Context: an optimization exercise on an open-source flow, tuned for small area. The choices shown serve that exercise and are no tape-out recipe. At most, simulation tests tie the RTL to the original design; equivalence was not proved. Some runs may be left out. An edit can pass the tests and still lose a function that they never use. No functional check of the RTL was part of runs 2 to 9, 11 and 12. In runs 11 and 12 the design's own scripts or RTL, not TritonCTS, make the clock network. The clock input has no modelled driver; a real chip could not lean on it and would need a root buffer or a full tree.

==> flow/design.v <==
`timescale 1ns / 1ps
module sev_seg(clk,rst,dist_in,en,seg
    );
input [9:0] dist_in;
input clk,rst;
output reg [7:0] seg;
output reg [2:0] en;
reg nclk;
reg [1:0] segno; 
reg [31:0] count;
reg [3:0] cas;
reg [3:0] a,b,c; 
reg [3:0] cas_n;
reg [7:0] seg_n;
reg [2:0] en_n;
reg [1:0] segno_n;
	always @(posedge clk) begin
		if(rst) begin
			count<=0;
			nclk<=0;
		end
		else if(count+1==50000) begin
			nclk<=~nclk;
			count<=0;
		end	
		else
			count<=count+1;
	end
	always @* begin
		c=dist_in/100;
		b=(dist_in%100)/10;
		a=dist_in%10;
	end
	always @* begin
		cas_n=cas;
		en_n=en;
		seg_n=seg;
		case(segno)
			0: begin
				en_n=3'b110;
				cas_n=c;
				end
			1: begin
				en_n=3'b101;
				cas_n=b;
				end
			2: begin
				en_n=3'b011;
				cas_n=a;
				end	
			default: ;
		endcase
			case(cas_n)
				0: seg_n=8'hC0;
				1: seg_n=8'hF9;
				2: seg_n=8'hA8;
				3: seg_n=8'hB0;
				4: seg_n=8'h99;
				5: seg_n=8'h92;
				6: seg_n=8'h82;
				7: seg_n=8'hF8;
				8: seg_n=8'h80;
				9: seg_n=8'h90;
				default: ;
			endcase	
		segno_n=segno+1;	
		if(segno_n==3)
			segno_n=0;
	end
	always @(posedge clk) begin
		if(rst) begin
			seg<=8'h80;
			en<=0;
			segno<=0;
			cas<=0;
		end
		else if(count+1==50000 && nclk==0) begin	 
			seg<=seg_n;
			en<=en_n;
			cas<=cas_n;
			segno<=segno_n;
		end
	end
endmodule
`timescale 1ns / 1ps
module us_sensor(echo,trigger,ss,en,clk,rst);
input clk,echo,rst;
output reg trigger;
output [7:0] ss;
output [2:0] en;
reg [9:0] distance;	
reg [31:0] t_2c, t_3c, t_c, count;	
wire [31:0] on_count = 1002;
wire [31:0] off_count = 10000000;
sev_seg m1(clk,rst,distance,en,ss);
always @(posedge clk) begin
	if(rst) begin
		trigger<=1;
		count<=0;
	end
	else if(trigger==1) begin
		if(count+1==on_count) begin
			count<=0;
			trigger<=0;
	   end
	   else
			count<=count+1;
	end	
	else begin
		if(count+1==off_count) begin
			count<=0;
			trigger<=1;
	   end
	   else
			count<=count+1;
	end	
end
	always @*
		distance=(t_3c*34)/200000;
always @(posedge clk) begin
		if(rst) begin
			t_c<=0;
			t_2c<=0;
			t_3c<=0;
		end
		else if(echo==0) begin
			t_3c<=t_2c+1;					 
			t_c<=0;							 
		end	
		else if(echo==1)	begin
			t_c<=t_c+1;						 
			t_2c<=t_c+1;					 
		end
end		
endmodule		
==> flow/run.sh <==
#!/bin/bash
# synth_recipe.tcl (not shown) runs the flow's synth.tcl, then flattens the netlist and writes it again
# the make line also repeats each setting of config.mk as NAME=value (left out here)
make -C /OpenROAD-flow-scripts/flow DESIGN_CONFIG=/design/flow/config.mk WORK_HOME=/design/flow/orfs CLKGATE_MAP_FILE= SYNTH_SCRIPT=/design/flow/synth_recipe.tcl finish
==> flow/config.mk <==
export PLATFORM = sky130hd
export DESIGN_NAME = us_sensor
export DESIGN_NICKNAME = us_sensor
export VERILOG_FILES = /design/flow/design.v
export SDC_FILE = /design/flow/constraint.sdc
export NUM_CORES = 4
export LEC_CHECK = 0
export CAP_MARGIN = 20
export CORE_MARGIN = 2
export CORE_UTILIZATION = 40
export PLACE_DENSITY = 0.6
export SLEW_MARGIN = 20
==> flow/constraint.sdc <==
create_clock -name core_clock -period 30.0 [get_ports {clk}]
set_input_delay 6.0000 -clock core_clock [delete_from_list [all_inputs] [get_ports {clk}]]
set_output_delay 6.0000 -clock core_clock [all_outputs]
set_load 0.01 [all_outputs]
==> results.txt, run 1 <==
- Setup violations remaining at the end of the flow were counted as 0.
* First-pass GRT wire length: 109,000 µm
- Detailed routing placed a total of 30,900 µm of wire on met2.
- The design has 174 sequential cells.
- Across all register-to-register paths, the minimum setup slack is between 3 and 4 ns.
- First-pass DRT Iterations: 6
* Ratio of cells with drive above 1 in the final layout: around 8.4%
* Count of plain and timing-repair buffers in the layout: 32
* Core region area: 0.0539 mm²
- The area growth from synthesis to layout is 5.33%.
- RSZ-0062 raised after global routing: no
* Commonest non-fill, non-tap cell in the layout: sky130_fd_sc_hd__nor2_1
- The die is ~240 µm tall.
- For the worst setup path, the data arrival time is 27.11 ns.
- Netlist cell types: 154
* Count of routing violations after the opening detailed-route iteration: about 2,200
- Sorting the synthesized cells by how often they occur yields sky130_fd_sc_hd__nor2_1, sky130_fd_sc_hd__nand2_1, sky130_fd_sc_hd__a21oi_1.
- Proportion of synthesized chip area in sequential cells: 16.0%
- In the post-synthesis netlist, the biggest area contributors are sky130_fd_sc_hd__dfxtp_1, sky130_fd_sc_hd__nor2_1, sky130_fd_sc_hd__xnor2_1.
* Critical path endpoint category: flip-flop
- After detailed routing, the wire length on met1 is 30,200 µm.
* Worst setup path start: t_3c[1]$_SDFFE_PP0N_
- Area of the die: roughly 0.056 mm²
* Largest net degree at the start of global routing: 45
- Once placement finished, the instance area stood at ~0.022 mm².
- Cell type of the slowest stage on the worst timing path: sky130_fd_sc_hd__a21boi_1
- Vias in the first global route: about 21,000
- Post-route DRC violation count: 0
* Result of the run: timing/DRC/antenna clean
- The total overflow left after global routing is 0.
- Area occupied by registers: between 0.003 and 0.004 mm²
- The detailed router used layers up to and including met4.
* Most area-hungry cell type in the Yosys netlist: sky130_fd_sc_hd__dfxtp_1
- Hold Fails Final Rpt: 0
- The number of antenna violations at the first check in global routing was 0.
* Share of the final layout cell area in sequential cells: 15.2%
- The count of nets left with antenna violations once routing finished came out at 0.
* Combined area of the multi-input logic cells: 0.0175 mm²
- Worst hold path endpoint: count[0]$_SDFF_PP0_
- Peak clock frequency supported by timing: around 37 MHz
- In this run the critical register-to-register path is launched from t_3c[1]$_SDFFE_PP0N_.
- Final-layout worst hold slack: 0.479 ns
- The final critical path takes up 89.2% of the cycle.
* Number of buffers inserted for hold repair after clock tree synthesis: 0
* Setup TNS: 0 ns
- Synthesis handed over a netlist of about 3,000 instances.
* Startpoint of the lowest-slack hold path: count[0]$_SDFF_PP0_
* R2r worst-path depth: 78
* Total GRT Usage: 22.9%
- The worst setup path is of the flip-flop to flip-flop kind.
* Share of cell area taken by multi-input logic gates: between 70 and 80%
* Worst Tran Pin Value: around 1.1 ns
* Data required time of the worst path: 30.35 ns
- Among all flip-flop cells after synthesis, the most frequent one is sky130_fd_sc_hd__dfxtp_1.
- Cell repeated most along the worst path: sky130_fd_sc_hd__a21o_1
- Ports: 15
* Clk Latency, worst-skew pair: 0.45 ns
- Counting the inverters off the clock network in the layout gives 49.
- The number of slew-limit violations in the final report came to 0.
- The Yosys step of the flow raised 2 warnings.
- Skew final: 0.0156 ns
- For this run, global-route usage on met3 was measured as 2.51%.
- The worst register-to-register path ends at m1.seg[0]$_SDFFE_PP0P_.
- Routed wl met3: ~4000 µm
- Routed len/inst: 18.5 µm
- Clk tree area frac: about 2.7%
- Final HPWL DP: between 50,000 and 60,000 µm
- Of all nets on the critical path, the largest fanout is 35.
- Critical Path Start Type: flip-flop
- Avg Inst Size Synth: 7.29 µm²
- Final instance count without filler cells: 3,614
- Clock buffer count: 17
* Placed cells: ~3,600
* Count of multi-input combinational gates: 2,631
- For this run, the slowest stage of the critical path takes 0.85 ns.
* Number of enable flip-flop cells after synthesis: 0
- In this run the horizontal extent of the chip is 238 µm.
- TritonCTS sink count: 174
* Number of buffer cells added on primary ports: 12
- Async set or reset register ratio after synthesis: 0%
* Via total after detailed routing: about 23,000
* Post-synth top area share: 16.0%
* Ant diodes: 0
- Along the worst hold path, the cell count comes to 1.
* Number of buffers inserted to repair setup after CTS: 0
- The finished cells cover 0.0230 mm².
* FF+latch count, synth: 174
* Period minus WS final: 26.77 ns
-- run 1: cell families (layout without fill, tap and decap cells) --
kind of cell / count (synthesis) / count (layout) / share of synthesized area (%)
DFF: 174 / 174 / 16.0
adders and majority gates: 83 / 83 / 4.64
other: 2 / 2 / 0.0344
xor gates and xnor gates: 233 / 233 / 9.45
AOI/OAI and AO/OA: 972 / 972 / 34.1
and+or+nand+nor: 1275 / 1275 / 28.8
buffers and inverters: 188 / 113 / 3.77
muxes: 66 / 66 / 3.19
-- run 1: worst max-delay path: cells and delay by family, from the launching register on --
kind,cells,cell delay [ns]
AOI/OAI and AO/OA,43,14.84
and+or+nand+nor,20,6.10
muxes,7,2.76
buffers and inverters,4,1.20
adders and majority gates,3,0.96
xor gates and xnor gates,1,0.46
DFF,1,0.34
-- run 1: flip-flops by register name, indices dropped and copies added (netlist names) --
signal    cells
m1.en         3
m1.seg        6
m1.segno      2
m1.count     32
t_2c         31
m1.nclk       1
t_3c         31
trigger       1
t_c          31
m1.cas        4
count        32
### M2 wires, run 1

Cells faint in the background.
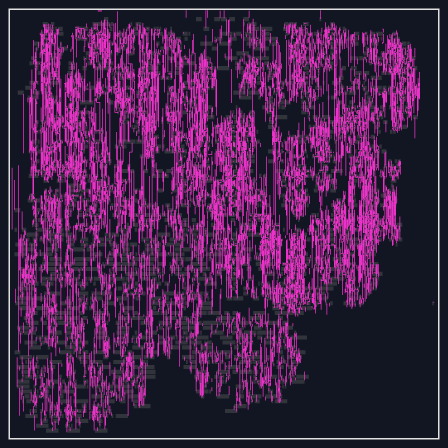
share of all routed wire: 46%
longest straight run: 103 µm
main direction: vertical
wire length on this layer: 30.9 mm

### Cell density map, run 1

24 x 24 tiles, from black (low) to pale yellow (high), 0 to 100% covered.
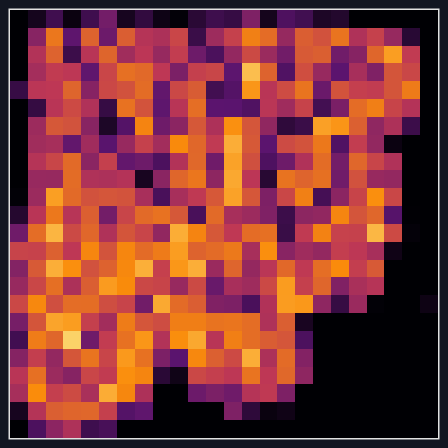
nearly empty tiles: 20%
tiles over 75% full: 6.6%
emptiest ninth of the die: lower right
mean over tiles: 39%
fullest tile: 90%

### Register map, names as in the netlist, run 1

Other sequential cells in the stronger grey, the rest of the logic in the fainter grey.
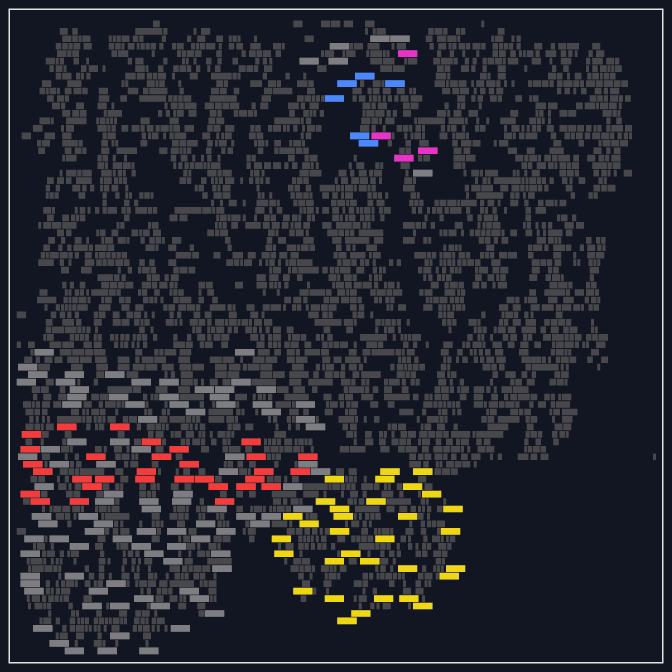
| name in the netlist | colour | placed flops |
|---|---|---|
| `m1.seg` | blue | 6 |
| `m1.count` | yellow | 32 |
| `m1.cas` | magenta | 4 |
| `t_2c` | red | 31 |
not coloured: 101

### Gate families picked out, run 1

Scale bar: 50 µm.
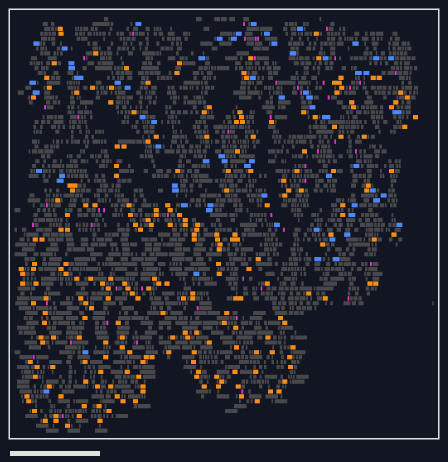

## Run 2: what changed since run 1
==> flow/design.v (replaced) <==
module us_sensor(echo,trigger,ss,en,clk,rst);
input clk,echo,rst;
output reg trigger;
output [7:0] ss;
output [2:0] en;
localparam [23:0] TRG_A   = 24'h1a325c;
localparam [23:0] TRG_X   = 24'h27bfba;
localparam [23:0] TRG_POL = 24'haaaaaa;
reg  [23:0] trg_q;
wire [23:0] trg_s   = trg_q ^ TRG_POL;
wire        trg_end = (trg_s == TRG_X);
wire        trg_ld  = rst | trg_end;
wire [23:0] trg_v   = {TRG_A[23:1], ~rst & trigger};
wire [23:0] trg_n   = trg_ld ? trg_v
                    : {trg_s[22:0], ~(trg_s[23] ^ trg_s[22] ^ trg_s[21] ^ trg_s[16])};
always @(posedge clk) begin
	trg_q   <= trg_n ^ TRG_POL;
	trigger <= rst | (trigger ^ trg_end);
end
localparam [16:0] DSP_B   = 17'h16d96;
localparam [16:0] DSP_X   = 17'h150e9;
localparam [16:0] DSP_POL = 17'h0aaaa;
reg  [16:0] dsp_q;
wire [16:0] dsp_s   = dsp_q ^ DSP_POL;
wire        tick    = (dsp_s == DSP_X);
wire [16:0] dsp_n   = (rst | tick) ? {DSP_B[16:1], rst}
                    : {dsp_s[15:0], ~(dsp_s[16] ^ dsp_s[13])};
always @(posedge clk)
	dsp_q <= dsp_n ^ DSP_POL;
localparam [12:0] GAP_X   = 13'h058f;
localparam [12:0] GAP_POL = 13'h0aaa;
reg  [12:0] gap_q;
reg  [4:0]  ph;               
reg         ph_long;          
wire [12:0] gap_s   = gap_q ^ GAP_POL;
wire        gap_end = (gap_s == GAP_X);
wire        gap_ld  = rst | ~echo | gap_end;
wire [12:0] gap_n   = gap_ld ? {12'd0, ~(ph_long & echo & ~rst)}
                    : {gap_s[11:0], ~(gap_s[12] ^ gap_s[3] ^ gap_s[2] ^ gap_s[0])};
always @*
	ph_long = (ph == 5'd1) | (ph == 5'd4) | (ph == 5'd7) | (ph == 5'd10) | (ph == 5'd13) | (ph == 5'd16);
always @(posedge clk) begin
	gap_q <= gap_n ^ GAP_POL;
	if (rst | ~echo)
		ph <= 5'd0;
	else if (gap_end)
		ph <= (ph == 5'd17) ? 5'd1 : ph + 5'd1;
end
reg  [3:0] r0, r1, r2;
reg  [3:0] r0_n, r1_n, r2_n;
function [3:0] bcd_inc(input [3:0] b);
	bcd_inc = {b[3] ? ~b[0] : &b[2:0], b[2] ^ (b[1] & b[0]), (b[1] ^ b[0]) & ~b[3], ~b[0]};
endfunction
wire r0_9 = r0[3] & r0[0];
wire r1_9 = r1[3] & r1[0];
always @* begin
	r0_n = r0; r1_n = r1; r2_n = r2;
	if (rst) begin
		r0_n = 0; r1_n = 0; r2_n = 0;
	end else if (echo) begin
		if (gap_end) begin
			r0_n = bcd_inc(r0);
			if (r0_9) r1_n = bcd_inc(r1);
			if (r0_9 & r1_9) r2_n = {r2[3] | (r2[2] & r2[1] & r2[0]), r2[2] ^ (r2[1] & r2[0]), r2[1] ^ r2[0], ~r2[0]};
		end else if (ph == 5'd0) begin
			r0_n = 0; r1_n = 0; r2_n = 0;
		end
	end
end
reg [3:0] d0, d1, d2;
always @(posedge clk) begin
	r0 <= r0_n; r1 <= r1_n; r2 <= r2_n;
	if (rst | ~echo) begin
		d0 <= r0_n; d1 <= r1_n; d2 <= r2_n;
	end
end
reg  [1:0] pos;
reg  [3:0] dig;
wire [1:0] pos_n = {pos[1] ^ pos[0], ~pos[0] | pos[1]};    
always @(posedge clk) begin
	if (rst) begin
		pos <= 0;
		dig <= 4'd8;
	end else if (tick) begin
		pos <= pos_n;
		case (pos_n)
			2'd1: if (!(d2[3] & d2[1])) dig <= d2;    
			2'd2: dig <= d1;
			default: dig <= d0;
		endcase
	end
end
assign en = {pos[1] ^ pos[0], pos[0], pos[1]};
wire [6:0] seg;
assign seg[0] = (dig == 4'd1) | (dig == 4'd4) | (dig == 4'd10) | (dig == 4'd12) | (dig == 4'd14);
assign seg[1] = (dig == 4'd5) | (dig == 4'd6);
assign seg[2] = 1'b0;
assign seg[3] = (dig == 4'd1) | (dig == 4'd2) | (dig == 4'd4) | (dig == 4'd7) | (dig == 4'd12) | (dig == 4'd13) | (dig == 4'd14) | (dig == 4'd15);
assign seg[4] = (dig == 4'd1) | (dig == 4'd3) | (dig == 4'd4) | (dig == 4'd5) | (dig == 4'd7) | (dig == 4'd9) | (dig == 4'd10) | (dig == 4'd11);
assign seg[5] = (dig == 4'd1) | (dig == 4'd2) | (dig == 4'd3) | (dig == 4'd7);
assign seg[6] = (dig == 4'd0) | (dig == 4'd1) | (dig == 4'd7);
assign ss = {1'b1, seg};
endmodule
### Gate families picked out, run 2

Scale bar: 20 µm.
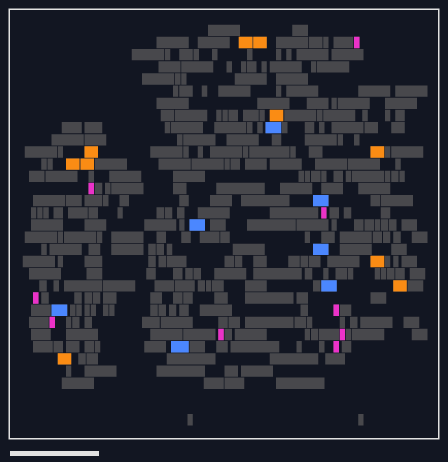
| family | colour | cells |
|---|---|---|
| multiplexers | blue | 7 |
| XOR/XNOR gates | orange | 10 |
| inverters | magenta | 9 |

### M2 wires, run 2

Cells faint in the background.
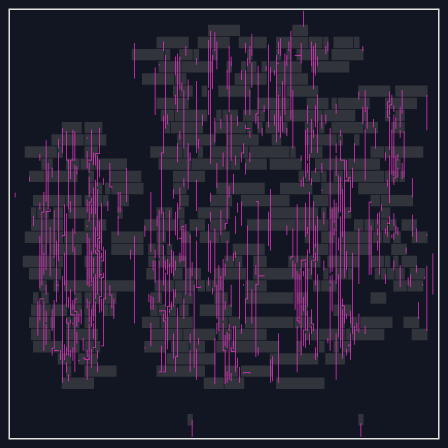
nets with wire on the layer: 294
longest straight run: 32.3 µm
main direction: vertical

==> results.txt, run 2 <==
* Routed metal-1 wire length: 2820 µm (-91%)
* Area of the die: 0.00915 mm² (-84%)
* Warnings from Yosys: 1 (-1)
* Max H-tree Level: 3
* Syn_nets: 348
- Result of the run: timing/DRC/antenna clean
* Number of enable flip-flop cells after synthesis: 12 (+12)
* Antenna-violating nets left: 0 (unchanged)
* WHS Path Cells: 1 (unchanged)
- Largest net degree at the start of global routing: 24 (-47%)
- The post-route clock skew came to 0.0103 ns (-0.00532 ns).
- The clock net sink count is 90 (-48%).
- Area occupied by registers: 0.00192 mm² (-45%)
- The number of cells in the finished layout apart from fillers is 450 (-88%).
* Routability congestion estimate: 0.781
- In this run the worst setup path begins at rst.
- Endpoint of the worst register-to-register path: d0[3]$_DFFE_PP_
- The largest individual stage delay along the critical path comes from the cell sky130_fd_sc_hd__clkdlybuf4s50_1.
- The sequential-to-total area share from yosys stat was 57.2% (+41 points).
* Avg Inst Size Synth: 10.1 µm² (+38%)
- Die Y-Extent: 95.7 µm (-60%)
* Ys flop type: sky130_fd_sc_hd__dfxtp_1
- Placed cells: 434 (-88%)
- First-pass GRT wire length: 9930 µm (-91%)
- Arrival @ worst endpoint: 8.65 ns (-18.46 ns)
- The count of port buffers added during placement came to 12 (unchanged).
* Final Cycle Share: 28.3% (-61 points)
- The count of hold buffers inserted by post-cts repair was 0 (unchanged).
* Final Max Tran Viols: 0 (unchanged)
* Main combinational cell family by area after synthesis: simple AND/OR/NAND/NOR gates
- The distinct cell type count after synthesis was 49 (-68%).
* Ports: 15 (unchanged)
- Critical Path Start Type: input pin
- Highest routed metal layer: met4
* Vias in the first global route: 2,162 (-90%)
* Met1 GRT Util: 18.0%
- Post-route DRC violation count: 0 (unchanged)
* Total placed instance area: 0.00353 mm² (-84%)
- In the final layout, the registers with the most flip-flops are trg_q x24, dsp_q x17, gap_q x13.
* Commonest non-fill, non-tap cell in the layout: sky130_fd_sc_hd__dfxtp_1
* Fraction of the mapped netlist area in compound gates: 8.38% (-26 points)
- Setup repair after global routing left no endpoint under its margin.
- The final period demand of the worst path came to 8.49 ns (-18.28 ns).
- Final-layout worst hold slack: 0.385 ns (-0.0938 ns)
* Die X-Extent: 95.7 µm (-60%)
- Data required time of the worst path: 30.17 ns (-0.18 ns)
* Top cells by area in the synthesized netlist: sky130_fd_sc_hd__dfxtp_1, sky130_fd_sc_hd__edfxtp_1, sky130_fd_sc_hd__nor2_1
- Area growth syn-to-layout: 11.3%
- The met2 wirelength from detailed routing came to 2740 µm (-91%).
- The cell count after synthesis was 333 (-89%).
* Basic-gate share of the synthesized area counting and, or, nand and nor cells: 21.6% (-7.2 points)
- The startpoint identified for the worst register-to-register timing path is gap_q[7]$_DFF_P_.
- Routed wl met3: 173 µm (-96%)
* Most common cell in the netlist: sky130_fd_sc_hd__dfxtp_1
- Routed len/inst: 13.1 µm (-29%)
- The biggest cell delay along the critical path was 0.89 ns (+0.04 ns).
* Total GRT Usage: 14.4% (-8.4 points)
* Most area-hungry cell type in the Yosys netlist: sky130_fd_sc_hd__dfxtp_1
* Setup TNS: 0 ns (unchanged)
- Fraction of synthesized cell area in xor and xnor cells: 2.61% (-6.8 points)
* Setup Crit Path Kind: input pin to flip-flop
- The total via count in the routed design came to 2,262 (-90%).
* Most common library cells after synthesis: sky130_fd_sc_hd__dfxtp_1, sky130_fd_sc_hd__nor2_1, sky130_fd_sc_hd__nand2_1
- Aggregate global routing overflow: 0 (unchanged)
* Largest register FFs: 24
* CP max FO: 23 (-34%)
* Final HPWL DP: 4100 µm (-92%)
- Cells traversed along the worst timing path: clkdlybuf4s50_1 -> nor2b_1 -> inv_1 -> nor2_2 -> a22oi_1 -> a311oi_1
- After clock tree synthesis, the clock-pin slew on the worst setup and hold paths is approximately 0.10 ns.
* FF+latch count, synth: 90 (-48%)
- The fraction of registers with async set/reset came to 0% (unchanged).
- Ratio of cells with drive above 1 in the final layout: 8.41% (+0.044 points)
- Combined area of the multi-input logic cells: 0.00132 mm² (-92%)
- Reg with most FFs: trg_q
* Hold Fails Final Rpt: 0 (unchanged)
* Setup-violating endpoint count in the final report: 0 (unchanged)
- Adder-cell share of the synthesized area: 4.47% (-0.18 points)
- Register-to-Register Setup Slack: 28.06 ns (+24.83 ns)
* Core region area: 0.00818 mm² (-85%)
- Startpoint of the lowest-slack hold path: dsp_q[1]$_DFF_P_
- The buffer count from post-CTS setup fixing is 0 (unchanged).
* Worst hold path endpoint: dsp_q[2]$_SDFF_PP1_
- First-pass DRT Iterations: 4 (-2)
* Peak clock frequency supported by timing: 118 MHz (+220%)
* Routing usage on met3: 3.79% (+1.3 points)
- The final standard cell area without fillers is 0.00374 mm² (-84%).
- The path depth of the worst reg2reg path came to 5 (-94%).
- Clk Latency, worst-skew pair: 0.36 ns (-0.09 ns)
* Worst Tran Pin Value: 0.944 ns (-0.182 ns)
- The fraction of synthesized area in multiplexers came to 2.12% (-1.1 points).
- The mapped netlist covers around 0.0034 mm².
- The initialized floorplan defines 33 standard-cell rows.
* Antenna violations before repair: 0 (unchanged)
* Ant diodes: 0 (unchanged)
* Count of routing violations after the opening detailed-route iteration: 127 (-94%)
- STA classifies the critical path endpoint as a flip-flop.
- The fraction of post-synthesis cell area in the top cell type by area is 46.5% (+31 points).
-- run 2: cell count changes in the layout (fill, tap and decap cells not counted), moves of 89 or more --
cell / previous run / this run
sky130_fd_sc_hd__xor2_1: 100 / 4
sky130_fd_sc_hd__nand2_1: 284 / 42
sky130_fd_sc_hd__nand3_1: 145 / 17
sky130_fd_sc_hd__o21ai_0: 122 / 7
sky130_fd_sc_hd__nor3_1: 91 / 2
sky130_fd_sc_hd__a21oi_1: 187 / 11
sky130_fd_sc_hd__nor2_1: 383 / 44
sky130_fd_sc_hd__dfxtp_1: 174 / 78
sky130_fd_sc_hd__xnor2_1: 129 / 6
-- run 2: layout make-up --
type,instances,share of cell area (%)
Clock buffer,10,3.98
Clock inverter,6,1.61
Inverter,9,0.903
Multi-Input combinational cell,218,35.4
Sequential cell,90,51.4
Tap cell,105,3.51
Timing Repair Buffer,12,3.21
-- run 2: worst max-delay path: cells and delay by family --
kind	cells	cell delay [ns]
AO/OA/AOI/OAI	2	0.43
buffers and inverters	2	1.35
AND/OR/NAND/NOR	2	0.86
### Clock routing, run 2

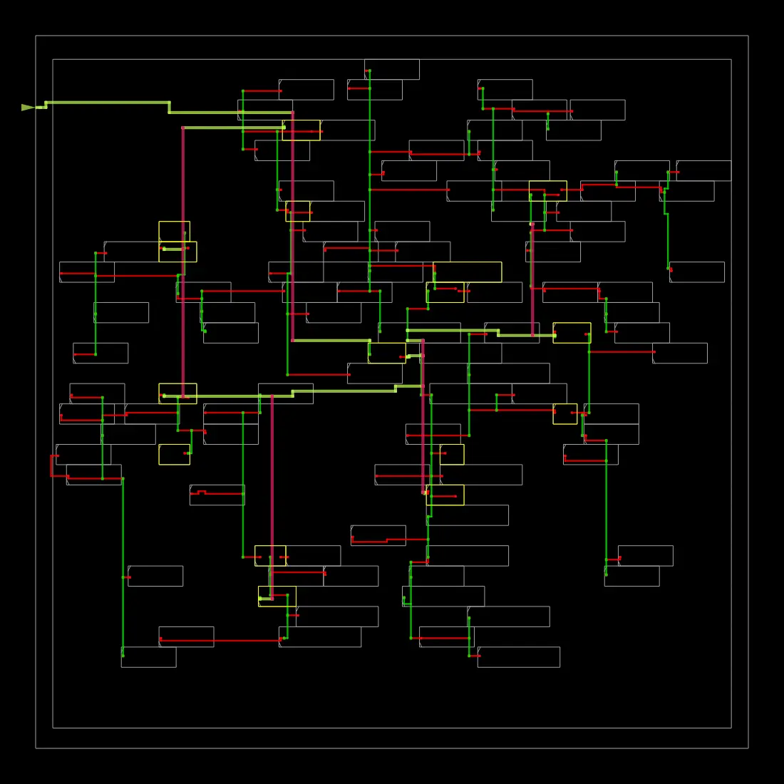

## Run 3: what changed since run 2
--- a/flow/config.mk
+++ b/flow/config.mk
@@ -5,6 +5,7 @@
 export SDC_FILE = /design/flow/constraint.sdc
 export NUM_CORES = 4
 export LEC_CHECK = 0
+export ABC_AREA = 1
 export CAP_MARGIN = 20
 export CORE_MARGIN = 2
 export CORE_UTILIZATION = 40
### Clock routing, run 3

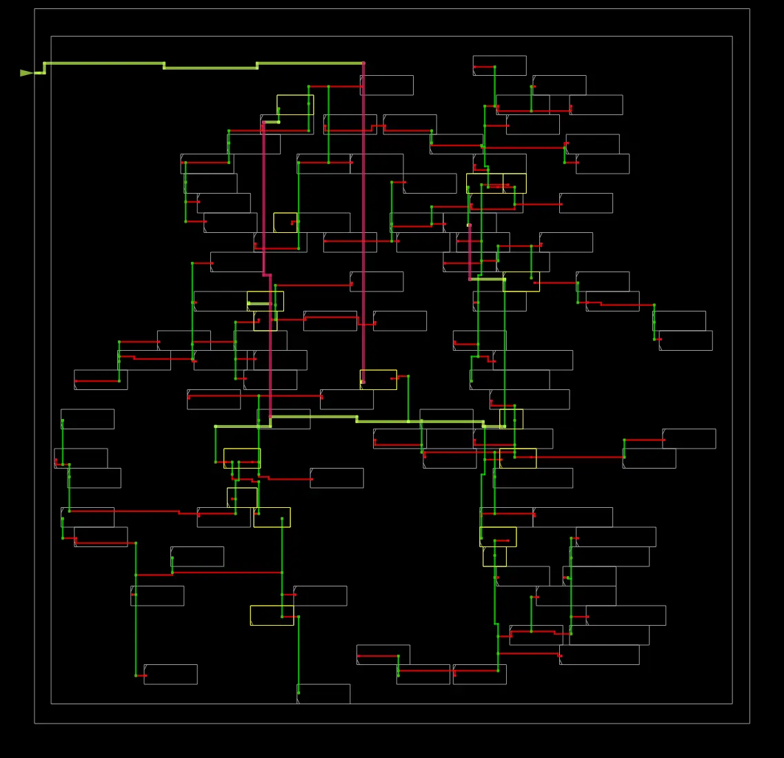
TritonCTS sink count: 90
skew final: 0.0129 ns

==> results.txt, run 3 <==
- Result of the run: timing/DRC/antenna clean
* Number of enable flip-flop cells after synthesis: 12 (unchanged)
* Routability congestion estimate: 0.820 (+4.9%)
- Register-to-Register Setup Slack: 28.28 ns (+0.22 ns)
- By area, the combinational part of the netlist is dominated by simple AND/OR/NAND/NOR gates.
* Total placed instance area: 0.00379 mm² (+7.4%)
* Die Y-Extent: 99.0 µm (+3.5%)
* Final Max Tran Viols: 0 (unchanged)
- The average detailed-routed wire length per instance was 11.1 µm (-15%).
* Reg with most FFs: trg_q
* Fraction of synthesized cell area in xor and xnor cells: 2.18% (-0.42 points)
* Detail Route met2 WL: 2830 µm (+3.4%)
- WHS Path Cells: 1 (unchanged)
- Clk Latency, worst-skew pair: 0.36 ns (about the same)
* Period minus WS final: 7.85 ns (-0.640 ns)
- Avg Inst Size Synth: 8.19 µm² (-19%)
- The number of cells in the finished layout apart from fillers was 566 (+26%).
- The buffer count from post-CTS setup fixing was 0 (unchanged).
* Post-synth top area share: 43.2% (-3.2 points)
* Final HPWL DP: 4610 µm (+12%)
- The total DRC errors in the routed layout was 0 (unchanged).
* Syn_nets: 456 (+31%)
* RSZ-0062 raised after global routing: no
- Final Cycle Share: 26.2% (-2.1 points)
- Worst Tran Pin Value: 0.672 ns (-0.272 ns)
- The post-synthesis sequential element count is 90 (unchanged).
* Async set or reset register ratio after synthesis: 0% (unchanged)
- The final total negative setup slack was 0 ns (unchanged).
* Highest routed metal layer: met4
* Netlist area before placement: 0.00361 mm² (+7.4%)
* Final-layout worst hold slack: 0.383 ns (-0.00209 ns)
- Critical Path Start Type: flip-flop
- Antenna violations before repair: 0 (unchanged)
* First-pass DRT Iterations: 4 (unchanged)
- The met3 capacity usage during global routing came to 2.98% (-0.82 points).
- CP max FO: 5 (-78%)
- Leaving out fill and tap cells, the most frequent cell in the layout is sky130_fd_sc_hd__nand2_1.
- Vias in the first global route: 2,506 (+16%)
- Max H-tree Level: 3 (unchanged)
- Placed cells: 550 (+27%)
- The total routing usage reported by global routing is 14.2% (-0.21 points).
- The number of hold violations in the final report came to 0 (unchanged).
* Met1 GRT Util: 19.0% (+0.96 points)
- The critical path data arrival time is 1.85 ns (-6.80 ns).
- The flip-flop count of the largest register after layout was 24 (unchanged).
* Routed wl met3: 174 µm (+0.58%)
- Number of buffer cells added on primary ports: 12 (unchanged)
- The largest net degree at the start of global routing came to 19 (-21%).
- The count of hold buffers inserted by post-cts repair came to 0 (unchanged).
* Netlist cell types: 32 (-35%)
* Core region area: 0.00872 mm² (+6.7%)
- The proportion of layout cells with a drive suffix above 1 is 6.77% (-1.6 points).
* R2r worst-path depth: 9 (+4)
### Cell density map, run 3

10 x 10 tiles, from black (low) to pale yellow (high), 0 to 100% covered.
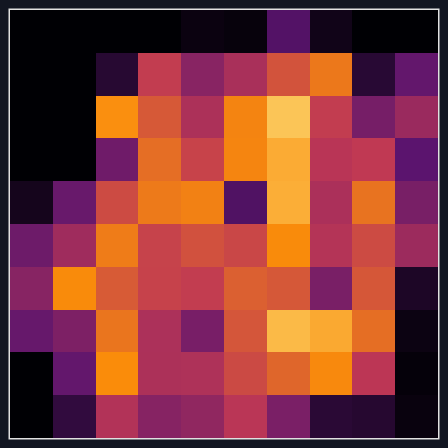
nearly empty tiles: 16%
emptiest ninth of the die: upper left
tiles over 75% full: 7.0%
fullest tile: 87%
densest ninth of the die: centre

-- run 3: worst max-delay path, cell delays in order, from the launching register on --
cell and delay [ns]:
sky130_fd_sc_hd__dfxtp_1 0.34, sky130_fd_sc_hd__inv_1 0.12, sky130_fd_sc_hd__nor2_1 0.05, sky130_fd_sc_hd__o21ai_0 0.26
sky130_fd_sc_hd__xor2_1 0.17, sky130_fd_sc_hd__clkdlybuf4s50_1 0.55
-- run 3: worst max path at each step --
stage / start / endpoint / slack, ns / cells past startpoint
final: dig[1]$_SDFFE_PP0P_ / ss[3] / 22.15 / 5
after global routing: dig[1]$_SDFFE_PP0P_ / ss[0] / 22.01 / 4
after CTS: dig[1]$_SDFFE_PP0P_ / ss[3] / 22.12 / 5
after detailed placement: rst / trg_q[21]$_DFF_P_ / 21.91 / 5
after global placement: rst / trg_q[11]$_DFF_P_ / 22.00 / 5
after floorplan: pos[1]$_SDFFE_PP0P_ / en[2] / 23.04 / 4
-- run 3: cell type report --
class                      instances  area [µm²]
fill                             865        4730
sequential                        90        1920
multi-input combinational        295        1450
inverter                          45         169
tap                              108         135
clock buffer                       9         124
timing repair buffer              12         120
clock inverter                     7        71.3
### Gate families picked out, run 3

Scale bar: 20 µm.
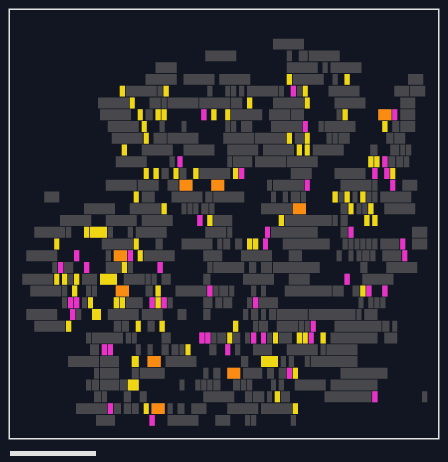

## Run 4: what changed since run 3
==> flow/flow/run.sh (new file) <==
#!/bin/bash
# Layout flow: the standard flow (standard.sh) with
#  - port buffers made of buf_1,
#  - every combinational cell that synthesis upsized replaced, after the
#    floorplan, by the smallest cell of the same function.
# Each tool's output goes to the ORFS logs and to standard.log here.
set -e
here=$(pwd)
export BUFFER_PORTS_ARGS="-buffer_cell sky130_fd_sc_hd__buf_1"
export POST_FLOORPLAN_TCL=$here/flow/downsize.tcl
bash standard.sh finish "$@" > standard.log 2>&1
==> flow/flow/downsize.tcl (new file) <==
# Replace each combinational cell that synthesis upsized with the smallest
# cell of the same function; the later repair steps fix any slew or load
# violation this makes.
set n 0
foreach inst [get_cells *] {
  set ref [get_property $inst ref_name]
  if {![regexp {^sky130_fd_sc_hd__([a-z0-9]+)_([0-9]+)$} $ref -> base size]} { continue }
  if {[string match "df*" $base] || [string match "edf*" $base] || [string match "sdf*" $base]} { continue }
  if {$base eq "conb" || [string match "tap*" $base] || [string match "fill*" $base] || [string match "decap*" $base]} { continue }
  set best ""
  set best_area 1e9
  foreach lc [get_lib_cells sky130_fd_sc_hd__${base}_*] {
    set lname [get_property $lc name]
    if {![regexp "^sky130_fd_sc_hd__${base}_\[0-9\]+\$" $lname]} { continue }
    set a [get_property $lc area]
    if {$a < $best_area} { set best_area $a; set best $lname }
  }
  if {$best ne "" && $best ne $ref} {
    replace_cell $inst $best
    incr n
  }
}
puts "downsize: replaced $n cells"
==> flow/standard.sh (new file) <==
#!/bin/bash
# synth_recipe.tcl (not shown) runs the flow's synth.tcl, then flattens the netlist and writes it again
# the make line also repeats each setting of config.mk as NAME=value (left out here)
make -C /OpenROAD-flow-scripts/flow DESIGN_CONFIG=/design/flow/config.mk WORK_HOME=/design/flow/orfs CLKGATE_MAP_FILE= SYNTH_SCRIPT=/design/flow/synth_recipe.tcl "${@:-finish}"
--- a/flow/config.mk
+++ b/flow/config.mk
@@ -5,7 +5,6 @@
 export SDC_FILE = /design/flow/constraint.sdc
 export NUM_CORES = 4
 export LEC_CHECK = 0
-export ABC_AREA = 1
 export CAP_MARGIN = 20
 export CORE_MARGIN = 2
 export CORE_UTILIZATION = 40
removed: flow/run.sh
### Gate families picked out, run 4

Scale bar: 20 µm.
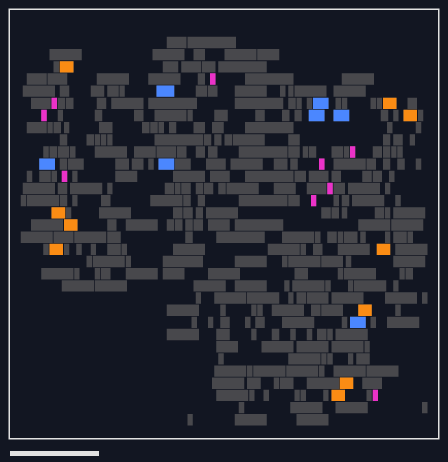
| family | colour | cells |
|---|---|---|
| multiplexers | blue | 7 |
| XOR/XNOR gates | orange | 10 |
| inverters | magenta | 9 |

==> results.txt, run 4 <==
- The worst-margin pin slew is 0.795 ns (+0.124 ns).
* Vias per Instance: 4.98
* Leading cell types in the layout, fill and taps excluded: sky130_fd_sc_hd__dfxtp_1, sky130_fd_sc_hd__nor2_1, sky130_fd_sc_hd__nand2_1
- Portion of netlist area occupied by mux cells: 2.12%
- Register-to-Register Setup Slack: 27.79 ns (-0.49 ns)
- Dominant delay contributor by cell family on the critical path: simple AND/OR/NAND/NOR gates
- 0 antenna diodes ended up in the layout.
* Warnings from Yosys: 1
- The count of hold buffers inserted by post-cts repair came to 0 (unchanged).
* Peak clock frequency supported by timing: ~130 MHz
* Final Max Tran Viols: 0 (unchanged)
- The sequential cell area was 0.00192 mm² (unchanged).
* Starting utilization of the core area: 41.1%
- Data required time of the worst path: 30.14 ns
- The first global-routing pass estimated 9780 µm of wire.
- The post-synthesis sequential element count was 90 (unchanged).
* Number of buffer cells added on primary ports: 12 (unchanged)
* Count of routing violations after the opening detailed-route iteration: between 60 and 70
* Hold Fails Final Rpt: 0 (unchanged)
- Synthesis produced a netlist whose cell count is roughly 330.
- The biggest cell delay along the critical path was 0.46 ns (-0.09 ns).
* Worst hold path endpoint: trg_q[11]$_DFF_P_
- The synthesized netlist devotes 4.47% of its cell area to adder and majority cells.
- TritonCTS created 9 clock buffers.
- The worst hold path belongs to the class flip-flop to flip-flop.
- The largest net degree at the start of global routing is 24 (+5).
- The mean post-synth cell area was 10.1 µm² (+23%).
* Capturing element of the worst setup path: d1[1]$_DFFE_PP_
* Cell type of the slowest stage on the worst timing path: sky130_fd_sc_hd__nor2_1
* Basic-gate share of the synthesized area counting and, or, nand and nor cells: between 20% and 30%
- Filler instances: 809 (-6.5%)
- Ratio of cells with drive above 1 in the final layout: 4.91% (-1.9 points)
- The hold path depth came to 1 (unchanged).
- The number of buffer and inverter instances along the worst setup path was 2 (unchanged).
- By instance count, the leading cell after synthesis is sky130_fd_sc_hd__dfxtp_1.
* Netlist cell types: 49 (+53%)
- The number of antenna violations at the first check in global routing was 0 (unchanged).
- Area growth syn-to-layout: 7.86%
- After synthesis, the largest family of logic cells by area is simple AND/OR/NAND/NOR gates.
- Core region area: 0.00818 mm² (-6.3%)
- The synthesized netlist devotes 8.38% of its cell area to compound gates.
- Top cells by area in the synthesized netlist: sky130_fd_sc_hd__dfxtp_1, sky130_fd_sc_hd__edfxtp_1, sky130_fd_sc_hd__nor2_1
- The xor/xnor share of the synthesized area came to 2.61% (+0.42 points).
- Across the run, the number of max-cap violations was 0.
- Final HPWL DP: 3950 µm (-14%)
- The final period demand of the worst path was 7.76 ns (-0.0892 ns).
- Combined area of the multi-input logic cells: 0.00128 mm² (-11%)
* Die Y-Extent: 95.7 µm (-3.4%)
- The flip-flop count of the largest register after layout was 24 (unchanged).
* WL final: 5660 µm
* Routability congestion estimate: 0.769 (-6.2%)
- Setup repair after global routing left no endpoint under its margin.
- The final total negative setup slack came to 0 ns (unchanged).
- Max H-tree Level: 3 (unchanged)
- Cells traversed along the worst timing path: buf_1 -> nor2b_1 -> inv_1 -> nor2_1 -> a22oi_1 -> a311oi_1
- Post-CTS repair changed the size of 0 cells.
* Post-synth top area share: 46.5% (+3.2 points)
* Routed len/inst: 12.6 µm (+13%)
- First-pass DRT Iterations: 4 (unchanged)
- Async set or reset register ratio after synthesis: 0% (unchanged)
- The root buffer cell chosen for the clock tree is sky130_fd_sc_hd__clkbuf_8.
* Levels on crit path: 6 (+1)
- The detail route stage leaves a number of antenna-violating nets equal to 0.
- In this run the tightest slew margin relative to its limit is 46.9%.
- Placed cells: 435 (-21%)
- By count the netlist is led by sky130_fd_sc_hd__dfxtp_1, sky130_fd_sc_hd__nor2_1, sky130_fd_sc_hd__nand2_1.
- The combined area of all synthesized cells was 0.00336 mm² (-6.9%).
- Critical Path Start Type: input pin
* Startpoint of the lowest-slack hold path: trg_q[10]$_SDFF_PP0_
- Commonest non-fill, non-tap cell in the layout: sky130_fd_sc_hd__dfxtp_1
* Final instance count without filler cells: 451 (-20%)
- Startpoint of the worst register-to-register path: gap_q[7]$_DFF_P_
- For this run the aggregate overflow at the end of global routing stands at 0.
- sky130_fd_sc_hd__dfxtp_1 takes more of the synthesized area than any other cell.
- Number of standard-cell rows in the floorplan: 33
- Final Cycle Share: 25.9% (-0.30 points)
- The path depth of the worst reg2reg path came to 5 (-4).
* Arrival @ worst endpoint: 7.90 ns (+6.05 ns)
- Area of the die: 0.00915 mm²
* Ports: 15
- Net total in the final layout: 356
- Biggest registers after layout: trg_q x24, dsp_q x17, gap_q x13
- Clock-pin slew was measured on the worst setup and hold paths at 0.09 ns.
* Setup Crit Path Kind: input pin to flip-flop
* Number of enable flip-flop cells after synthesis: 12 (unchanged)
- Number of buffers inserted to repair setup after CTS: 0 (unchanged)
* Post-route DRC violation count: 0 (unchanged)
- Reg with most FFs: trg_q
- The run finished with no timing, DRC or antenna violations.
- The final route contains 2,247 vias.
* Die X-Extent: approximately 96 µm
- The worst-path maximum fanout was 23 (+18).
- The worst setup path is captured at a flip-flop.
- The clock net sink count came to 90 (unchanged).
- The number of global-route vias before repair is 2,133 (-15%).
* Syn_nets: 348 (-24%)
- The total routing usage reported by global routing was 14.0% (-0.26 points).
- The most critical setup path has its startpoint at echo.
### Clock routing, run 4

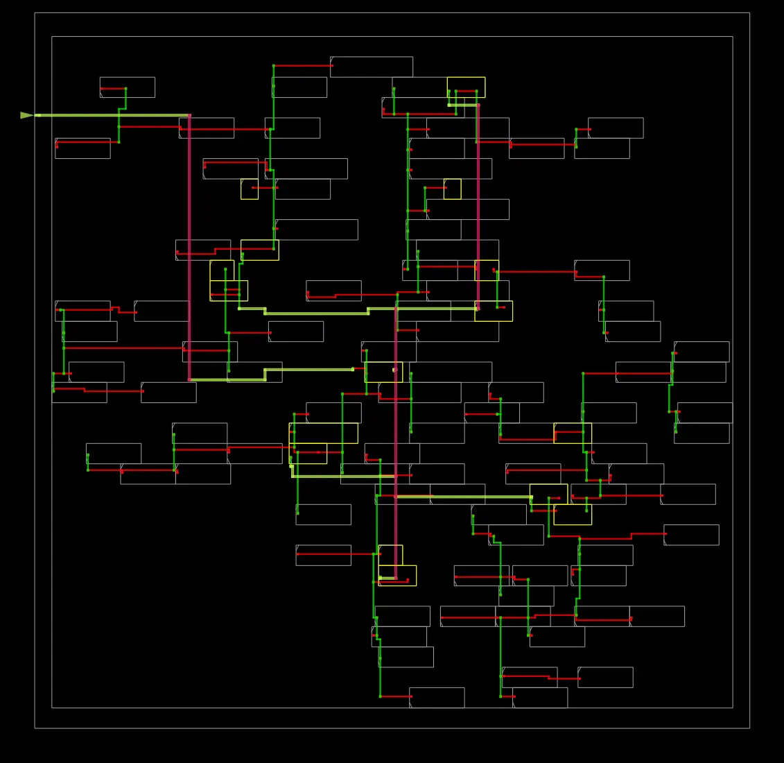
clock buffer count: 11
Clk Latency, worst-skew pair: 0.35 ns
skew final: 0.00955 ns

run 4: cell types whose count changed in the layout (fill, tap and decap cells not counted), sizes merged, moves of 7 or more:
| cell | previous run | this run |
|---|---|---|
| nor2 | 76 | 45 |
| clkdlybuf4s50 | 12 | 0 |
| inv | 48 | 14 |
| nand2 | 119 | 42 |
| buf | 0 | 13 |
| nand3 | 24 | 17 |
run 4: layer usage:
layer / wire length (µm) / track usage [%]
met1: 2920 / 18.2
met4: 116 / 7.62
met3: 189 / 3.64
met2: 2440 / 21.0
met5: 0 / 0
run 4: metrics by stage:
step / utilization (%) / cell area (µm²) / setup slack, ns / hold slack [ns]
3_5_place_dp: 41.9 / 3420 / 21.89 / 0.364
5_1_grt: 44.3 / 3620 / 21.95 / 0.391
2_1_floorplan: - / 3360 / 22.81 / 0.353
4_1_cts: 44.3 / 3620 / 22.22 / 0.373
6_report: 44.3 / 3620 / 22.24 / 0.373
3_3_place_gp: 41.9 / 3420 / 21.93 / 0.358
run 4: layout make-up:
type	instances	area share (%)
Clock buffer	11	4.49
Tap cell	105	3.62
Inverter	9	0.932
Timing Repair Buffer	13	1.45
Multi-Input combinational cell	218	35.4
Sequential cell	90	53.0
Clock inverter	5	1.07
### M2 wires, run 4

Cells faint in the background.
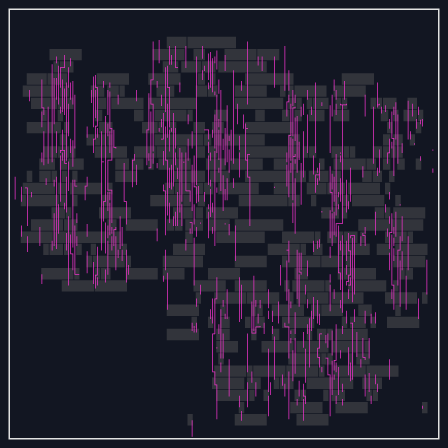

## Run 5: what changed since run 4
--- a/flow/config.mk
+++ b/flow/config.mk
@@ -8,5 +8,8 @@
 export CAP_MARGIN = 20
 export CORE_MARGIN = 2
 export CORE_UTILIZATION = 40
+export CTS_BUF_LIST = sky130_fd_sc_hd__clkbuf_8
+export CTS_CLUSTER_DIAMETER = 100
+export CTS_CLUSTER_SIZE = 30
 export PLACE_DENSITY = 0.6
 export SLEW_MARGIN = 20
### M2 wires, run 5

Cells faint in the background.
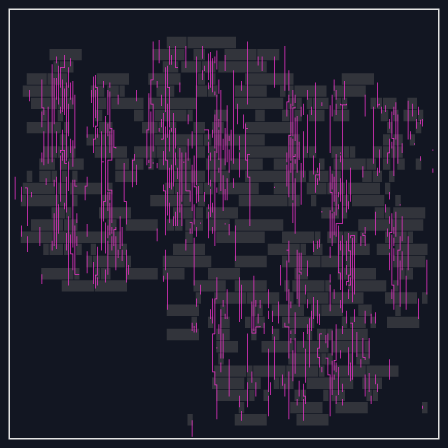
wire length on this layer: 2,430 µm
main direction: vertical

### Gate families picked out, run 5

Scale bar: 20 µm.
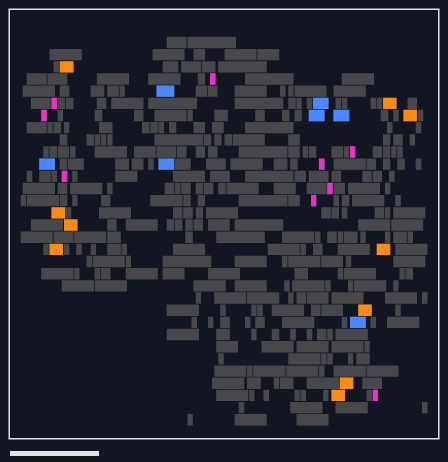
| family | colour | cells |
|---|---|---|
| multiplexers | blue | 7 |
| inverters | magenta | 9 |
| XOR/XNOR gates | orange | 10 |

==> results.txt, run 5 <==
- Result of the run: timing/DRC/antenna clean
- The fraction of synthesized area in multiplexers is 2.12% (unchanged).
- The global-route met2 utilization came to 21.0% (unchanged).
- Most crowded layer after global routing: met2
- The max-capacitance violation count came to 0 (unchanged).
- Syn_nets: 348 (unchanged)
- The area of the die came to 0.00915 mm² (unchanged).
- TritonCTS sink count: 90 (unchanged)
- In the final layout, the registers with the most flip-flops are trg_q x24, dsp_q x17, gap_q x13.
- The DRC marker count from the first detailed-route iteration came to 68 (+1.5%).
- Ratio of cells with drive above 1 in the final layout: 4.91% (unchanged)
- Via total after detailed routing: 2,247 (unchanged)
- Critical Path Start Type: input pin
- Leading cell types in the layout, fill and taps excluded: sky130_fd_sc_hd__dfxtp_1, sky130_fd_sc_hd__nor2_1, sky130_fd_sc_hd__nand2_1
- Critical path endpoint category: flip-flop
- The core utilization of the finished layout was 44.4% (+0.061 points).
- Fraction of the mapped netlist area in compound gates: 8.38% (unchanged)
- The final period demand of the worst path is 7.76 ns (-0.00110 ns).
* Worst hold path type: flip-flop to flip-flop
- The fraction of registers with async set/reset came to 0% (unchanged).
* Vias per Instance: 4.98 (unchanged)
- The initial standard-cell utilization of the core was 41.1% (unchanged).
- The count of hold buffers inserted by post-cts repair came to 0 (unchanged).
- The cell row count came to 33 (unchanged).
- The xor/xnor share of the synthesized area was 2.61% (unchanged).
* Total placed instance area: 0.00342 mm² (unchanged)
* Ports: 15 (unchanged)
- The reg2reg setup slack came to 27.79 ns (about the same).
- Data required time of the worst path: 30.14 ns (about the same)
* Vias in the first global route: 2,133 (unchanged)
- The adder and majority cell fraction of the synthesized area is 4.47% (unchanged).
- The critical path starts at echo.
- The flip-flop count of the largest register after layout came to 24 (unchanged).
- Hold Fails Final Rpt: 0 (unchanged)
* Setup ws final: 22.24 ns (+0.00110 ns)
- The fraction of post-synthesis cell area in the top cell type by area was 46.5% (unchanged).
* Number of buffers inserted to repair setup after CTS: 0 (unchanged)
- The worst-margin pin slew came to 0.795 ns (unchanged).
* Final HPWL DP: 3950 µm (unchanged)
* Warnings from Yosys: 1 (unchanged)
- The worst-case hold slack is 0.373 ns (unchanged).
- Clk Latency, worst-skew pair: 0.35 ns (about the same)
- Capturing element of the worst setup path: d1[1]$_DFFE_PP_
- The routability congestion estimate from global placement was 0.769 (unchanged).
* Reg with most FFs: trg_q
- Signal routing reaches up to met4.
- Netlist cell types: 49 (unchanged)
- Startpoint of the lowest-slack hold path: trg_q[10]$_SDFF_PP0_
- The largest net degree at the start of global routing came to 24 (unchanged).
* Basic-gate share of the synthesized area counting and, or, nand and nor cells: 21.6% (unchanged)
- Slowest cell delay on critical path: 0.46 ns (about the same)
- Clk slew on worst S/H paths: 0.09 ns (about the same)
* Arrival @ worst endpoint: 7.90 ns (about the same)
* Setup TNS: 0 ns (unchanged)
- CP max FO: 23 (unchanged)
- Area growth syn-to-layout: 8.00%
- Main combinational cell family by area after synthesis: simple AND/OR/NAND/NOR gates
- The amount of wire on met3 after detailed routing is 190 µm (+0.53%).
- The met3 capacity usage during global routing was 3.64% (unchanged).
- The final standard cell area without fillers is 0.00363 mm² (+0.14%).
* Die X-Extent: 95.7 µm (unchanged)
* Die Y-Extent: 95.7 µm (unchanged)
* Most common library cells after synthesis: sky130_fd_sc_hd__dfxtp_1, sky130_fd_sc_hd__nor2_1, sky130_fd_sc_hd__nand2_1
* Core region area: 0.00818 mm² (unchanged)
* Post-Synthesis Cells: 333 (unchanged)
- The worst max-slew margin expressed relative to the limit came to 46.9% (unchanged).
- The number of slew-limit violations in the final report came to 0 (unchanged).
* Number of buffer cells added on primary ports: 12 (unchanged)
* Routed metal-1 wire length: 2920 µm (unchanged)
- The slowest stage of the critical path belongs to the cell sky130_fd_sc_hd__nor2_1.
- Pre-CTS setup slack: 21.89 ns (unchanged)
- Cells traversed along the worst timing path: buf_1 -> nor2b_1 -> inv_1 -> nor2_1 -> a22oi_1 -> a311oi_1
- Clock root buffer: sky130_fd_sc_hd__clkbuf_8
* Avg Inst Size Synth: 10.1 µm² (unchanged)
- The startpoint identified for the worst register-to-register timing path is gap_q[7]$_DFF_P_.
* WL final: 5660 µm (about the same)
- Setup repair after global routing left no endpoint under its margin.
* Antenna violations before repair: 0 (unchanged)
* Netlist area before placement: 0.00336 mm² (unchanged)
- Leaving out fill and tap cells, the most frequent cell in the layout is sky130_fd_sc_hd__dfxtp_1.
- The path depth of the worst reg2reg path came to 5 (unchanged).
- The count of TritonRoute iterations in the first routing pass was 4 (unchanged).
* Peak clock frequency supported by timing: 129 MHz (about the same)
run 5: worst min path at each step:
| stage | end | slack [ns] |
|---|---|---|
| 3_3_place_gp | gap_q[9]$_DFF_P_ | 0.36 |
| 6_report | trg_q[11]$_DFF_P_ | 0.37 |
| 2_1_floorplan | dsp_q[2]$_SDFF_PP1_ | 0.35 |
| 4_1_cts | trg_q[11]$_DFF_P_ | 0.37 |
| 3_5_place_dp | gap_q[11]$_DFF_P_ | 0.36 |
| 5_1_grt | trg_q[15]$_DFF_P_ | 0.39 |
run 5: cell type report:
cell class / instances / area (µm²)
Fill cell: 808 / 4550
Clock buffer: 10 / 138
Sequential cell: 90 / 1920
Multi-Input combinational cell: 218 / 1280
Clock inverter: 6 / 68.8
Inverter: 9 / 33.8
Timing Repair Buffer: 13 / 52.6
Tap cell: 105 / 131
run 5: worst max-delay path: cells and delay by family:
kind / cells / cell delay (ns)
simple gates: 2 / 0.77
buf+inv: 2 / 0.65
compound gates: 2 / 0.46
### Clock routing, run 5

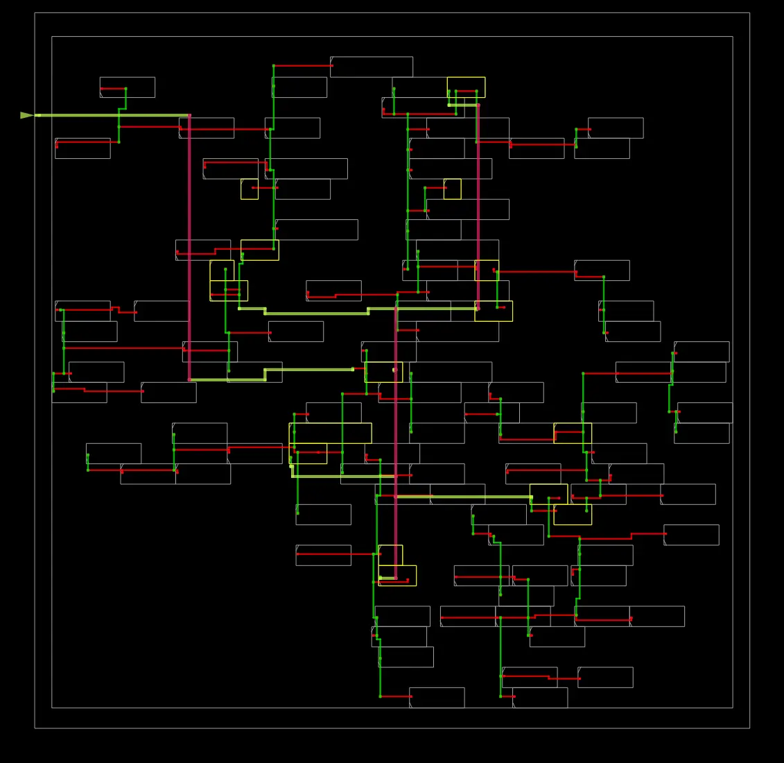

## Run 6: what changed since run 5
--- a/flow/config.mk
+++ b/flow/config.mk
@@ -8,7 +8,7 @@
 export CAP_MARGIN = 20
 export CORE_MARGIN = 2
 export CORE_UTILIZATION = 40
-export CTS_BUF_LIST = sky130_fd_sc_hd__clkbuf_8
+export CTS_BUF_LIST = sky130_fd_sc_hd__clkbuf_16
 export CTS_CLUSTER_DIAMETER = 100
 export CTS_CLUSTER_SIZE = 30
 export PLACE_DENSITY = 0.6
### Clock routing, run 6

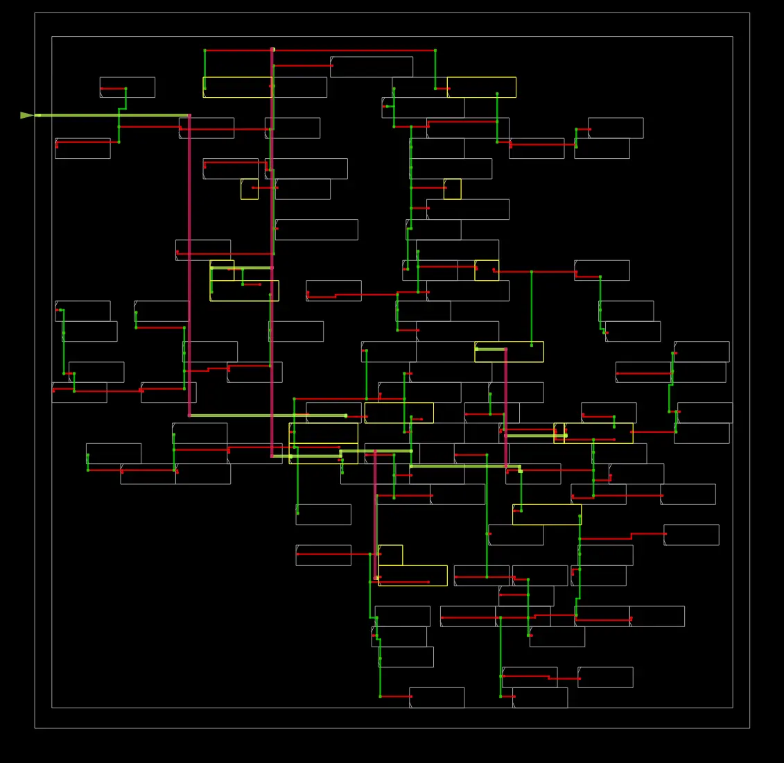
TritonCTS Buffers: 9
skew final: 0.00608 ns
final sequential cell count: 90
Clk Latency, worst-skew pair: 0.34 ns

### Gate families picked out, run 6

Scale bar: 20 µm.
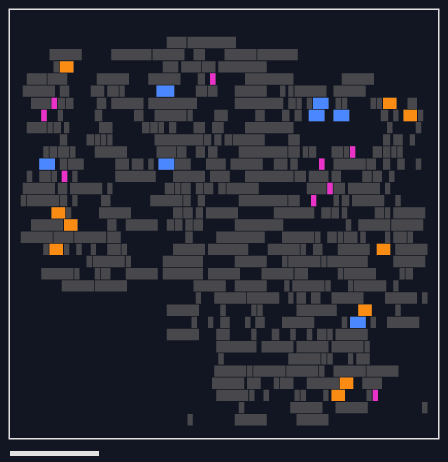
| family | colour | cells |
|---|---|---|
| inverters | magenta | 9 |
| XOR/XNOR gates | orange | 10 |
| multiplexers | blue | 7 |

==> results.txt, run 6 <==
- Total placed instance area: 0.00342 mm² (unchanged)
* Result of the run: timing/DRC/antenna clean
* Startpoint of the lowest-slack hold path: trg_q[10]$_SDFF_PP0_
- The worst-case hold slack is 0.372 ns (-0.00125 ns).
- The mean post-synth cell area came to 10.1 µm² (unchanged).
- Dominant delay contributor by cell family on the critical path: simple AND/OR/NAND/NOR gates
- Core region area: 0.00818 mm² (unchanged)
- Die X-Extent: 95.7 µm (unchanged)
* MaxCap Viol Count: 0 (unchanged)
- CP max FO: 23 (unchanged)
* Most common library cells after synthesis: sky130_fd_sc_hd__dfxtp_1, sky130_fd_sc_hd__nor2_1, sky130_fd_sc_hd__nand2_1
- Via total after detailed routing: 2,249 (+0.089%)
- The reg2reg setup slack came to 27.81 ns (+0.02 ns).
- trg_q holds more flip-flops than any other register.
- The worst setup path is launched from an input pin.
- Syn_nets: 348 (unchanged)
* Startpoint of the worst register-to-register path: gap_q[7]$_DFF_P_
- Post-Synthesis Cells: 333 (unchanged)
- R2r worst-path depth: 5 (unchanged)
- The number of top-level pins came to 15 (unchanged).
* Period minus WS final: 7.76 ns (+0.00880 ns)
* Worst hold path type: flip-flop to flip-flop
- Worst path bufs/invs: 2 (unchanged)
- Ratio of cells with drive above 1 in the final layout: 4.62% (-0.29 points)
- Netlist cell types: 49 (unchanged)
* Final non-filler cell area: 0.00372 mm² (+2.4%)
- Worst hold path endpoint: trg_q[11]$_DFF_P_
- Number of standard-cell rows in the floorplan: 33 (unchanged)
- Critical path endpoint category: flip-flop
* Leading cell types in the layout, fill and taps excluded: sky130_fd_sc_hd__dfxtp_1, sky130_fd_sc_hd__nor2_1, sky130_fd_sc_hd__nand2_1
- The DRC marker count from the first detailed-route iteration is 94 (+38%).
* WL final: 5730 µm (+1.2%)
* Pre-CTS setup slack: 21.89 ns (unchanged)
* Hold Fails Final Rpt: 0 (unchanged)
- Warnings from Yosys: 1 (unchanged)
- Filler instances: 801 (-0.87%)
* Setup ws final: 22.24 ns (-0.00880 ns)
- Among all stages on the critical path, the largest delay is contributed by sky130_fd_sc_hd__nor2_1.
- Clk slew on worst S/H paths: 0.07 ns (-0.02 ns)
- The vertical extent of the die was 95.7 µm (unchanged).
- TritonCTS sink count: 90 (unchanged)
- The compound-cell area share of the yosys netlist was 8.38% (unchanged).
* Routability congestion estimate: 0.769 (unchanged)
* Area of the die: 0.00915 mm² (unchanged)
* Fraction of synthesized cell area in xor and xnor cells: 2.61% (unchanged)
- Basic-gate share of the synthesized area counting and, or, nand and nor cells: 21.6% (unchanged)
- Async set or reset register ratio after synthesis: 0% (unchanged)
* Number of buffers inserted to repair setup after CTS: 0 (unchanged)
* Starting utilization of the core area: 41.1% (unchanged)
- The biggest cell delay along the critical path was 0.45 ns (about the same).
run 6: cell counts after synthesis:
No cell type changed its count.
run 6: metal layers:
metal,wire length [µm],part of all wire (%),GRT usage [%]
met3,168,2.9,4.58
met4,145,2.5,7.38
met5,0,0,0
met2,2450,43,21.2
met1,2960,52,18.1
run 6: worst max path at each step:
stage | start | end | slack [ns] | cells after the start
final | echo | d1[1]$_DFFE_PP_ | 22.24 | 6
after global routing | echo | d1[1]$_DFFE_PP_ | 21.93 | 6
after CTS | rst | d1[1]$_DFFE_PP_ | 22.20 | 7
after detailed placement | rst | d1[1]$_DFFE_PP_ | 21.89 | 7
after global placement | rst | d1[1]$_DFFE_PP_ | 21.93 | 7
after floorplan | echo | d0[0]$_DFFE_PP_ | 22.81 | 3
run 6: final cells by class:
class	count	area [µm²]	area share, %
inverter	9	33.8	0.909
sequential	90	1920	51.7
multi-input combinational	218	1280	34.5
clock inverter	6	42.5	1.14
clock buffer	10	250	6.73
timing repair buffer	13	52.6	1.41
tap	105	131	3.54
## Run 7: what changed since run 6
--- a/flow/flow/run.sh
+++ b/flow/flow/run.sh
@@ -7,5 +7,6 @@
 set -e
 here=$(pwd)
 export BUFFER_PORTS_ARGS="-buffer_cell sky130_fd_sc_hd__buf_1"
+export CTS_ARGS="-repair_clock_nets -buf_list sky130_fd_sc_hd__clkbuf_16 -root_buf sky130_fd_sc_hd__clkbuf_16"
 export POST_FLOORPLAN_TCL=$here/flow/downsize.tcl
 bash standard.sh finish "$@" > standard.log 2>&1
--- a/flow/config.mk
+++ b/flow/config.mk
@@ -8,8 +8,5 @@
 export CAP_MARGIN = 20
 export CORE_MARGIN = 2
 export CORE_UTILIZATION = 40
-export CTS_BUF_LIST = sky130_fd_sc_hd__clkbuf_16
-export CTS_CLUSTER_DIAMETER = 100
-export CTS_CLUSTER_SIZE = 30
 export PLACE_DENSITY = 0.6
 export SLEW_MARGIN = 20
### Cell density map, run 7

10 x 10 tiles, from black (low) to pale yellow (high), 0 to 100% covered.
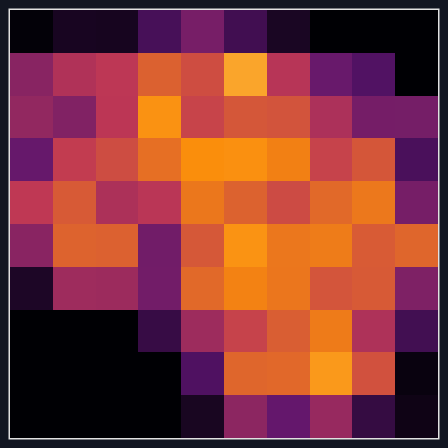
mean over tiles: 39%
densest ninth of the die: centre
nearly empty tiles: 16%

==> results.txt, run 7 <==
- Most crowded layer after global routing: met2
- Largest net degree at the start of global routing: 24
* Period minus WS final: 7.76 ns (unchanged)
- Dividing the final minimum period by the clock period gives between 20% and 30%.
- Detail Route met2 WL: 2450 µm (unchanged)
* Reg with most FFs: trg_q
- Routed wl met3: 168 µm (unchanged)
* Routed metal-1 wire length: 2960 µm (unchanged)
* Final HPWL DP: 3950 µm
* Data required time of the worst path: 30.13 ns
* Result of the run: timing/DRC/antenna clean
- Resize count post-CTS: 0
- Cell type of the slowest stage on the worst timing path: sky130_fd_sc_hd__nor2_1
* R2r worst-path depth: 5 (unchanged)
- The cell count after synthesis was 333 (unchanged).
* Most common cell in the netlist: sky130_fd_sc_hd__dfxtp_1
* Worst setup path start: echo
* Worst Tran Pin Value: 0.791 ns
- Setup TNS: 0 ns
* Critical Path Start Type: input pin
- The DRC marker count from the first detailed-route iteration came to 94 (unchanged).
* WL final: 5730 µm (unchanged)
* Ports: 15 (unchanged)
- FF+latch count, synth: 90
* Area of the die: 0.00915 mm² (unchanged)
- Area growth syn-to-layout: 10.6%
- The synthesized netlist net count is 348 (unchanged).
* Routability congestion estimate: 0.769 (unchanged)
- The clock net sink count was 90 (unchanged).
- The area of the core came to 0.00818 mm² (unchanged).
- Number of buffers inserted to repair setup after CTS: 0 (unchanged)
* Setup-violating endpoint count in the final report: 0
- WHS Path Cells: 1
- The worst hold path begins at trg_q[10]$_SDFF_PP0_.
- The worst pin sits at a relative slew slack of 47.2%.
- Number of standard-cell rows in the floorplan: 33 (unchanged)
- The startpoint identified for the worst register-to-register timing path is gap_q[7]$_DFF_P_.
- The register with the most flip-flops in the layout has 24 of them.
- Ratio of cells with drive above 1 in the final layout: 4.62% (unchanged)
- Among cell families on the critical path, the largest total delay comes from simple AND/OR/NAND/NOR gates.
* Endpoint of the worst register-to-register path: d1[1]$_DFFE_PP_
- Clk slew on worst S/H paths: 0.07 ns (about the same)
- Summed over its instances, the top area cell type makes up 46.5% of the synthesized netlist area.
* Clk Latency, worst-skew pair: 0.34 ns (about the same)
* Bufs on Longest Clock Path: 2
* Routed len/inst: 12.7 µm
- TritonCTS Buffers: 9 (unchanged)
- After synthesis, flip-flops and latches occupy 57.2% of the total area.
- The pre-antenna-repair detailed-routing pass consisted of 4 iterations.
- The biggest cell delay along the critical path was 0.45 ns (about the same).
* Netlist cell types: 49 (unchanged)
- The number of antenna violations at the first check in global routing is 0.
* Net total in the final layout: 356
- Number of buffers inserted for hold repair after clock tree synthesis: 0
* Hold Fails Final Rpt: 0 (unchanged)
- The final-layout fill cell count came to 801 (unchanged).
- Clock tree from TritonCTS: built
- The instance area after placement is 0.00342 mm² (unchanged).
- GR met2 Demand/Resource: 21.2% (unchanged)
- The overall die width is 95.7 µm (unchanged).
* Cells traversed along the worst timing path: buf_1 -> nor2b_1 -> inv_1 -> nor2_1 -> a22oi_1 -> a311oi_1
- Async set or reset register ratio after synthesis: 0% (unchanged)
- In the post-synthesis netlist, the biggest area contributors are sky130_fd_sc_hd__dfxtp_1, sky130_fd_sc_hd__edfxtp_1, sky130_fd_sc_hd__nor2_1.
- The final standard cell area without fillers came to 0.00372 mm² (unchanged).
- Ys flop type: sky130_fd_sc_hd__dfxtp_1
* Highest routed metal layer: met4
- The first global-routing pass estimated 9840 µm of wire.
- Warnings from Yosys: 1 (unchanged)
- The worst setup path is captured at a flip-flop.
- MaxCap Viol Count: 0 (unchanged)
- In this run the number of H-tree levels came out at 3.
* Via total after detailed routing: 2,249 (unchanged)
- Clock root buffer: sky130_fd_sc_hd__clkbuf_16
* Starting utilization of the core area: 41.1% (unchanged)
* Leading cell types in the layout, fill and taps excluded: sky130_fd_sc_hd__dfxtp_1, sky130_fd_sc_hd__nor2_1, sky130_fd_sc_hd__nand2_1
* Worst hold path endpoint: trg_q[11]$_DFF_P_
- Final Max Tran Viols: 0
* Avg Inst Size Synth: 10.1 µm² (unchanged)
- Levels on crit path: 6 (unchanged)
* Arrival @ worst endpoint: 7.89 ns
- Worst hold path type: flip-flop to flip-flop
* Routing usage on met3: 4.58% (unchanged)
* CP max FO: 23 (unchanged)
* Skew final: 0.00608 ns (unchanged)
- The reg2reg setup slack is 27.81 ns (about the same).
- In the final layout, the registers with the most flip-flops are trg_q x24, dsp_q x17, gap_q x13.
- Worst path bufs/invs: 2 (unchanged)
- Aggregate global routing overflow: 0
- Capturing element of the worst setup path: d1[1]$_DFFE_PP_
- Most common library cells after synthesis: sky130_fd_sc_hd__dfxtp_1, sky130_fd_sc_hd__nor2_1, sky130_fd_sc_hd__nand2_1
* Core occupancy in the finished layout: 45.5%
* Die Y-Extent: 95.7 µm (unchanged)
* Vias in the first global route: between 2,000 and 2,500
* Met1 GRT Util: 18.1% (unchanged)
### M2 wires, run 7

Cells faint in the background.
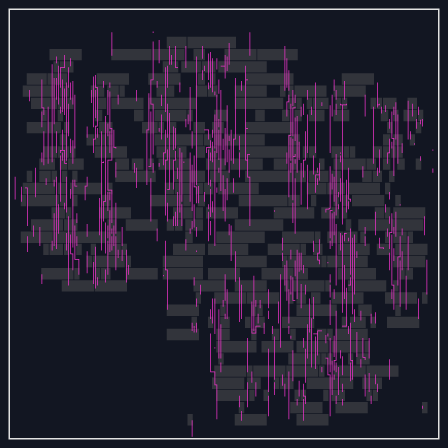
main direction: vertical
wire length on this layer: 2,450 µm
nets with wire on the layer: 288
share of all routed wire: 43%
longest straight run: 28.6 µm

-- run 7: cell counts after synthesis --
No cell type changed its count.
-- run 7: kinds of logic after synthesis --
family	after synthesis	synth area share (%)
mux	7	2.12
fa+ha+maj	12	4.47
compound gates	42	8.38
buf+inv	25	3.42
other cells	2	0.223
simple gates	145	21.6
flops	90	57.2
xor+xnor	10	2.61
-- run 7: through the flow --
stage	hold slack, ns	instances	setup slack (ns)
final	0.372	451	22.24
after global routing	0.386	451	21.93
after CTS	0.372	451	22.20
after detailed placement	0.364	435	21.89
after global placement	0.358	435	21.93
after floorplan	0.353	333	22.81
-- run 7: cell type report --
| type | count | area (µm²) | area share (%) |
|---|---|---|---|
| Sequential cell | 90 | 1920 | 51.7 |
| Inverter | 9 | 33.8 | 0.909 |
| Timing Repair Buffer | 13 | 52.6 | 1.41 |
| Clock buffer | 10 | 250 | 6.73 |
| Multi-Input combinational cell | 218 | 1280 | 34.5 |
| Clock inverter | 6 | 42.5 | 1.14 |
| Tap cell | 105 | 131 | 3.54 |
## Run 8: what changed since run 7
--- a/flow/flow/run.sh
+++ b/flow/flow/run.sh
@@ -7,6 +7,6 @@
 set -e
 here=$(pwd)
 export BUFFER_PORTS_ARGS="-buffer_cell sky130_fd_sc_hd__buf_1"
-export CTS_ARGS="-repair_clock_nets -buf_list sky130_fd_sc_hd__clkbuf_16 -root_buf sky130_fd_sc_hd__clkbuf_16"
+export CTS_ARGS="-sink_clustering_enable -repair_clock_nets -buf_list sky130_fd_sc_hd__clkbuf_16 -sink_clustering_size 90 -sink_clustering_max_diameter 500 -sink_clustering_levels 0"
 export POST_FLOORPLAN_TCL=$here/flow/downsize.tcl
 bash standard.sh finish "$@" > standard.log 2>&1
### Register map, names as in the netlist, run 8

Other sequential cells in the stronger grey, the rest of the logic in the fainter grey.
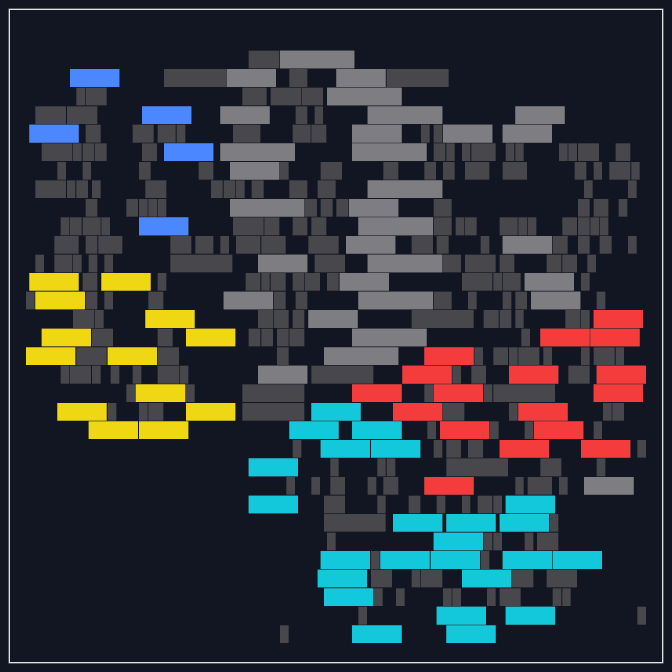
| name in the netlist | colour | placed flops |
|---|---|---|
| `dsp_q` | red | 17 |
| `gap_q` | yellow | 13 |
| `trg_q` | cyan | 24 |
| `ph` | blue | 5 |
not coloured: 31

==> results.txt, run 8 <==
- Result of the run: timing/DRC/antenna clean
* MaxCap Viol Count: 0 (unchanged)
- Critical Path Start Type: input pin
* Async set or reset register ratio after synthesis: 0% (unchanged)
- Cells traversed along the worst timing path: buf_1 -> nor2b_1 -> inv_1 -> nor2_1 -> a22oi_1 -> a311oi_1
* Area of the die: 0.00915 mm² (unchanged)
* Syn_nets: 348 (unchanged)
* Clk slew on worst S/H paths: 0.07 ns (about the same)
- CP max FO: 23 (unchanged)
- STA classifies the critical path endpoint as a flip-flop.
* Reg with most FFs: trg_q
- First-pass GRT wire length: 9840 µm (unchanged)
* Most common library cells after synthesis: sky130_fd_sc_hd__dfxtp_1, sky130_fd_sc_hd__nor2_1, sky130_fd_sc_hd__nand2_1
- The level count of the clock H-tree was 3 (unchanged).
- Final instance count without filler cells: 451 (unchanged)
- The largest registers in the layout are trg_q x24, dsp_q x17, gap_q x13.
- The wire length on met1 is 2960 µm (unchanged).
- Data required time of the worst path: 30.13 ns (about the same)
- The worst-margin pin slew is 0.791 ns (unchanged).
- The cell count after synthesis was 333 (unchanged).
* Warnings from Yosys: 1 (unchanged)
- Starting utilization of the core area: 41.1% (unchanged)
- Antenna violations before repair: 0 (unchanged)
- First-pass DRT Iterations: 4 (unchanged)
- The worst max-slew margin expressed relative to the limit was 47.2% (unchanged).
* Routability congestion estimate: 0.769 (unchanged)
- Number of standard-cell rows in the floorplan: 33 (unchanged)
- TritonCTS built the clock tree.
* Final non-filler cell area: 0.00372 mm² (unchanged)
* TritonCTS Buffers: 9 (unchanged)
* Number of buffers inserted for hold repair after clock tree synthesis: 0 (unchanged)
* TritonCTS sink count: 90 (unchanged)
- The number of global-route vias before repair came to 2,143 (unchanged).
- Ratio of cells with drive above 1 in the final layout: 4.62% (unchanged)
- The overall die width was 95.7 µm (unchanged).
- Hold Fails Final Rpt: 0 (unchanged)
- The final period demand of the worst path is 7.76 ns (unchanged).
- The met1 layer usage reported by global route came to 18.1% (unchanged).
- The detailed router used layers up to and including met4.
- The amount of wire on met3 after detailed routing was 168 µm (unchanged).
- Avg Inst Size Synth: 10.1 µm² (unchanged)
- The flip-flop count of the largest register after layout is 24 (unchanged).
- The number of nets in the layout was 356 (unchanged).
* Setup TNS: 0 ns (unchanged)
- The post-route clock period utilization is 25.9% (unchanged).
- The number of placed cells counting well taps came to 435 (unchanged).
- Arrival @ worst endpoint: 7.89 ns (about the same)
* Final-layout worst hold slack: 0.372 ns (unchanged)
* GR met2 Demand/Resource: 21.2% (unchanged)
- The overall overflow remaining after global route came to 0 (unchanged).
- The worst setup margin was 22.24 ns (unchanged).
* Core occupancy in the finished layout: 45.5% (unchanged)
- Resize count post-CTS: 0 (unchanged)
- The post-synthesis sequential element count was 90 (unchanged).
- Skew final: 0.00608 ns (unchanged)
- The met2 wirelength from detailed routing was 2450 µm (unchanged).
* Worst hold path type: flip-flop to flip-flop
- The layout-stage area growth over the synthesis result was 10.6% (unchanged).
- Die Y-Extent: 95.7 µm (unchanged)
- The number of slew-limit violations in the final report is 0 (unchanged).
- Top cells by area in the synthesized netlist: sky130_fd_sc_hd__dfxtp_1, sky130_fd_sc_hd__edfxtp_1, sky130_fd_sc_hd__nor2_1
- Proportion of synthesized chip area in sequential cells: 57.2% (unchanged)
## run 8: final timing paths
kind	start	endpoint	slack [ns]	depth (start not counted)
min reg2reg	trg_q[10]$_SDFF_PP0_	trg_q[11]$_DFF_P_	0.37	1
max reg2reg	gap_q[7]$_DFF_P_	d1[1]$_DFFE_PP_	27.81	5
min	trg_q[10]$_SDFF_PP0_	trg_q[11]$_DFF_P_	0.37	1
max	echo	d1[1]$_DFFE_PP_	22.24	6
## run 8: logic make-up after synthesis
group                      count (synthesis)  synth area share [%]
AOI/OAI and AO/OA                         42                  8.38
and+or+nand+nor                          145                  21.6
xor gates and xnor gates                  10                  2.61
DFF                                       90                  57.2
other                                      2                 0.223
muxes                                      7                  2.12
adders and majority gates                 12                  4.47
buffers and inverters                     25                  3.42
## run 8: area by class of cell
cell class,count,area (µm²)
inverters,9,33.8
multi-input cells,218,1280
flip-flops and latches,90,1920
well taps,105,131
clock inverters,6,42.5
clock buffers,10,250
repair buffers,13,52.6
fillers,801,4460
## run 8: worst max-delay path: cells and delay by family
family / cells / cell delay [ns]
buffers and inverters: 2 / 0.66
AND/OR/NAND/NOR: 2 / 0.76
AO/OA/AOI/OAI: 2 / 0.47
## Run 9: what changed since run 8
--- a/flow/flow/run.sh
+++ b/flow/flow/run.sh
@@ -7,6 +7,6 @@
 set -e
 here=$(pwd)
 export BUFFER_PORTS_ARGS="-buffer_cell sky130_fd_sc_hd__buf_1"
-export CTS_ARGS="-sink_clustering_enable -repair_clock_nets -buf_list sky130_fd_sc_hd__clkbuf_16 -sink_clustering_size 90 -sink_clustering_max_diameter 500 -sink_clustering_levels 0"
+export CTS_ARGS="-sink_clustering_enable -repair_clock_nets -buf_list sky130_fd_sc_hd__clkbuf_8 -sink_clustering_size 45 -sink_clustering_max_diameter 500 -sink_buffer_max_cap_derate 1.0"
 export POST_FLOORPLAN_TCL=$here/flow/downsize.tcl
 bash standard.sh finish "$@" > standard.log 2>&1
### Register map, names as in the netlist, run 9

Other sequential cells in the stronger grey, the rest of the logic in the fainter grey.
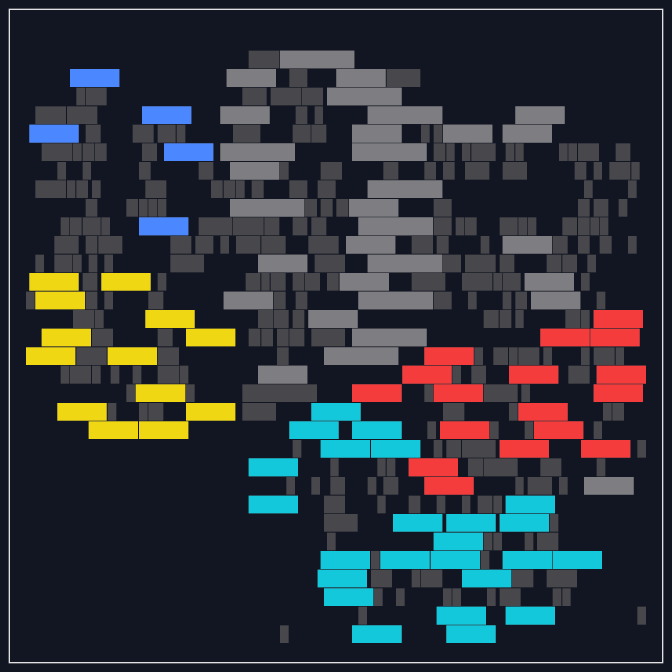
| name in the netlist | colour | placed flops |
|---|---|---|
| `dsp_q` | red | 17 |
| `ph` | blue | 5 |
| `gap_q` | yellow | 13 |
| `trg_q` | cyan | 24 |
not coloured: 31

==> results.txt, run 9 <==
* Result of the run: timing/DRC/antenna clean
* Critical path endpoint category: flip-flop
- Dominant delay contributor by cell family on the critical path: simple AND/OR/NAND/NOR gates
- Period minus WS final: 7.76 ns (-0.00880 ns)
- Proportion of synthesized chip area in sequential cells: 57.2% (unchanged)
* Fraction of synthesized cell area in xor and xnor cells: 2.61% (unchanged)
- The fraction of synthesized area in multiplexers is 2.12% (unchanged).
- The number of slew-limit violations in the final report came to 0 (unchanged).
- Skew final: 0.00955 ns (+0.00348 ns)
- Starting utilization of the core area: 41.1% (unchanged)
* Clk slew on worst S/H paths: 0.09 ns (+0.02 ns)
- The compound-cell area share of the yosys netlist is 8.38% (unchanged).
- The flip-flop count of the largest register after layout is 24 (unchanged).
- Setup TNS: 0 ns (unchanged)
- The clock net sink count was 90 (unchanged).
* Placed cells: 435 (unchanged)
* Max H-tree Level: 3 (unchanged)
- The post-route clock period utilization came to 25.9% (-0.029 points).
* TritonCTS Buffers: 9 (unchanged)
- Ranked by total cell area, the synthesized netlist is headed by sky130_fd_sc_hd__dfxtp_1, sky130_fd_sc_hd__edfxtp_1, sky130_fd_sc_hd__nor2_1.
- Number of standard-cell rows in the floorplan: 33 (unchanged)
- The number of buffer and inverter instances along the worst setup path came to 2 (unchanged).
- The count of hold buffers inserted by post-cts repair is 0 (unchanged).
- Normalized max-slew margin: 46.9% (-0.30 points)
* Most common library cells after synthesis: sky130_fd_sc_hd__dfxtp_1, sky130_fd_sc_hd__nor2_1, sky130_fd_sc_hd__nand2_1
- Final non-filler cell area: 0.00363 mm² (-2.3%)
* Worst hold path endpoint: trg_q[11]$_DFF_P_
* Post-Synthesis Cells: 333 (unchanged)
* Worst Tran Pin Value: 0.795 ns (+0.00451 ns)
- More flip-flops sit in one register than any other, and that register is trg_q.
- Filler instances: 808 (+0.87%)
- The proportion of layout cells with a drive suffix above 1 is 4.91% (+0.29 points).
* Basic-gate share of the synthesized area counting and, or, nand and nor cells: 21.6% (unchanged)
- The hold path depth is 1 (unchanged).
* Combined area of the multi-input logic cells: 0.00128 mm² (unchanged)
- First-pass DRT Iterations: 4 (unchanged)
- Vias in the first global route: 2,133 (-0.47%)
* Die Y-Extent: 95.7 µm (unchanged)
* Data required time of the worst path: 30.14 ns (about the same)
- First-pass GRT wire length: 9780 µm (-0.56%)
- Endpoint of the worst register-to-register path: d1[1]$_DFFE_PP_
- The path depth of the worst reg2reg path is 5 (unchanged).
- FF+latch count, synth: 90 (unchanged)
- The number of hold violations in the final report was 0 (unchanged).
* Arrival @ worst endpoint: 7.90 ns (about the same)
* Startpoint of the lowest-slack hold path: trg_q[10]$_SDFF_PP0_
- TritonCTS built the clock tree.
- The number of cells in the finished layout apart from fillers was 451 (unchanged).
* Area growth syn-to-layout: 8.00%
- The routability congestion estimate from global placement came to 0.769 (unchanged).
### Cell density map, run 9

10 x 10 tiles, from black (low) to pale yellow (high), 0 to 100% covered.
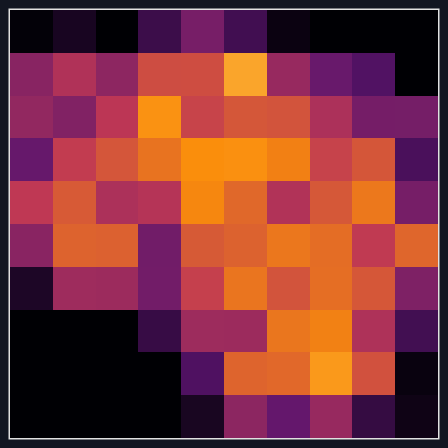
mean over tiles: 38%
nearly empty tiles: 17%
emptiest ninth of the die: lower left
fullest tile: 80%
densest ninth of the die: centre
tiles over 75% full: 5.0%

run 9: worst max-delay path by stage:
stage / start / end / cells after the start
after floorplan: echo / d0[0]$_DFFE_PP_ / 3
after global placement: rst / d1[1]$_DFFE_PP_ / 7
after detailed placement: rst / d1[1]$_DFFE_PP_ / 7
after CTS: rst / d1[1]$_DFFE_PP_ / 7
after global routing: echo / d1[1]$_DFFE_PP_ / 6
final: echo / d1[1]$_DFFE_PP_ / 6
run 9: routing by layer:
layer  part of all wire, %  up-vias  wire (µm)  global-route usage, %
met5                     0        -          0                      0
met4                   2.1        0        116                   7.62
met3                   3.4       11        190                   3.64
met2                    43       32       2430                   21.0
met1                    52     1051       2920                   18.2
li1                      -     1153          -                      -
run 9: cell type report:
cell class | count | share of cell area [%]
clock buffer | 10 | 3.79
clock inverter | 6 | 1.90
inverter | 9 | 0.931
multi-input combinational | 218 | 35.4
sequential | 90 | 52.9
tap | 105 | 3.62
timing repair buffer | 13 | 1.45
run 9: metrics by stage:
stage,worst slack [ns],utilization (%)
after CTS,22.22,44.4
after detailed placement,21.89,41.9
after floorplan,22.81,-
after global placement,21.93,41.9
final,22.24,44.4
after global routing,21.95,44.4
## Run 10: what changed since run 9
--- a/flow/design.v
+++ b/flow/design.v
@@ -37,8 +37,12 @@
 wire        gap_ld  = rst | ~echo | gap_end;
 wire [12:0] gap_n   = gap_ld ? {12'd0, ~(ph_long & echo & ~rst)}
                     : {gap_s[11:0], ~(gap_s[12] ^ gap_s[3] ^ gap_s[2] ^ gap_s[0])};
-always @*
-	ph_long = (ph == 5'd1) | (ph == 5'd4) | (ph == 5'd7) | (ph == 5'd10) | (ph == 5'd13) | (ph == 5'd16);
+always @* begin
+	case (ph)
+		5'd1, 5'd4, 5'd7, 5'd10, 5'd13, 5'd16: ph_long = 1'b1;
+		default: ph_long = 1'b0;
+	endcase
+end
 always @(posedge clk) begin
 	gap_q <= gap_n ^ GAP_POL;
 	if (rst | ~echo)
@@ -48,20 +52,21 @@
 end
 reg  [3:0] r0, r1, r2;
 reg  [3:0] r0_n, r1_n, r2_n;
-function [3:0] bcd_inc(input [3:0] b);
-	bcd_inc = {b[3] ? ~b[0] : &b[2:0], b[2] ^ (b[1] & b[0]), (b[1] ^ b[0]) & ~b[3], ~b[0]};
-endfunction
-wire r0_9 = r0[3] & r0[0];
-wire r1_9 = r1[3] & r1[0];
 always @* begin
 	r0_n = r0; r1_n = r1; r2_n = r2;
 	if (rst) begin
 		r0_n = 0; r1_n = 0; r2_n = 0;
 	end else if (echo) begin
 		if (gap_end) begin
-			r0_n = bcd_inc(r0);
-			if (r0_9) r1_n = bcd_inc(r1);
-			if (r0_9 & r1_9) r2_n = {r2[3] | (r2[2] & r2[1] & r2[0]), r2[2] ^ (r2[1] & r2[0]), r2[1] ^ r2[0], ~r2[0]};
+			if (r0 == 4'd9) begin
+				r0_n = 0;
+				if (r1 == 4'd9) begin
+					r1_n = 0;
+					r2_n = r2 + 4'd1;
+				end else
+					r1_n = r1 + 4'd1;
+			end else
+				r0_n = r0 + 4'd1;
 		end else if (ph == 5'd0) begin
 			r0_n = 0; r1_n = 0; r2_n = 0;
 		end
@@ -76,7 +81,7 @@
 end
 reg  [1:0] pos;
 reg  [3:0] dig;
-wire [1:0] pos_n = {pos[1] ^ pos[0], ~pos[0] | pos[1]};    
+wire [1:0] pos_n = (pos == 2'd3) ? 2'd1 : pos + 2'd1;
 always @(posedge clk) begin
 	if (rst) begin
 		pos <= 0;
@@ -84,20 +89,27 @@
 	end else if (tick) begin
 		pos <= pos_n;
 		case (pos_n)
-			2'd1: if (!(d2[3] & d2[1])) dig <= d2;    
+			2'd1: if (d2 != 4'd10) dig <= d2;
 			2'd2: dig <= d1;
 			default: dig <= d0;
 		endcase
 	end
 end
 assign en = {pos[1] ^ pos[0], pos[0], pos[1]};
-wire [6:0] seg;
-assign seg[0] = (dig == 4'd1) | (dig == 4'd4) | (dig == 4'd10) | (dig == 4'd12) | (dig == 4'd14);
-assign seg[1] = (dig == 4'd5) | (dig == 4'd6);
-assign seg[2] = 1'b0;
-assign seg[3] = (dig == 4'd1) | (dig == 4'd2) | (dig == 4'd4) | (dig == 4'd7) | (dig == 4'd12) | (dig == 4'd13) | (dig == 4'd14) | (dig == 4'd15);
-assign seg[4] = (dig == 4'd1) | (dig == 4'd3) | (dig == 4'd4) | (dig == 4'd5) | (dig == 4'd7) | (dig == 4'd9) | (dig == 4'd10) | (dig == 4'd11);
-assign seg[5] = (dig == 4'd1) | (dig == 4'd2) | (dig == 4'd3) | (dig == 4'd7);
-assign seg[6] = (dig == 4'd0) | (dig == 4'd1) | (dig == 4'd7);
+reg [6:0] seg;
+always @* begin
+	case (dig)
+		4'd0: seg = 7'h40;
+		4'd1: seg = 7'h79;
+		4'd2: seg = 7'h28;
+		4'd3: seg = 7'h30;
+		4'd4: seg = 7'h19;
+		4'd5: seg = 7'h12;
+		4'd6: seg = 7'h02;
+		4'd7: seg = 7'h78;
+		4'd8: seg = 7'h00;
+		default: seg = 7'h10;
+	endcase
+end
 assign ss = {1'b1, seg};
 endmodule
==> flow/run.sh (new file) <==
#!/bin/bash
# synth_recipe.tcl (not shown) runs the flow's synth.tcl, then flattens the netlist and writes it again
# the make line also repeats each setting of config.mk as NAME=value (left out here)
make -C /OpenROAD-flow-scripts/flow DESIGN_CONFIG=/design/flow/config.mk WORK_HOME=/design/flow/orfs CLKGATE_MAP_FILE= SYNTH_SCRIPT=/design/flow/synth_recipe.tcl finish
removed: flow/flow/run.sh
removed: flow/flow/downsize.tcl
removed: flow/standard.sh
### Gate families picked out, run 10

Scale bar: 20 µm.
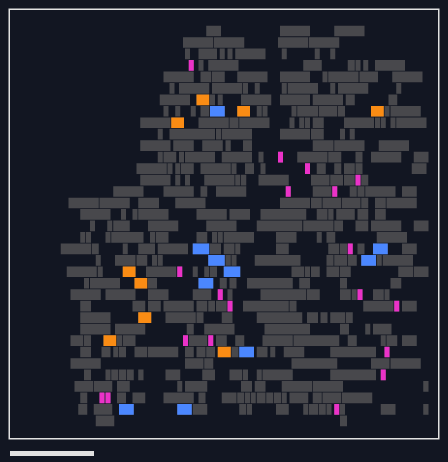
| family | colour | cells |
|---|---|---|
| XOR/XNOR gates | orange | 9 |
| multiplexers | blue | 10 |
| inverters | magenta | 19 |

==> results.txt, run 10 <==
* Largest register FFs: 24 (unchanged)
- The post-route clock period utilization was 26.0% (+0.19 points).
- The core utilization of the finished layout was 45.6% (+1.2 points).
* Die Y-Extent: 102 µm (+6.2%)
- The clock buffer instance count of the final layout came to 9 (-1).
- Worst hold path endpoint: gap_q[5]$_DFF_P_
- Startpoint of the lowest-slack hold path: gap_q[4]$_SDFF_PP0_
* Signal buf overhead: 3.21% (+1.8 points)
- The number of non-clock buffers is 14 (+1).
- The count of flip-flops and latches came to 96 (+6.7%).
* TritonCTS Buffers: 9 (unchanged)
* Skew final: 0.00840 ns (-0.00115 ns)
* Result of the run: timing/DRC/antenna clean
- Filler instances: 883 (+9.3%)
- The multi-input gate count came to 250 (+15%).
- Share of the final layout cell area in sequential cells: 48.4% (-4.5 points)
* Setup-violating endpoint count in the final report: 0
* Routability congestion estimate: 0.759 (-1.2%)
- The clock net sink count was 96 (+6.7%).
- Clk tree area frac: 4.78% (-0.91 points)
- Relative to the synthesized area, the layout overhead comes to 10.7%.
- Setup TNS: 0 ns (unchanged)
* Final instance count without filler cells: 524 (+16%)
- TritonCTS built the clock tree.
- Arrival @ worst endpoint: 1.81 ns (-6.09 ns)
- Following the worst setup path forward leads to its endpoint at en[2].
- Vias in the first global route: 2,555 (+20%)
- The hold path depth is 1 (unchanged).
- The count of hold buffers inserted by post-cts repair was 0 (unchanged).
* Hold Fails Final Rpt: 0 (unchanged)
- The worst setup path is captured at an output port.
- The level count of the clock H-tree was 3 (unchanged).
- The well-tap cell count is 129 (+23%).
- First-pass GRT wire length: 11,400 µm (+16%)
* Clk slew on worst S/H paths: 0.09 ns (about the same)
- The cell count after synthesis was 381 (+14%).
* Normalized max-slew margin: 48.1% (+1.2 points)
- The final period demand of the worst path was 7.81 ns (+0.0556 ns).
* Starting utilization of the core area: 41.2% (+0.084 points)
- The number of signal-net inverters in the final layout is 19 (+10).
- Clk Latency, worst-skew pair: 0.35 ns
* Number of standard-cell rows in the floorplan: 35 (+6.1%)
- The number of placed cells counting well taps came to 508 (+17%).
- The worst-margin pin slew is 0.769 ns (-0.0267 ns).
* Final non-filler cell area: 0.00422 mm² (+16%)
- The path depth of the worst reg2reg path came to 10 (+5).
### Cell density map, run 10

10 x 10 tiles, from black (low) to pale yellow (high), 0 to 100% covered.
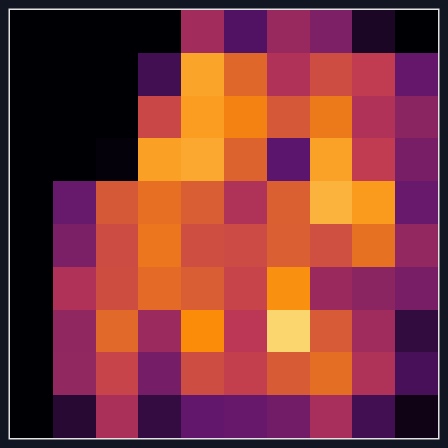
densest ninth of the die: centre
mean over tiles: 39%
tiles over 75% full: 10%
emptiest ninth of the die: upper left
fullest tile: 91%

[run 10: metal layers]
metal  routed length, µm  vias to the layer above  GRT usage [%]
met5                   0                        -              0
met4                 216                        0           8.00
met3                 189                       17           3.31
met2                3030                       36           22.2
met1                3200                     1231           17.3
li1                    -                     1338              -
[run 10: cell families after synthesis]
kind of cell,count (synthesis),share of synthesized area (%)
other,2,0.197
AOI/OAI and AO/OA,60,11.1
buffers and inverters,35,4.21
muxes,10,2.73
DFF,96,53.6
xor gates and xnor gates,9,2.07
and+or+nand+nor,152,20.4
adders and majority gates,17,5.59
[run 10: worst max-delay path, delay by kind of cell, from the launching register on]
| kind | cells | cell delay (ns) |
|---|---|---|
| DFF | 1 | 0.39 |
| adders and majority gates | 1 | 0.40 |
| buffers and inverters | 3 | 0.67 |
### Clock routing, run 10

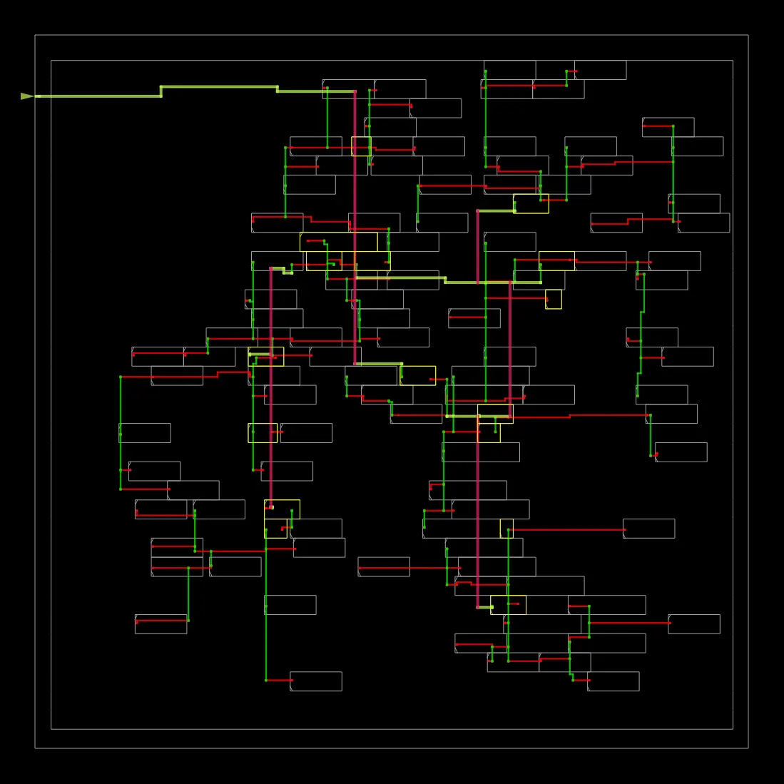

--- run 11 (changed files replaced; the others as in run 10) ---
removed: flow/run.sh
==> flow/design.v <==
module us_sensor(echo,trigger,ss,en,clk,rst);
input clk,echo,rst;
output reg trigger;
output [7:0] ss;
output [2:0] en;
localparam [23:0] TRG_A   = 24'h1a325c;
localparam [23:0] TRG_X   = 24'h27bfba;
localparam [23:0] TRG_POL = 24'haaaaaa;
reg  [23:0] trg_q;
wire [23:0] trg_s   = trg_q ^ TRG_POL;
wire        trg_end = (trg_s == TRG_X);
wire        trg_ld  = rst | trg_end;
wire [23:0] trg_v   = {TRG_A[23:1], ~rst & trigger};
wire [23:0] trg_n   = trg_ld ? trg_v
                    : {trg_s[22:0], ~(trg_s[23] ^ trg_s[22] ^ trg_s[21] ^ trg_s[16])};
always @(posedge clk) begin
	trg_q   <= trg_n ^ TRG_POL;
	trigger <= rst | (trigger ^ trg_end);
end
localparam [16:0] DSP_B   = 17'h16d96;
localparam [16:0] DSP_X   = 17'h150e9;
localparam [16:0] DSP_POL = 17'h0aaaa;
reg  [16:0] dsp_q;
wire [16:0] dsp_s   = dsp_q ^ DSP_POL;
wire        tick    = (dsp_s == DSP_X);
wire [16:0] dsp_n   = (rst | tick) ? {DSP_B[16:1], rst}
                    : {dsp_s[15:0], ~(dsp_s[16] ^ dsp_s[13])};
always @(posedge clk)
	dsp_q <= dsp_n ^ DSP_POL;
localparam [12:0] GAP_X   = 13'h058f;
localparam [12:0] GAP_POL = 13'h0aaa;
reg  [12:0] gap_q;
reg  [4:0]  ph;               
reg         ph_long;          
wire [12:0] gap_s   = gap_q ^ GAP_POL;
wire        gap_end = (gap_s == GAP_X);
wire        gap_ld  = rst | ~echo | gap_end;
wire [12:0] gap_n   = gap_ld ? {12'd0, ~(ph_long & echo & ~rst)}
                    : {gap_s[11:0], ~(gap_s[12] ^ gap_s[3] ^ gap_s[2] ^ gap_s[0])};
always @*
	ph_long = (ph == 5'd1) | (ph == 5'd4) | (ph == 5'd7) | (ph == 5'd10) | (ph == 5'd13) | (ph == 5'd16);
always @(posedge clk) begin
	gap_q <= gap_n ^ GAP_POL;
	if (rst | ~echo)
		ph <= 5'd0;
	else if (gap_end)
		ph <= (ph == 5'd17) ? 5'd1 : ph + 5'd1;
end
reg  [3:0] r0, r1, r2;
reg  [3:0] r0_n, r1_n, r2_n;
function [3:0] bcd_inc(input [3:0] b);
	bcd_inc = {b[3] ? ~b[0] : &b[2:0], b[2] ^ (b[1] & b[0]), (b[1] ^ b[0]) & ~b[3], ~b[0]};
endfunction
wire r0_9 = r0[3] & r0[0];
wire r1_9 = r1[3] & r1[0];
always @* begin
	r0_n = r0; r1_n = r1; r2_n = r2;
	if (rst) begin
		r0_n = 0; r1_n = 0; r2_n = 0;
	end else if (echo) begin
		if (gap_end) begin
			r0_n = bcd_inc(r0);
			if (r0_9) r1_n = bcd_inc(r1);
			if (r0_9 & r1_9) r2_n = {r2[3] | (r2[2] & r2[1] & r2[0]), r2[2] ^ (r2[1] & r2[0]), r2[1] ^ r2[0], ~r2[0]};
		end else if (ph == 5'd0) begin
			r0_n = 0; r1_n = 0; r2_n = 0;
		end
	end
end
reg [3:0] d0, d1, d2;
always @(posedge clk) begin
	r0 <= r0_n; r1 <= r1_n; r2 <= r2_n;
	if (rst | ~echo) begin
		d0 <= r0_n; d1 <= r1_n; d2 <= r2_n;
	end
end
reg  [1:0] pos;
reg  [3:0] dig;
wire [1:0] pos_n = {pos[1] ^ pos[0], ~pos[0] | pos[1]};    
always @(posedge clk) begin
	if (rst) begin
		pos <= 0;
		dig <= 4'd8;
	end else if (tick) begin
		pos <= pos_n;
		case (pos_n)
			2'd1: if (!(d2[3] & d2[1])) dig <= d2;    
			2'd2: dig <= d1;
			default: dig <= d0;
		endcase
	end
end
assign en = {pos[1] ^ pos[0], pos[0], pos[1]};
wire [6:0] seg;
assign seg[0] = (dig == 4'd1) | (dig == 4'd4) | (dig == 4'd10) | (dig == 4'd12) | (dig == 4'd14);
assign seg[1] = (dig == 4'd5) | (dig == 4'd6);
assign seg[2] = 1'b0;
assign seg[3] = (dig == 4'd1) | (dig == 4'd2) | (dig == 4'd4) | (dig == 4'd7) | (dig == 4'd12) | (dig == 4'd13) | (dig == 4'd14) | (dig == 4'd15);
assign seg[4] = (dig == 4'd1) | (dig == 4'd3) | (dig == 4'd4) | (dig == 4'd5) | (dig == 4'd7) | (dig == 4'd9) | (dig == 4'd10) | (dig == 4'd11);
assign seg[5] = (dig == 4'd1) | (dig == 4'd2) | (dig == 4'd3) | (dig == 4'd7);
assign seg[6] = (dig == 4'd0) | (dig == 4'd1) | (dig == 4'd7);
assign ss = {1'b1, seg};
endmodule
==> flow/flow/run.sh <==
#!/bin/bash
# Layout flow: the standard flow (standard.sh) with
#  - port buffers made of buf_1,
#  - every combinational cell that synthesis upsized replaced, after the
#    floorplan, by the smallest cell of the same function.
# Each tool's output goes to the ORFS logs and to standard.log here.
set -e
here=$(pwd)
export BUFFER_PORTS_ARGS="-buffer_cell sky130_fd_sc_hd__buf_1"
export POST_FLOORPLAN_TCL=$here/flow/downsize.tcl
export POST_CTS_TCL=$here/flow/clocktree.tcl
export CLOCK_LEAF_BUF=sky130_fd_sc_hd__clkbuf_16
export CLOCK_LEAVES=4
export CLOCK_ROOT_BUF=
bash standard.sh finish "$@" > standard.log 2>&1
==> flow/flow/clocktree.tcl <==
# Replace the clock tree that CTS built with CLOCK_LEAVES buffers of type
# CLOCK_LEAF_BUF, one per cluster of nearby registers (k-means on the
# register positions), each placed at its cluster's centre and fed straight
# from the clock port, or from one CLOCK_ROOT_BUF if CLOCK_ROOT_BUF is set.
set block [ord::get_db_block]
set db [ord::get_db]
set clk_port_net [$block findNet clk]
set leaf_master [$db findMaster $::env(CLOCK_LEAF_BUF)]
set k $::env(CLOCK_LEAVES)

# remove the CTS buffers and their nets
set cts_nets {}
foreach inst [$block getInsts] {
  set mname [[$inst getMaster] getName]
  if {[string match "sky130_fd_sc_hd__clkbuf_*" $mname] && [string match "clkbuf_*" [$inst getName]]} {
    set on [[$inst findITerm X] getNet]
    if {$on ne "NULL"} { lappend cts_nets $on }
    odb::dbInst_destroy $inst
  }
}
foreach n $cts_nets {
  if {[$n getName] ne "clk"} { odb::dbNet_destroy $n }
}

# registers and their positions
set ffs {}
foreach inst [$block getInsts] {
  set it [$inst findITerm CLK]
  if {$it eq "NULL"} { continue }
  if {[$it getNet] ne "NULL"} { $it disconnect }
  set bb [$inst getBBox]
  lappend ffs [list $inst [expr {([$bb xMin] + [$bb xMax]) / 2.0}] [expr {([$bb yMin] + [$bb yMax]) / 2.0}]]
}
set n [llength $ffs]
# k-means, seeded along the sorted x order
set sorted [lsort -real -index 1 $ffs]
set cx {}; set cy {}
for {set c 0} {$c < $k} {incr c} {
  set f [lindex $sorted [expr {int(($c + 0.5) * $n / $k)}]]
  lappend cx [lindex $f 1]; lappend cy [lindex $f 2]
}
for {set iter 0} {$iter < 50} {incr iter} {
  set assign {}
  foreach f $ffs {
    set best 0; set bd 1e30
    for {set c 0} {$c < $k} {incr c} {
      set d [expr {abs([lindex $f 1] - [lindex $cx $c]) + abs([lindex $f 2] - [lindex $cy $c])}]
      if {$d < $bd} { set bd $d; set best $c }
    }
    lappend assign $best
  }
  set nx {}; set ny {}
  for {set c 0} {$c < $k} {incr c} {
    set sx 0; set sy 0; set m 0
    foreach f $ffs a $assign {
      if {$a == $c} { set sx [expr {$sx + [lindex $f 1]}]; set sy [expr {$sy + [lindex $f 2]}]; incr m }
    }
    if {$m > 0} { lappend nx [expr {$sx / $m}]; lappend ny [expr {$sy / $m}] } else { lappend nx [lindex $cx $c]; lappend ny [lindex $cy $c] }
  }
  set cx $nx; set cy $ny
}

set src_net $clk_port_net
if {[info exists ::env(CLOCK_ROOT_BUF)] && $::env(CLOCK_ROOT_BUF) ne ""} {
  set root [odb::dbInst_create $block [$db findMaster $::env(CLOCK_ROOT_BUF)] clkroot_buf]
  set src_net [odb::dbNet_create $block clkroot_net]
  $src_net setSigType CLOCK
  [$root findITerm A] connect $clk_port_net
  [$root findITerm X] connect $src_net
  set sx 0; set sy 0
  foreach x $cx y $cy { set sx [expr {$sx + $x}]; set sy [expr {$sy + $y}] }
  $root setLocation [expr {int($sx / $k)}] [expr {int($sy / $k)}]
  $root setPlacementStatus PLACED
}
for {set c 0} {$c < $k} {incr c} {
  set b [odb::dbInst_create $block $leaf_master clkleaf_buf_$c]
  set net [odb::dbNet_create $block clkleaf_net_$c]
  $net setSigType CLOCK
  [$b findITerm A] connect $src_net
  [$b findITerm X] connect $net
  set m 0
  foreach f $ffs a $assign {
    if {$a == $c} { [[lindex $f 0] findITerm CLK] connect $net; incr m }
  }
  $b setLocation [expr {int([lindex $cx $c])}] [expr {int([lindex $cy $c])}]
  $b setPlacementStatus PLACED
  puts "clocktree: leaf $c drives $m registers"
}
detailed_placement
check_placement -verbose
estimate_parasitics -placement
report_checks -path_delay min_max -format full_clock_expanded
report_check_types -max_slew -max_capacitance -violators
==> flow/flow/downsize.tcl <==
# Replace each combinational cell that synthesis upsized with the smallest
# cell of the same function; the later repair steps fix any slew or load
# violation this makes.
set n 0
foreach inst [get_cells *] {
  set ref [get_property $inst ref_name]
  if {![regexp {^sky130_fd_sc_hd__([a-z0-9]+)_([0-9]+)$} $ref -> base size]} { continue }
  if {[string match "df*" $base] || [string match "edf*" $base] || [string match "sdf*" $base]} { continue }
  if {$base eq "conb" || [string match "tap*" $base] || [string match "fill*" $base] || [string match "decap*" $base]} { continue }
  set best ""
  set best_area 1e9
  foreach lc [get_lib_cells sky130_fd_sc_hd__${base}_*] {
    set lname [get_property $lc name]
    if {![regexp "^sky130_fd_sc_hd__${base}_\[0-9\]+\$" $lname]} { continue }
    set a [get_property $lc area]
    if {$a < $best_area} { set best_area $a; set best $lname }
  }
  if {$best ne "" && $best ne $ref} {
    replace_cell $inst $best
    incr n
  }
}
puts "downsize: replaced $n cells"
==> flow/standard.sh <==
#!/bin/bash
# synth_recipe.tcl (not shown) runs the flow's synth.tcl, then flattens the netlist and writes it again
# the make line also repeats each setting of config.mk as NAME=value (left out here)
make -C /OpenROAD-flow-scripts/flow DESIGN_CONFIG=/design/flow/config.mk WORK_HOME=/design/flow/orfs CLKGATE_MAP_FILE= SYNTH_SCRIPT=/design/flow/synth_recipe.tcl "${@:-finish}"
### Clock routing, run 11

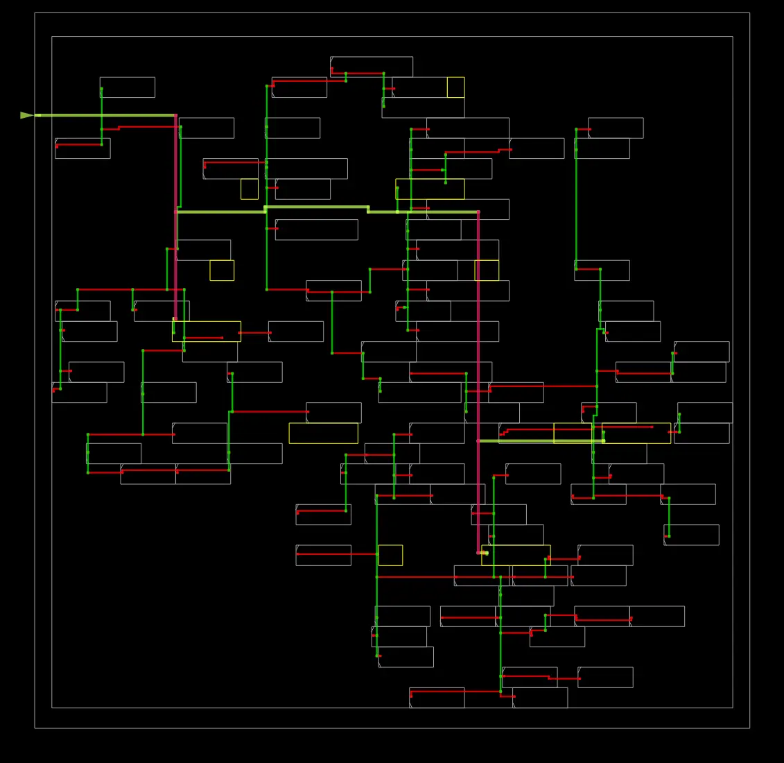
Clk Latency, worst-skew pair: 0.16 ns
skew final: 0.0160 ns

==> results.txt, run 11 <==
- Async set or reset register ratio after synthesis: 0%
- The largest registers in the layout are trg_q x24, dsp_q x17, gap_q x13.
* Result of the run: timing/DRC/antenna clean
* Setup-violating endpoint count in the final report: 0 (unchanged)
- The xor/xnor share of the synthesized area was 2.61% (+0.54 points).
- Count of routing violations after the opening detailed-route iteration: 122
* Normalized max-slew margin: 47.4% (-0.75 points)
- Ports: 15
- The worst setup path is of the input pin to flip-flop kind.
* Aggregate global routing overflow: 0
- The global-route met2 utilization is 21.4% (-0.77 points).
- WL final: 5650 µm
* Setup TNS: 0 ns (unchanged)
* Placed cells: 435 (-14%)
- Vias in the first global route: 2,084 (-18%)
- Die Y-Extent: 95.7 µm (-5.8%)
- FF+latch count, synth: 90
* Via total after detailed routing: 2,208
* Largest net degree at the start of global routing: 29
- Cell type of the slowest stage on the worst timing path: sky130_fd_sc_hd__nor2_1
- The number of buffer and inverter instances along the worst setup path was 3 (unchanged).
* Most common library cells after synthesis: sky130_fd_sc_hd__dfxtp_1, sky130_fd_sc_hd__nor2_1, sky130_fd_sc_hd__nand2_1
- The cell count after synthesis is 333 (-13%).
- Slowest cell delay on critical path: 0.46 ns
- Final instance count without filler cells: 446 (-15%)
- The core utilization of the finished layout was 44.0% (-1.6 points).
* Combined area of the multi-input logic cells: 0.00128 mm²
- Clk slew on worst S/H paths: 0.09 ns (about the same)
* Worst hold path type: flip-flop to flip-flop
- Walking the worst path, the cells encountered are buf_1 -> buf_4 -> nor2b_1 -> inv_1 -> nor2_1 -> a22oi_1 -> a311oi_1.
* Final HPWL DP: 3950 µm
- Worst Tran Pin Value: 0.789 ns (+0.0202 ns)
- First-pass DRT Iterations: 4
- Measured along the x axis, the die boundary spans 95.7 µm.
- Setup repair after global routing left no endpoint under its margin.
- Post-route DRC violation count: 0
* Largest register FFs: 24 (unchanged)
- For the worst setup path, the data required time is 29.95 ns.
* Number of enable flip-flop cells after synthesis: 12
* Peak clock frequency supported by timing: between 100 and 150 MHz
* Commonest non-fill, non-tap cell in the layout: sky130_fd_sc_hd__dfxtp_1
- The synthesized design devotes to its leading area cell type 46.5% of total area.
* First-pass GRT wire length: 9650 µm (-15%)
- The cell row count came to 33 (-5.7%).
- Leaving out fill and tap cells, the most frequent cells in the layout are sky130_fd_sc_hd__dfxtp_1, sky130_fd_sc_hd__nor2_1, sky130_fd_sc_hd__nand2_1.
- The met2 wirelength from detailed routing came to 2500 µm (-17%).
- Basic-gate share of the synthesized area counting and, or, nand and nor cells: 21.6% (+1.1 points)
- The repair_antennas step left the layout with diodes totalling 0.
- The register with the most flip-flops in the final layout is trg_q.
* Arrival @ worst endpoint: 7.89 ns (+6.08 ns)
* Antenna violations before repair: 0
- Net total in the final layout: 351
- Starting utilization of the core area: 41.1% (-0.084 points)
- Main combinational cell family by area after synthesis: simple AND/OR/NAND/NOR gates
- Number of buffer cells added on primary ports: 12
- The synthesized netlist occupies a cell area of 0.00336 mm².
- Across every metal layer, demand over resource in global routing totals a little over an eighth.
* Ratio of cells with drive above 1 in the final layout: 3.52%
- Routability congestion estimate: 0.769 (+1.3%)
- From synthesis to final layout, the design area changed by 7.15%.
- The floorplan step defined a core boundary enclosing 0.00818 mm².
- Avg Inst Size Synth: 10.1 µm²
- The amount of wire on met3 after detailed routing was 166 µm (-12%).
- The highest layer touched by signal routing is met4.
- Routing usage on met3: 2.69% (-0.62 points)
- CP max FO: 23
- By instance count, the leading cell after synthesis is sky130_fd_sc_hd__dfxtp_1.
- The die covers 0.00915 mm².
- Area occupied by registers: 0.00192 mm²
- Ys flop type: sky130_fd_sc_hd__dfxtp_1
- The met1 layer usage reported by global route was 17.9% (+0.65 points).
- Period minus WS final: 7.94 ns (+0.130 ns)
- Syn_nets: 348
- The number of hold violations in the final report was 0 (unchanged).
- MaxCap Viol Count: 0
- The clock net sink count came to 90 (-6.3%).
- Routed metal-1 wire length: 2890 µm (-9.9%)
- Fraction of the mapped netlist area in compound gates: 8.38% (-2.7 points)
* Critical path endpoint category: flip-flop
* Portion of netlist area occupied by mux cells: 2.12% (-0.61 points)
* Most crowded layer after global routing: met2
* Dominant delay contributor by cell family on the critical path: simple AND/OR/NAND/NOR gates
* Adder-cell share of the synthesized area: 4.47% (-1.1 points)
- Final Cycle Share: 26.5% (+0.43 points)
- The final-layout fill cell count is 799 (-9.5%).
* Critical Path Start Type: input pin
### Cell density map, run 11

10 x 10 tiles, from black (low) to pale yellow (high), 0 to 100% covered.
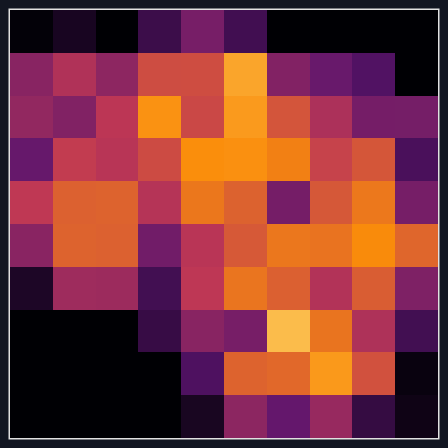
emptiest ninth of the die: lower left
tiles over 75% full: 7.0%
mean over tiles: 38%
nearly empty tiles: 18%
fullest tile: 85%

## run 11: through the flow
stage          setup slack, ns  hold WS (ns)  cell area [µm²]
6_report                 22.06         0.384             3600
5_1_grt                  21.74         0.390             3600
3_5_place_dp             21.89         0.364             3420
3_3_place_gp             21.93         0.358             3420
2_1_floorplan            22.81         0.353             3360
## run 11: path summary, 6_finish.rpt
check / from / to / slack (ns) / cells after the start
worst max-delay path: rst / d1[1]$_DFFE_PP_ / 22.06 / 7
worst min-delay path: dsp_q[1]$_DFF_P_ / dsp_q[2]$_SDFF_PP1_ / 0.38 / 1
worst max register to register: trg_q[22]$_SDFF_PP0_ / trg_q[3]$_DFF_P_ / 27.80 / 7
worst min register to register: dsp_q[1]$_DFF_P_ / dsp_q[2]$_SDFF_PP1_ / 0.38 / 1
## run 11: layout make-up
cell class,instances,area share [%]
buffer,4,2.78
timing repair inverter,5,1.08
tap,105,3.65
sequential,90,53.4
timing repair buffer,15,2.54
multi-input combinational,218,35.6
inverter,9,0.938
### Register map, names as in the netlist, run 11

Other sequential cells in the stronger grey, the rest of the logic in the fainter grey.
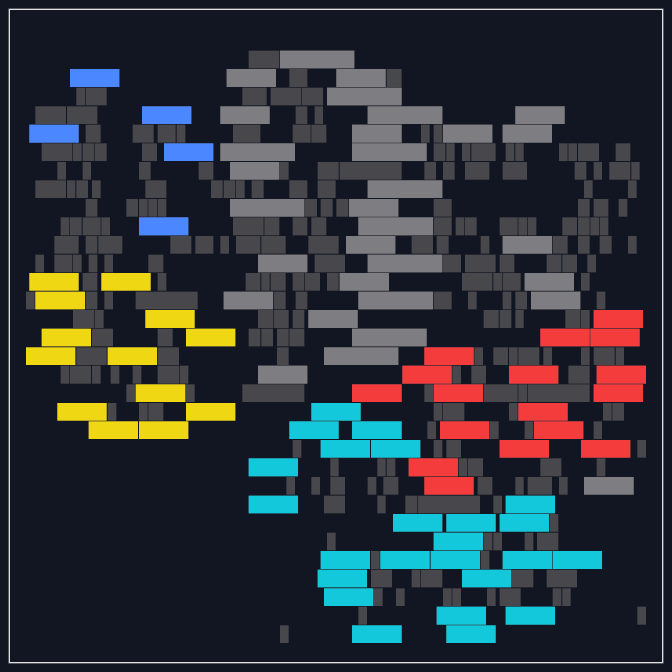

## Run 12: what changed since run 11
--- a/flow/flow/run.sh
+++ b/flow/flow/run.sh
@@ -9,7 +9,7 @@
 export BUFFER_PORTS_ARGS="-buffer_cell sky130_fd_sc_hd__buf_1"
 export POST_FLOORPLAN_TCL=$here/flow/downsize.tcl
 export POST_CTS_TCL=$here/flow/clocktree.tcl
-export CLOCK_LEAF_BUF=sky130_fd_sc_hd__clkbuf_16
-export CLOCK_LEAVES=4
-export CLOCK_ROOT_BUF=
+export CLOCK_LEAF_BUF=sky130_fd_sc_hd__clkbuf_8
+export CLOCK_LEAVES=5
+export CLOCK_ROOT_BUF=sky130_fd_sc_hd__clkbuf_4
 bash standard.sh finish "$@" > standard.log 2>&1
### Register map, names as in the netlist, run 12

Other sequential cells in the stronger grey, the rest of the logic in the fainter grey.
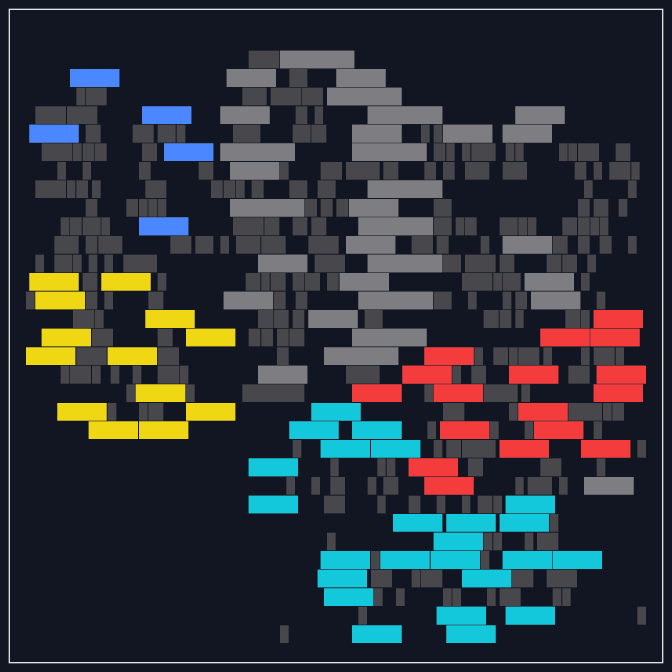
| name in the netlist | colour | placed flops |
|---|---|---|
| `ph` | blue | 5 |
| `trg_q` | cyan | 24 |
| `gap_q` | yellow | 13 |
| `dsp_q` | red | 17 |
not coloured: 31

### M2 wires, run 12

Cells faint in the background.
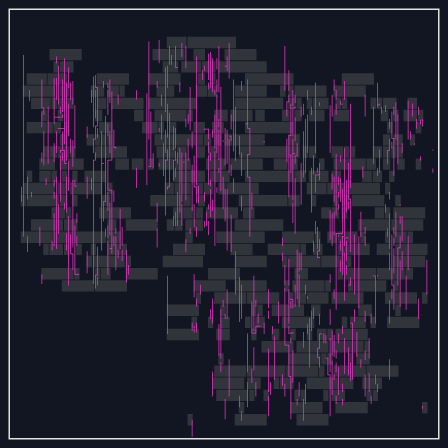
wire length on this layer: 2,460 µm
nets with wire on the layer: 286

==> results.txt, run 12 <==
* Worst hold path type: flip-flop to flip-flop
- From synthesis to final layout, the design area changed by 6.44%.
- In the post-synthesis netlist, the cell with the most instances is sky130_fd_sc_hd__dfxtp_1.
- The post-CTS clock slew at the launch and capture registers of the worst setup and hold paths was 0.12 ns (+0.03 ns).
- Ant diodes: 0 (unchanged)
- The max-capacitance violation count was 0 (unchanged).
* Clk Latency, worst-skew pair: 0.39 ns (+0.23 ns)
- The count of nets left with antenna violations once routing finished came out at 0.
- The number of buffer and inverter instances along the worst setup path came to 3 (unchanged).
* Ports: 15 (unchanged)
- Netlist cell types: 49
- The startpoint identified for the worst register-to-register timing path is gap_q[7]$_DFF_P_.
- The mean post-synth cell area was 10.1 µm² (unchanged).
- The flip-flop count of the largest register after layout is 24 (unchanged).
* First-pass DRT Iterations: 4 (unchanged)
- CP max FO: 23 (unchanged)
- The run finished with no timing, DRC or antenna violations.
* Aggregate global routing overflow: 0 (unchanged)
- The sequential cell area was 0.00192 mm² (unchanged).
- FF+latch count, synth: 90 (unchanged)
- The worst path required time is 30.20 ns (+0.25 ns).
- Placed cells: 435 (unchanged)
- Cells traversed along the worst timing path: buf_1 -> buf_4 -> nor2b_1 -> inv_1 -> nor2_1 -> a22oi_1 -> a311oi_1
* Die X-Extent: 95.7 µm (unchanged)
- Dominant delay contributor by cell family on the critical path: simple AND/OR/NAND/NOR gates
- RSZ-0062 raised after global routing: no
- Dividing the detail-routed via count by the number of cells gives approximately 4.9.
- Worst setup path start: rst
- The final total negative setup slack came to 0 ns (unchanged).
* Syn_nets: 348 (unchanged)
- Reg with most FFs: trg_q
* Final Cycle Share: 25.6% (-0.89 points)
* Starting utilization of the core area: 41.1% (unchanged)
* Routability congestion estimate: 0.769 (unchanged)
- STA classifies the critical path startpoint as an input pin.
- The proportion of layout cells with a drive suffix above 1 came to 4.08% (+0.56 points).
* Biggest registers after layout: trg_q x24, dsp_q x17, gap_q x13
* Post-Synthesis Cells: 333 (unchanged)
* R2r worst-path depth: 5 (-2)
- Final non-filler cell area: 0.00358 mm² (-0.66%)
- The core utilization of the finished layout is 43.8% (-0.29 points).
- The worst-case hold slack is 0.380 ns (-0.00384 ns).
* Peak clock frequency supported by timing: 130 MHz (+3.5%)
- The worst-margin pin slew came to 0.787 ns (-0.00193 ns).
- WL final: 5570 µm (-1.5%)
- Routed len/inst: 12.4 µm
* Post-synth top area share: 46.5% (unchanged)
- The combined area of all synthesized cells came to 0.00336 mm² (unchanged).
- The count of port buffers added during placement is 12 (unchanged).
* Total GRT Usage: 13.0% (-0.40 points)
- Total placed instance area: 0.00342 mm² (unchanged)
- The DRC marker count from the first detailed-route iteration is 82 (-33%).
* Arrival @ worst endpoint: 7.87 ns (-0.02 ns)
* Levels on crit path: 7 (unchanged)
- Period minus WS final: 7.67 ns (-0.267 ns)
* Hold Fails Final Rpt: 0 (unchanged)
- WHS Path Cells: 1 (unchanged)
- The biggest cell delay along the critical path is 0.45 ns (about the same).
- Largest net degree at the start of global routing: 24 (-17%)
* Net total in the final layout: 353 (+0.57%)
* Worst hold path endpoint: dsp_q[2]$_SDFF_PP1_
- Async set or reset register ratio after synthesis: 0% (unchanged)
- The worst max-slew margin expressed relative to the limit came to 47.5% (+0.13 points).
- The first-pass GRT wire length came to 9620 µm (-0.36%).
* Setup ws final: 22.33 ns (+0.267 ns)
- Final Max Tran Viols: 0
- The total via count in the routed design is 2,206 (-0.091%).
* Vias in the first global route: 2,080 (-0.19%)
* Final HPWL DP: 3950 µm (unchanged)
- Register-to-Register Setup Slack: 27.83 ns (+0.03 ns)
* Core region area: 0.00818 mm² (unchanged)
- STA classifies the critical path endpoint as a flip-flop.
* Startpoint of the lowest-slack hold path: dsp_q[1]$_DFF_P_
- The area of the die came to 0.00915 mm² (unchanged).
* Warnings from Yosys: 1
- Ranked by instance count, the synthesized netlist is headed by sky130_fd_sc_hd__dfxtp_1, sky130_fd_sc_hd__nor2_1, sky130_fd_sc_hd__nand2_1.
- Summing the sequential cell areas from Yosys gives 57.2% of the chip area.
- Most area-hungry cell type in the Yosys netlist: sky130_fd_sc_hd__dfxtp_1
- By area the synthesized netlist is led by sky130_fd_sc_hd__dfxtp_1, sky130_fd_sc_hd__edfxtp_1, sky130_fd_sc_hd__nor2_1.
- The area of combinational cells with multiple inputs came to 0.00128 mm² (unchanged).
- Setup Crit Path Kind: input pin to flip-flop
- The number of synthesized flops with an enable pin is 12 (unchanged).
* Number of standard-cell rows in the floorplan: 33 (unchanged)
- Die Y-Extent: 95.7 µm (unchanged)
* Filler instances: 811 (+1.5%)
- The critical path ends at d1[1]$_DFFE_PP_.
* Pre-CTS setup slack: 21.89 ns (unchanged)
- Leaving out fill and tap cells, the most frequent cell in the layout is sky130_fd_sc_hd__dfxtp_1.
- TritonCTS sink count: 90 (unchanged)
- Leading cell types in the layout, fill and taps excluded: sky130_fd_sc_hd__dfxtp_1, sky130_fd_sc_hd__nor2_1, sky130_fd_sc_hd__nand2_1
* Final instance count without filler cells: 448 (+0.45%)
- For this design, the slowest cell found on the critical path is sky130_fd_sc_hd__nor2_1.
- The post-route clock skew came to 0.0263 ns (+0.0103 ns).
- Post-route DRC violation count: 0 (unchanged)
- Antenna violations before repair: 0 (unchanged)
- The worst register-to-register path ends at d1[1]$_DFFE_PP_.
- The total of endpoints with negative setup slack in the final report came to 0 (unchanged).
- Ys flop type: sky130_fd_sc_hd__dfxtp_1
==> run 12: cell counts after synthesis <==
No cell type changed its count.
==> run 12: layout make-up <==
cell class	count	area share [%]
Sequential cell	90	53.7
Inverter	9	0.944
Timing Repair Buffer	15	2.55
Tap cell	105	3.67
Timing Repair inverter	5	1.08
Multi-Input combinational cell	218	35.9
Buffer	6	2.13
==> run 12: cell families after synthesis <==
family,after synthesis,share of synthesized area (%)
muxes,7,2.12
buffers and inverters,25,3.42
adders and majority gates,12,4.47
and+or+nand+nor,145,21.6
AOI/OAI and AO/OA,42,8.38
other,2,0.223
DFF,90,57.2
xor gates and xnor gates,10,2.61
==> run 12: metal layers <==
layer / GRT usage (%) / vias to the layer above / part of all wire [%]
met3: 2.45 / 7 / 3.7
met1: 18.0 / 1029 / 51
li1: - / 1142 / -
met5: 0 / - / 0
met4: 3.10 / 0 / 0.95
met2: 21.0 / 28 / 44

==> re-timing with driven ports <==
No port has a modelled driver above. Below, the same layouts with a new extraction and two added sets of constraints.
Step 1 sets driving cells, clkbuf_16 on the clock port and buf_2 on the other inputs (assumed; they add their load-dependent delay and slew).
Step 2 also shifts input and output timing later by t, the mid clock arrival at the registers, as if the neighbouring blocks saw the same clock.
Three values: no drivers, after step 1, after step 2; two values: the first two.
run	t, ns	slack for setup (ns)	worst register clock-pin slew, ns
run 1	0.506	3.233 / 3.233 / 3.233	0.08 / 0.08
run 2	0.388	21.514 / 21.522 / 21.134	0.10 / 0.10
run 3	0.388	22.155 / 22.124 / 21.941	0.11 / 0.11
run 4	0.379	22.244 / 22.254 / 21.875	0.09 / 0.09
run 5	0.379	22.245 / 22.255 / 21.876	0.09 / 0.09
run 6	0.373	22.236 / 22.251 / 21.878	0.07 / 0.07
run 7	0.373	22.236 / 22.251 / 21.878	0.07 / 0.07
run 8	0.373	22.236 / 22.251 / 21.878	0.07 / 0.07
run 9	0.379	22.245 / 22.255 / 21.876	0.09 / 0.09
run 10	0.383	22.189 / 22.157 / 21.851	0.10 / 0.10
run 11	0.226	22.059 / 22.114 / 21.887	0.10 / 0.10
run 12	0.411	22.325 / 22.334 / 21.923	0.12 / 0.12
After both steps setup and hold are still met in every run listed. For run 12, which loses most, drivers alone change the setup slack by +0.009 ns; drivers and shift together by -0.402 ns.
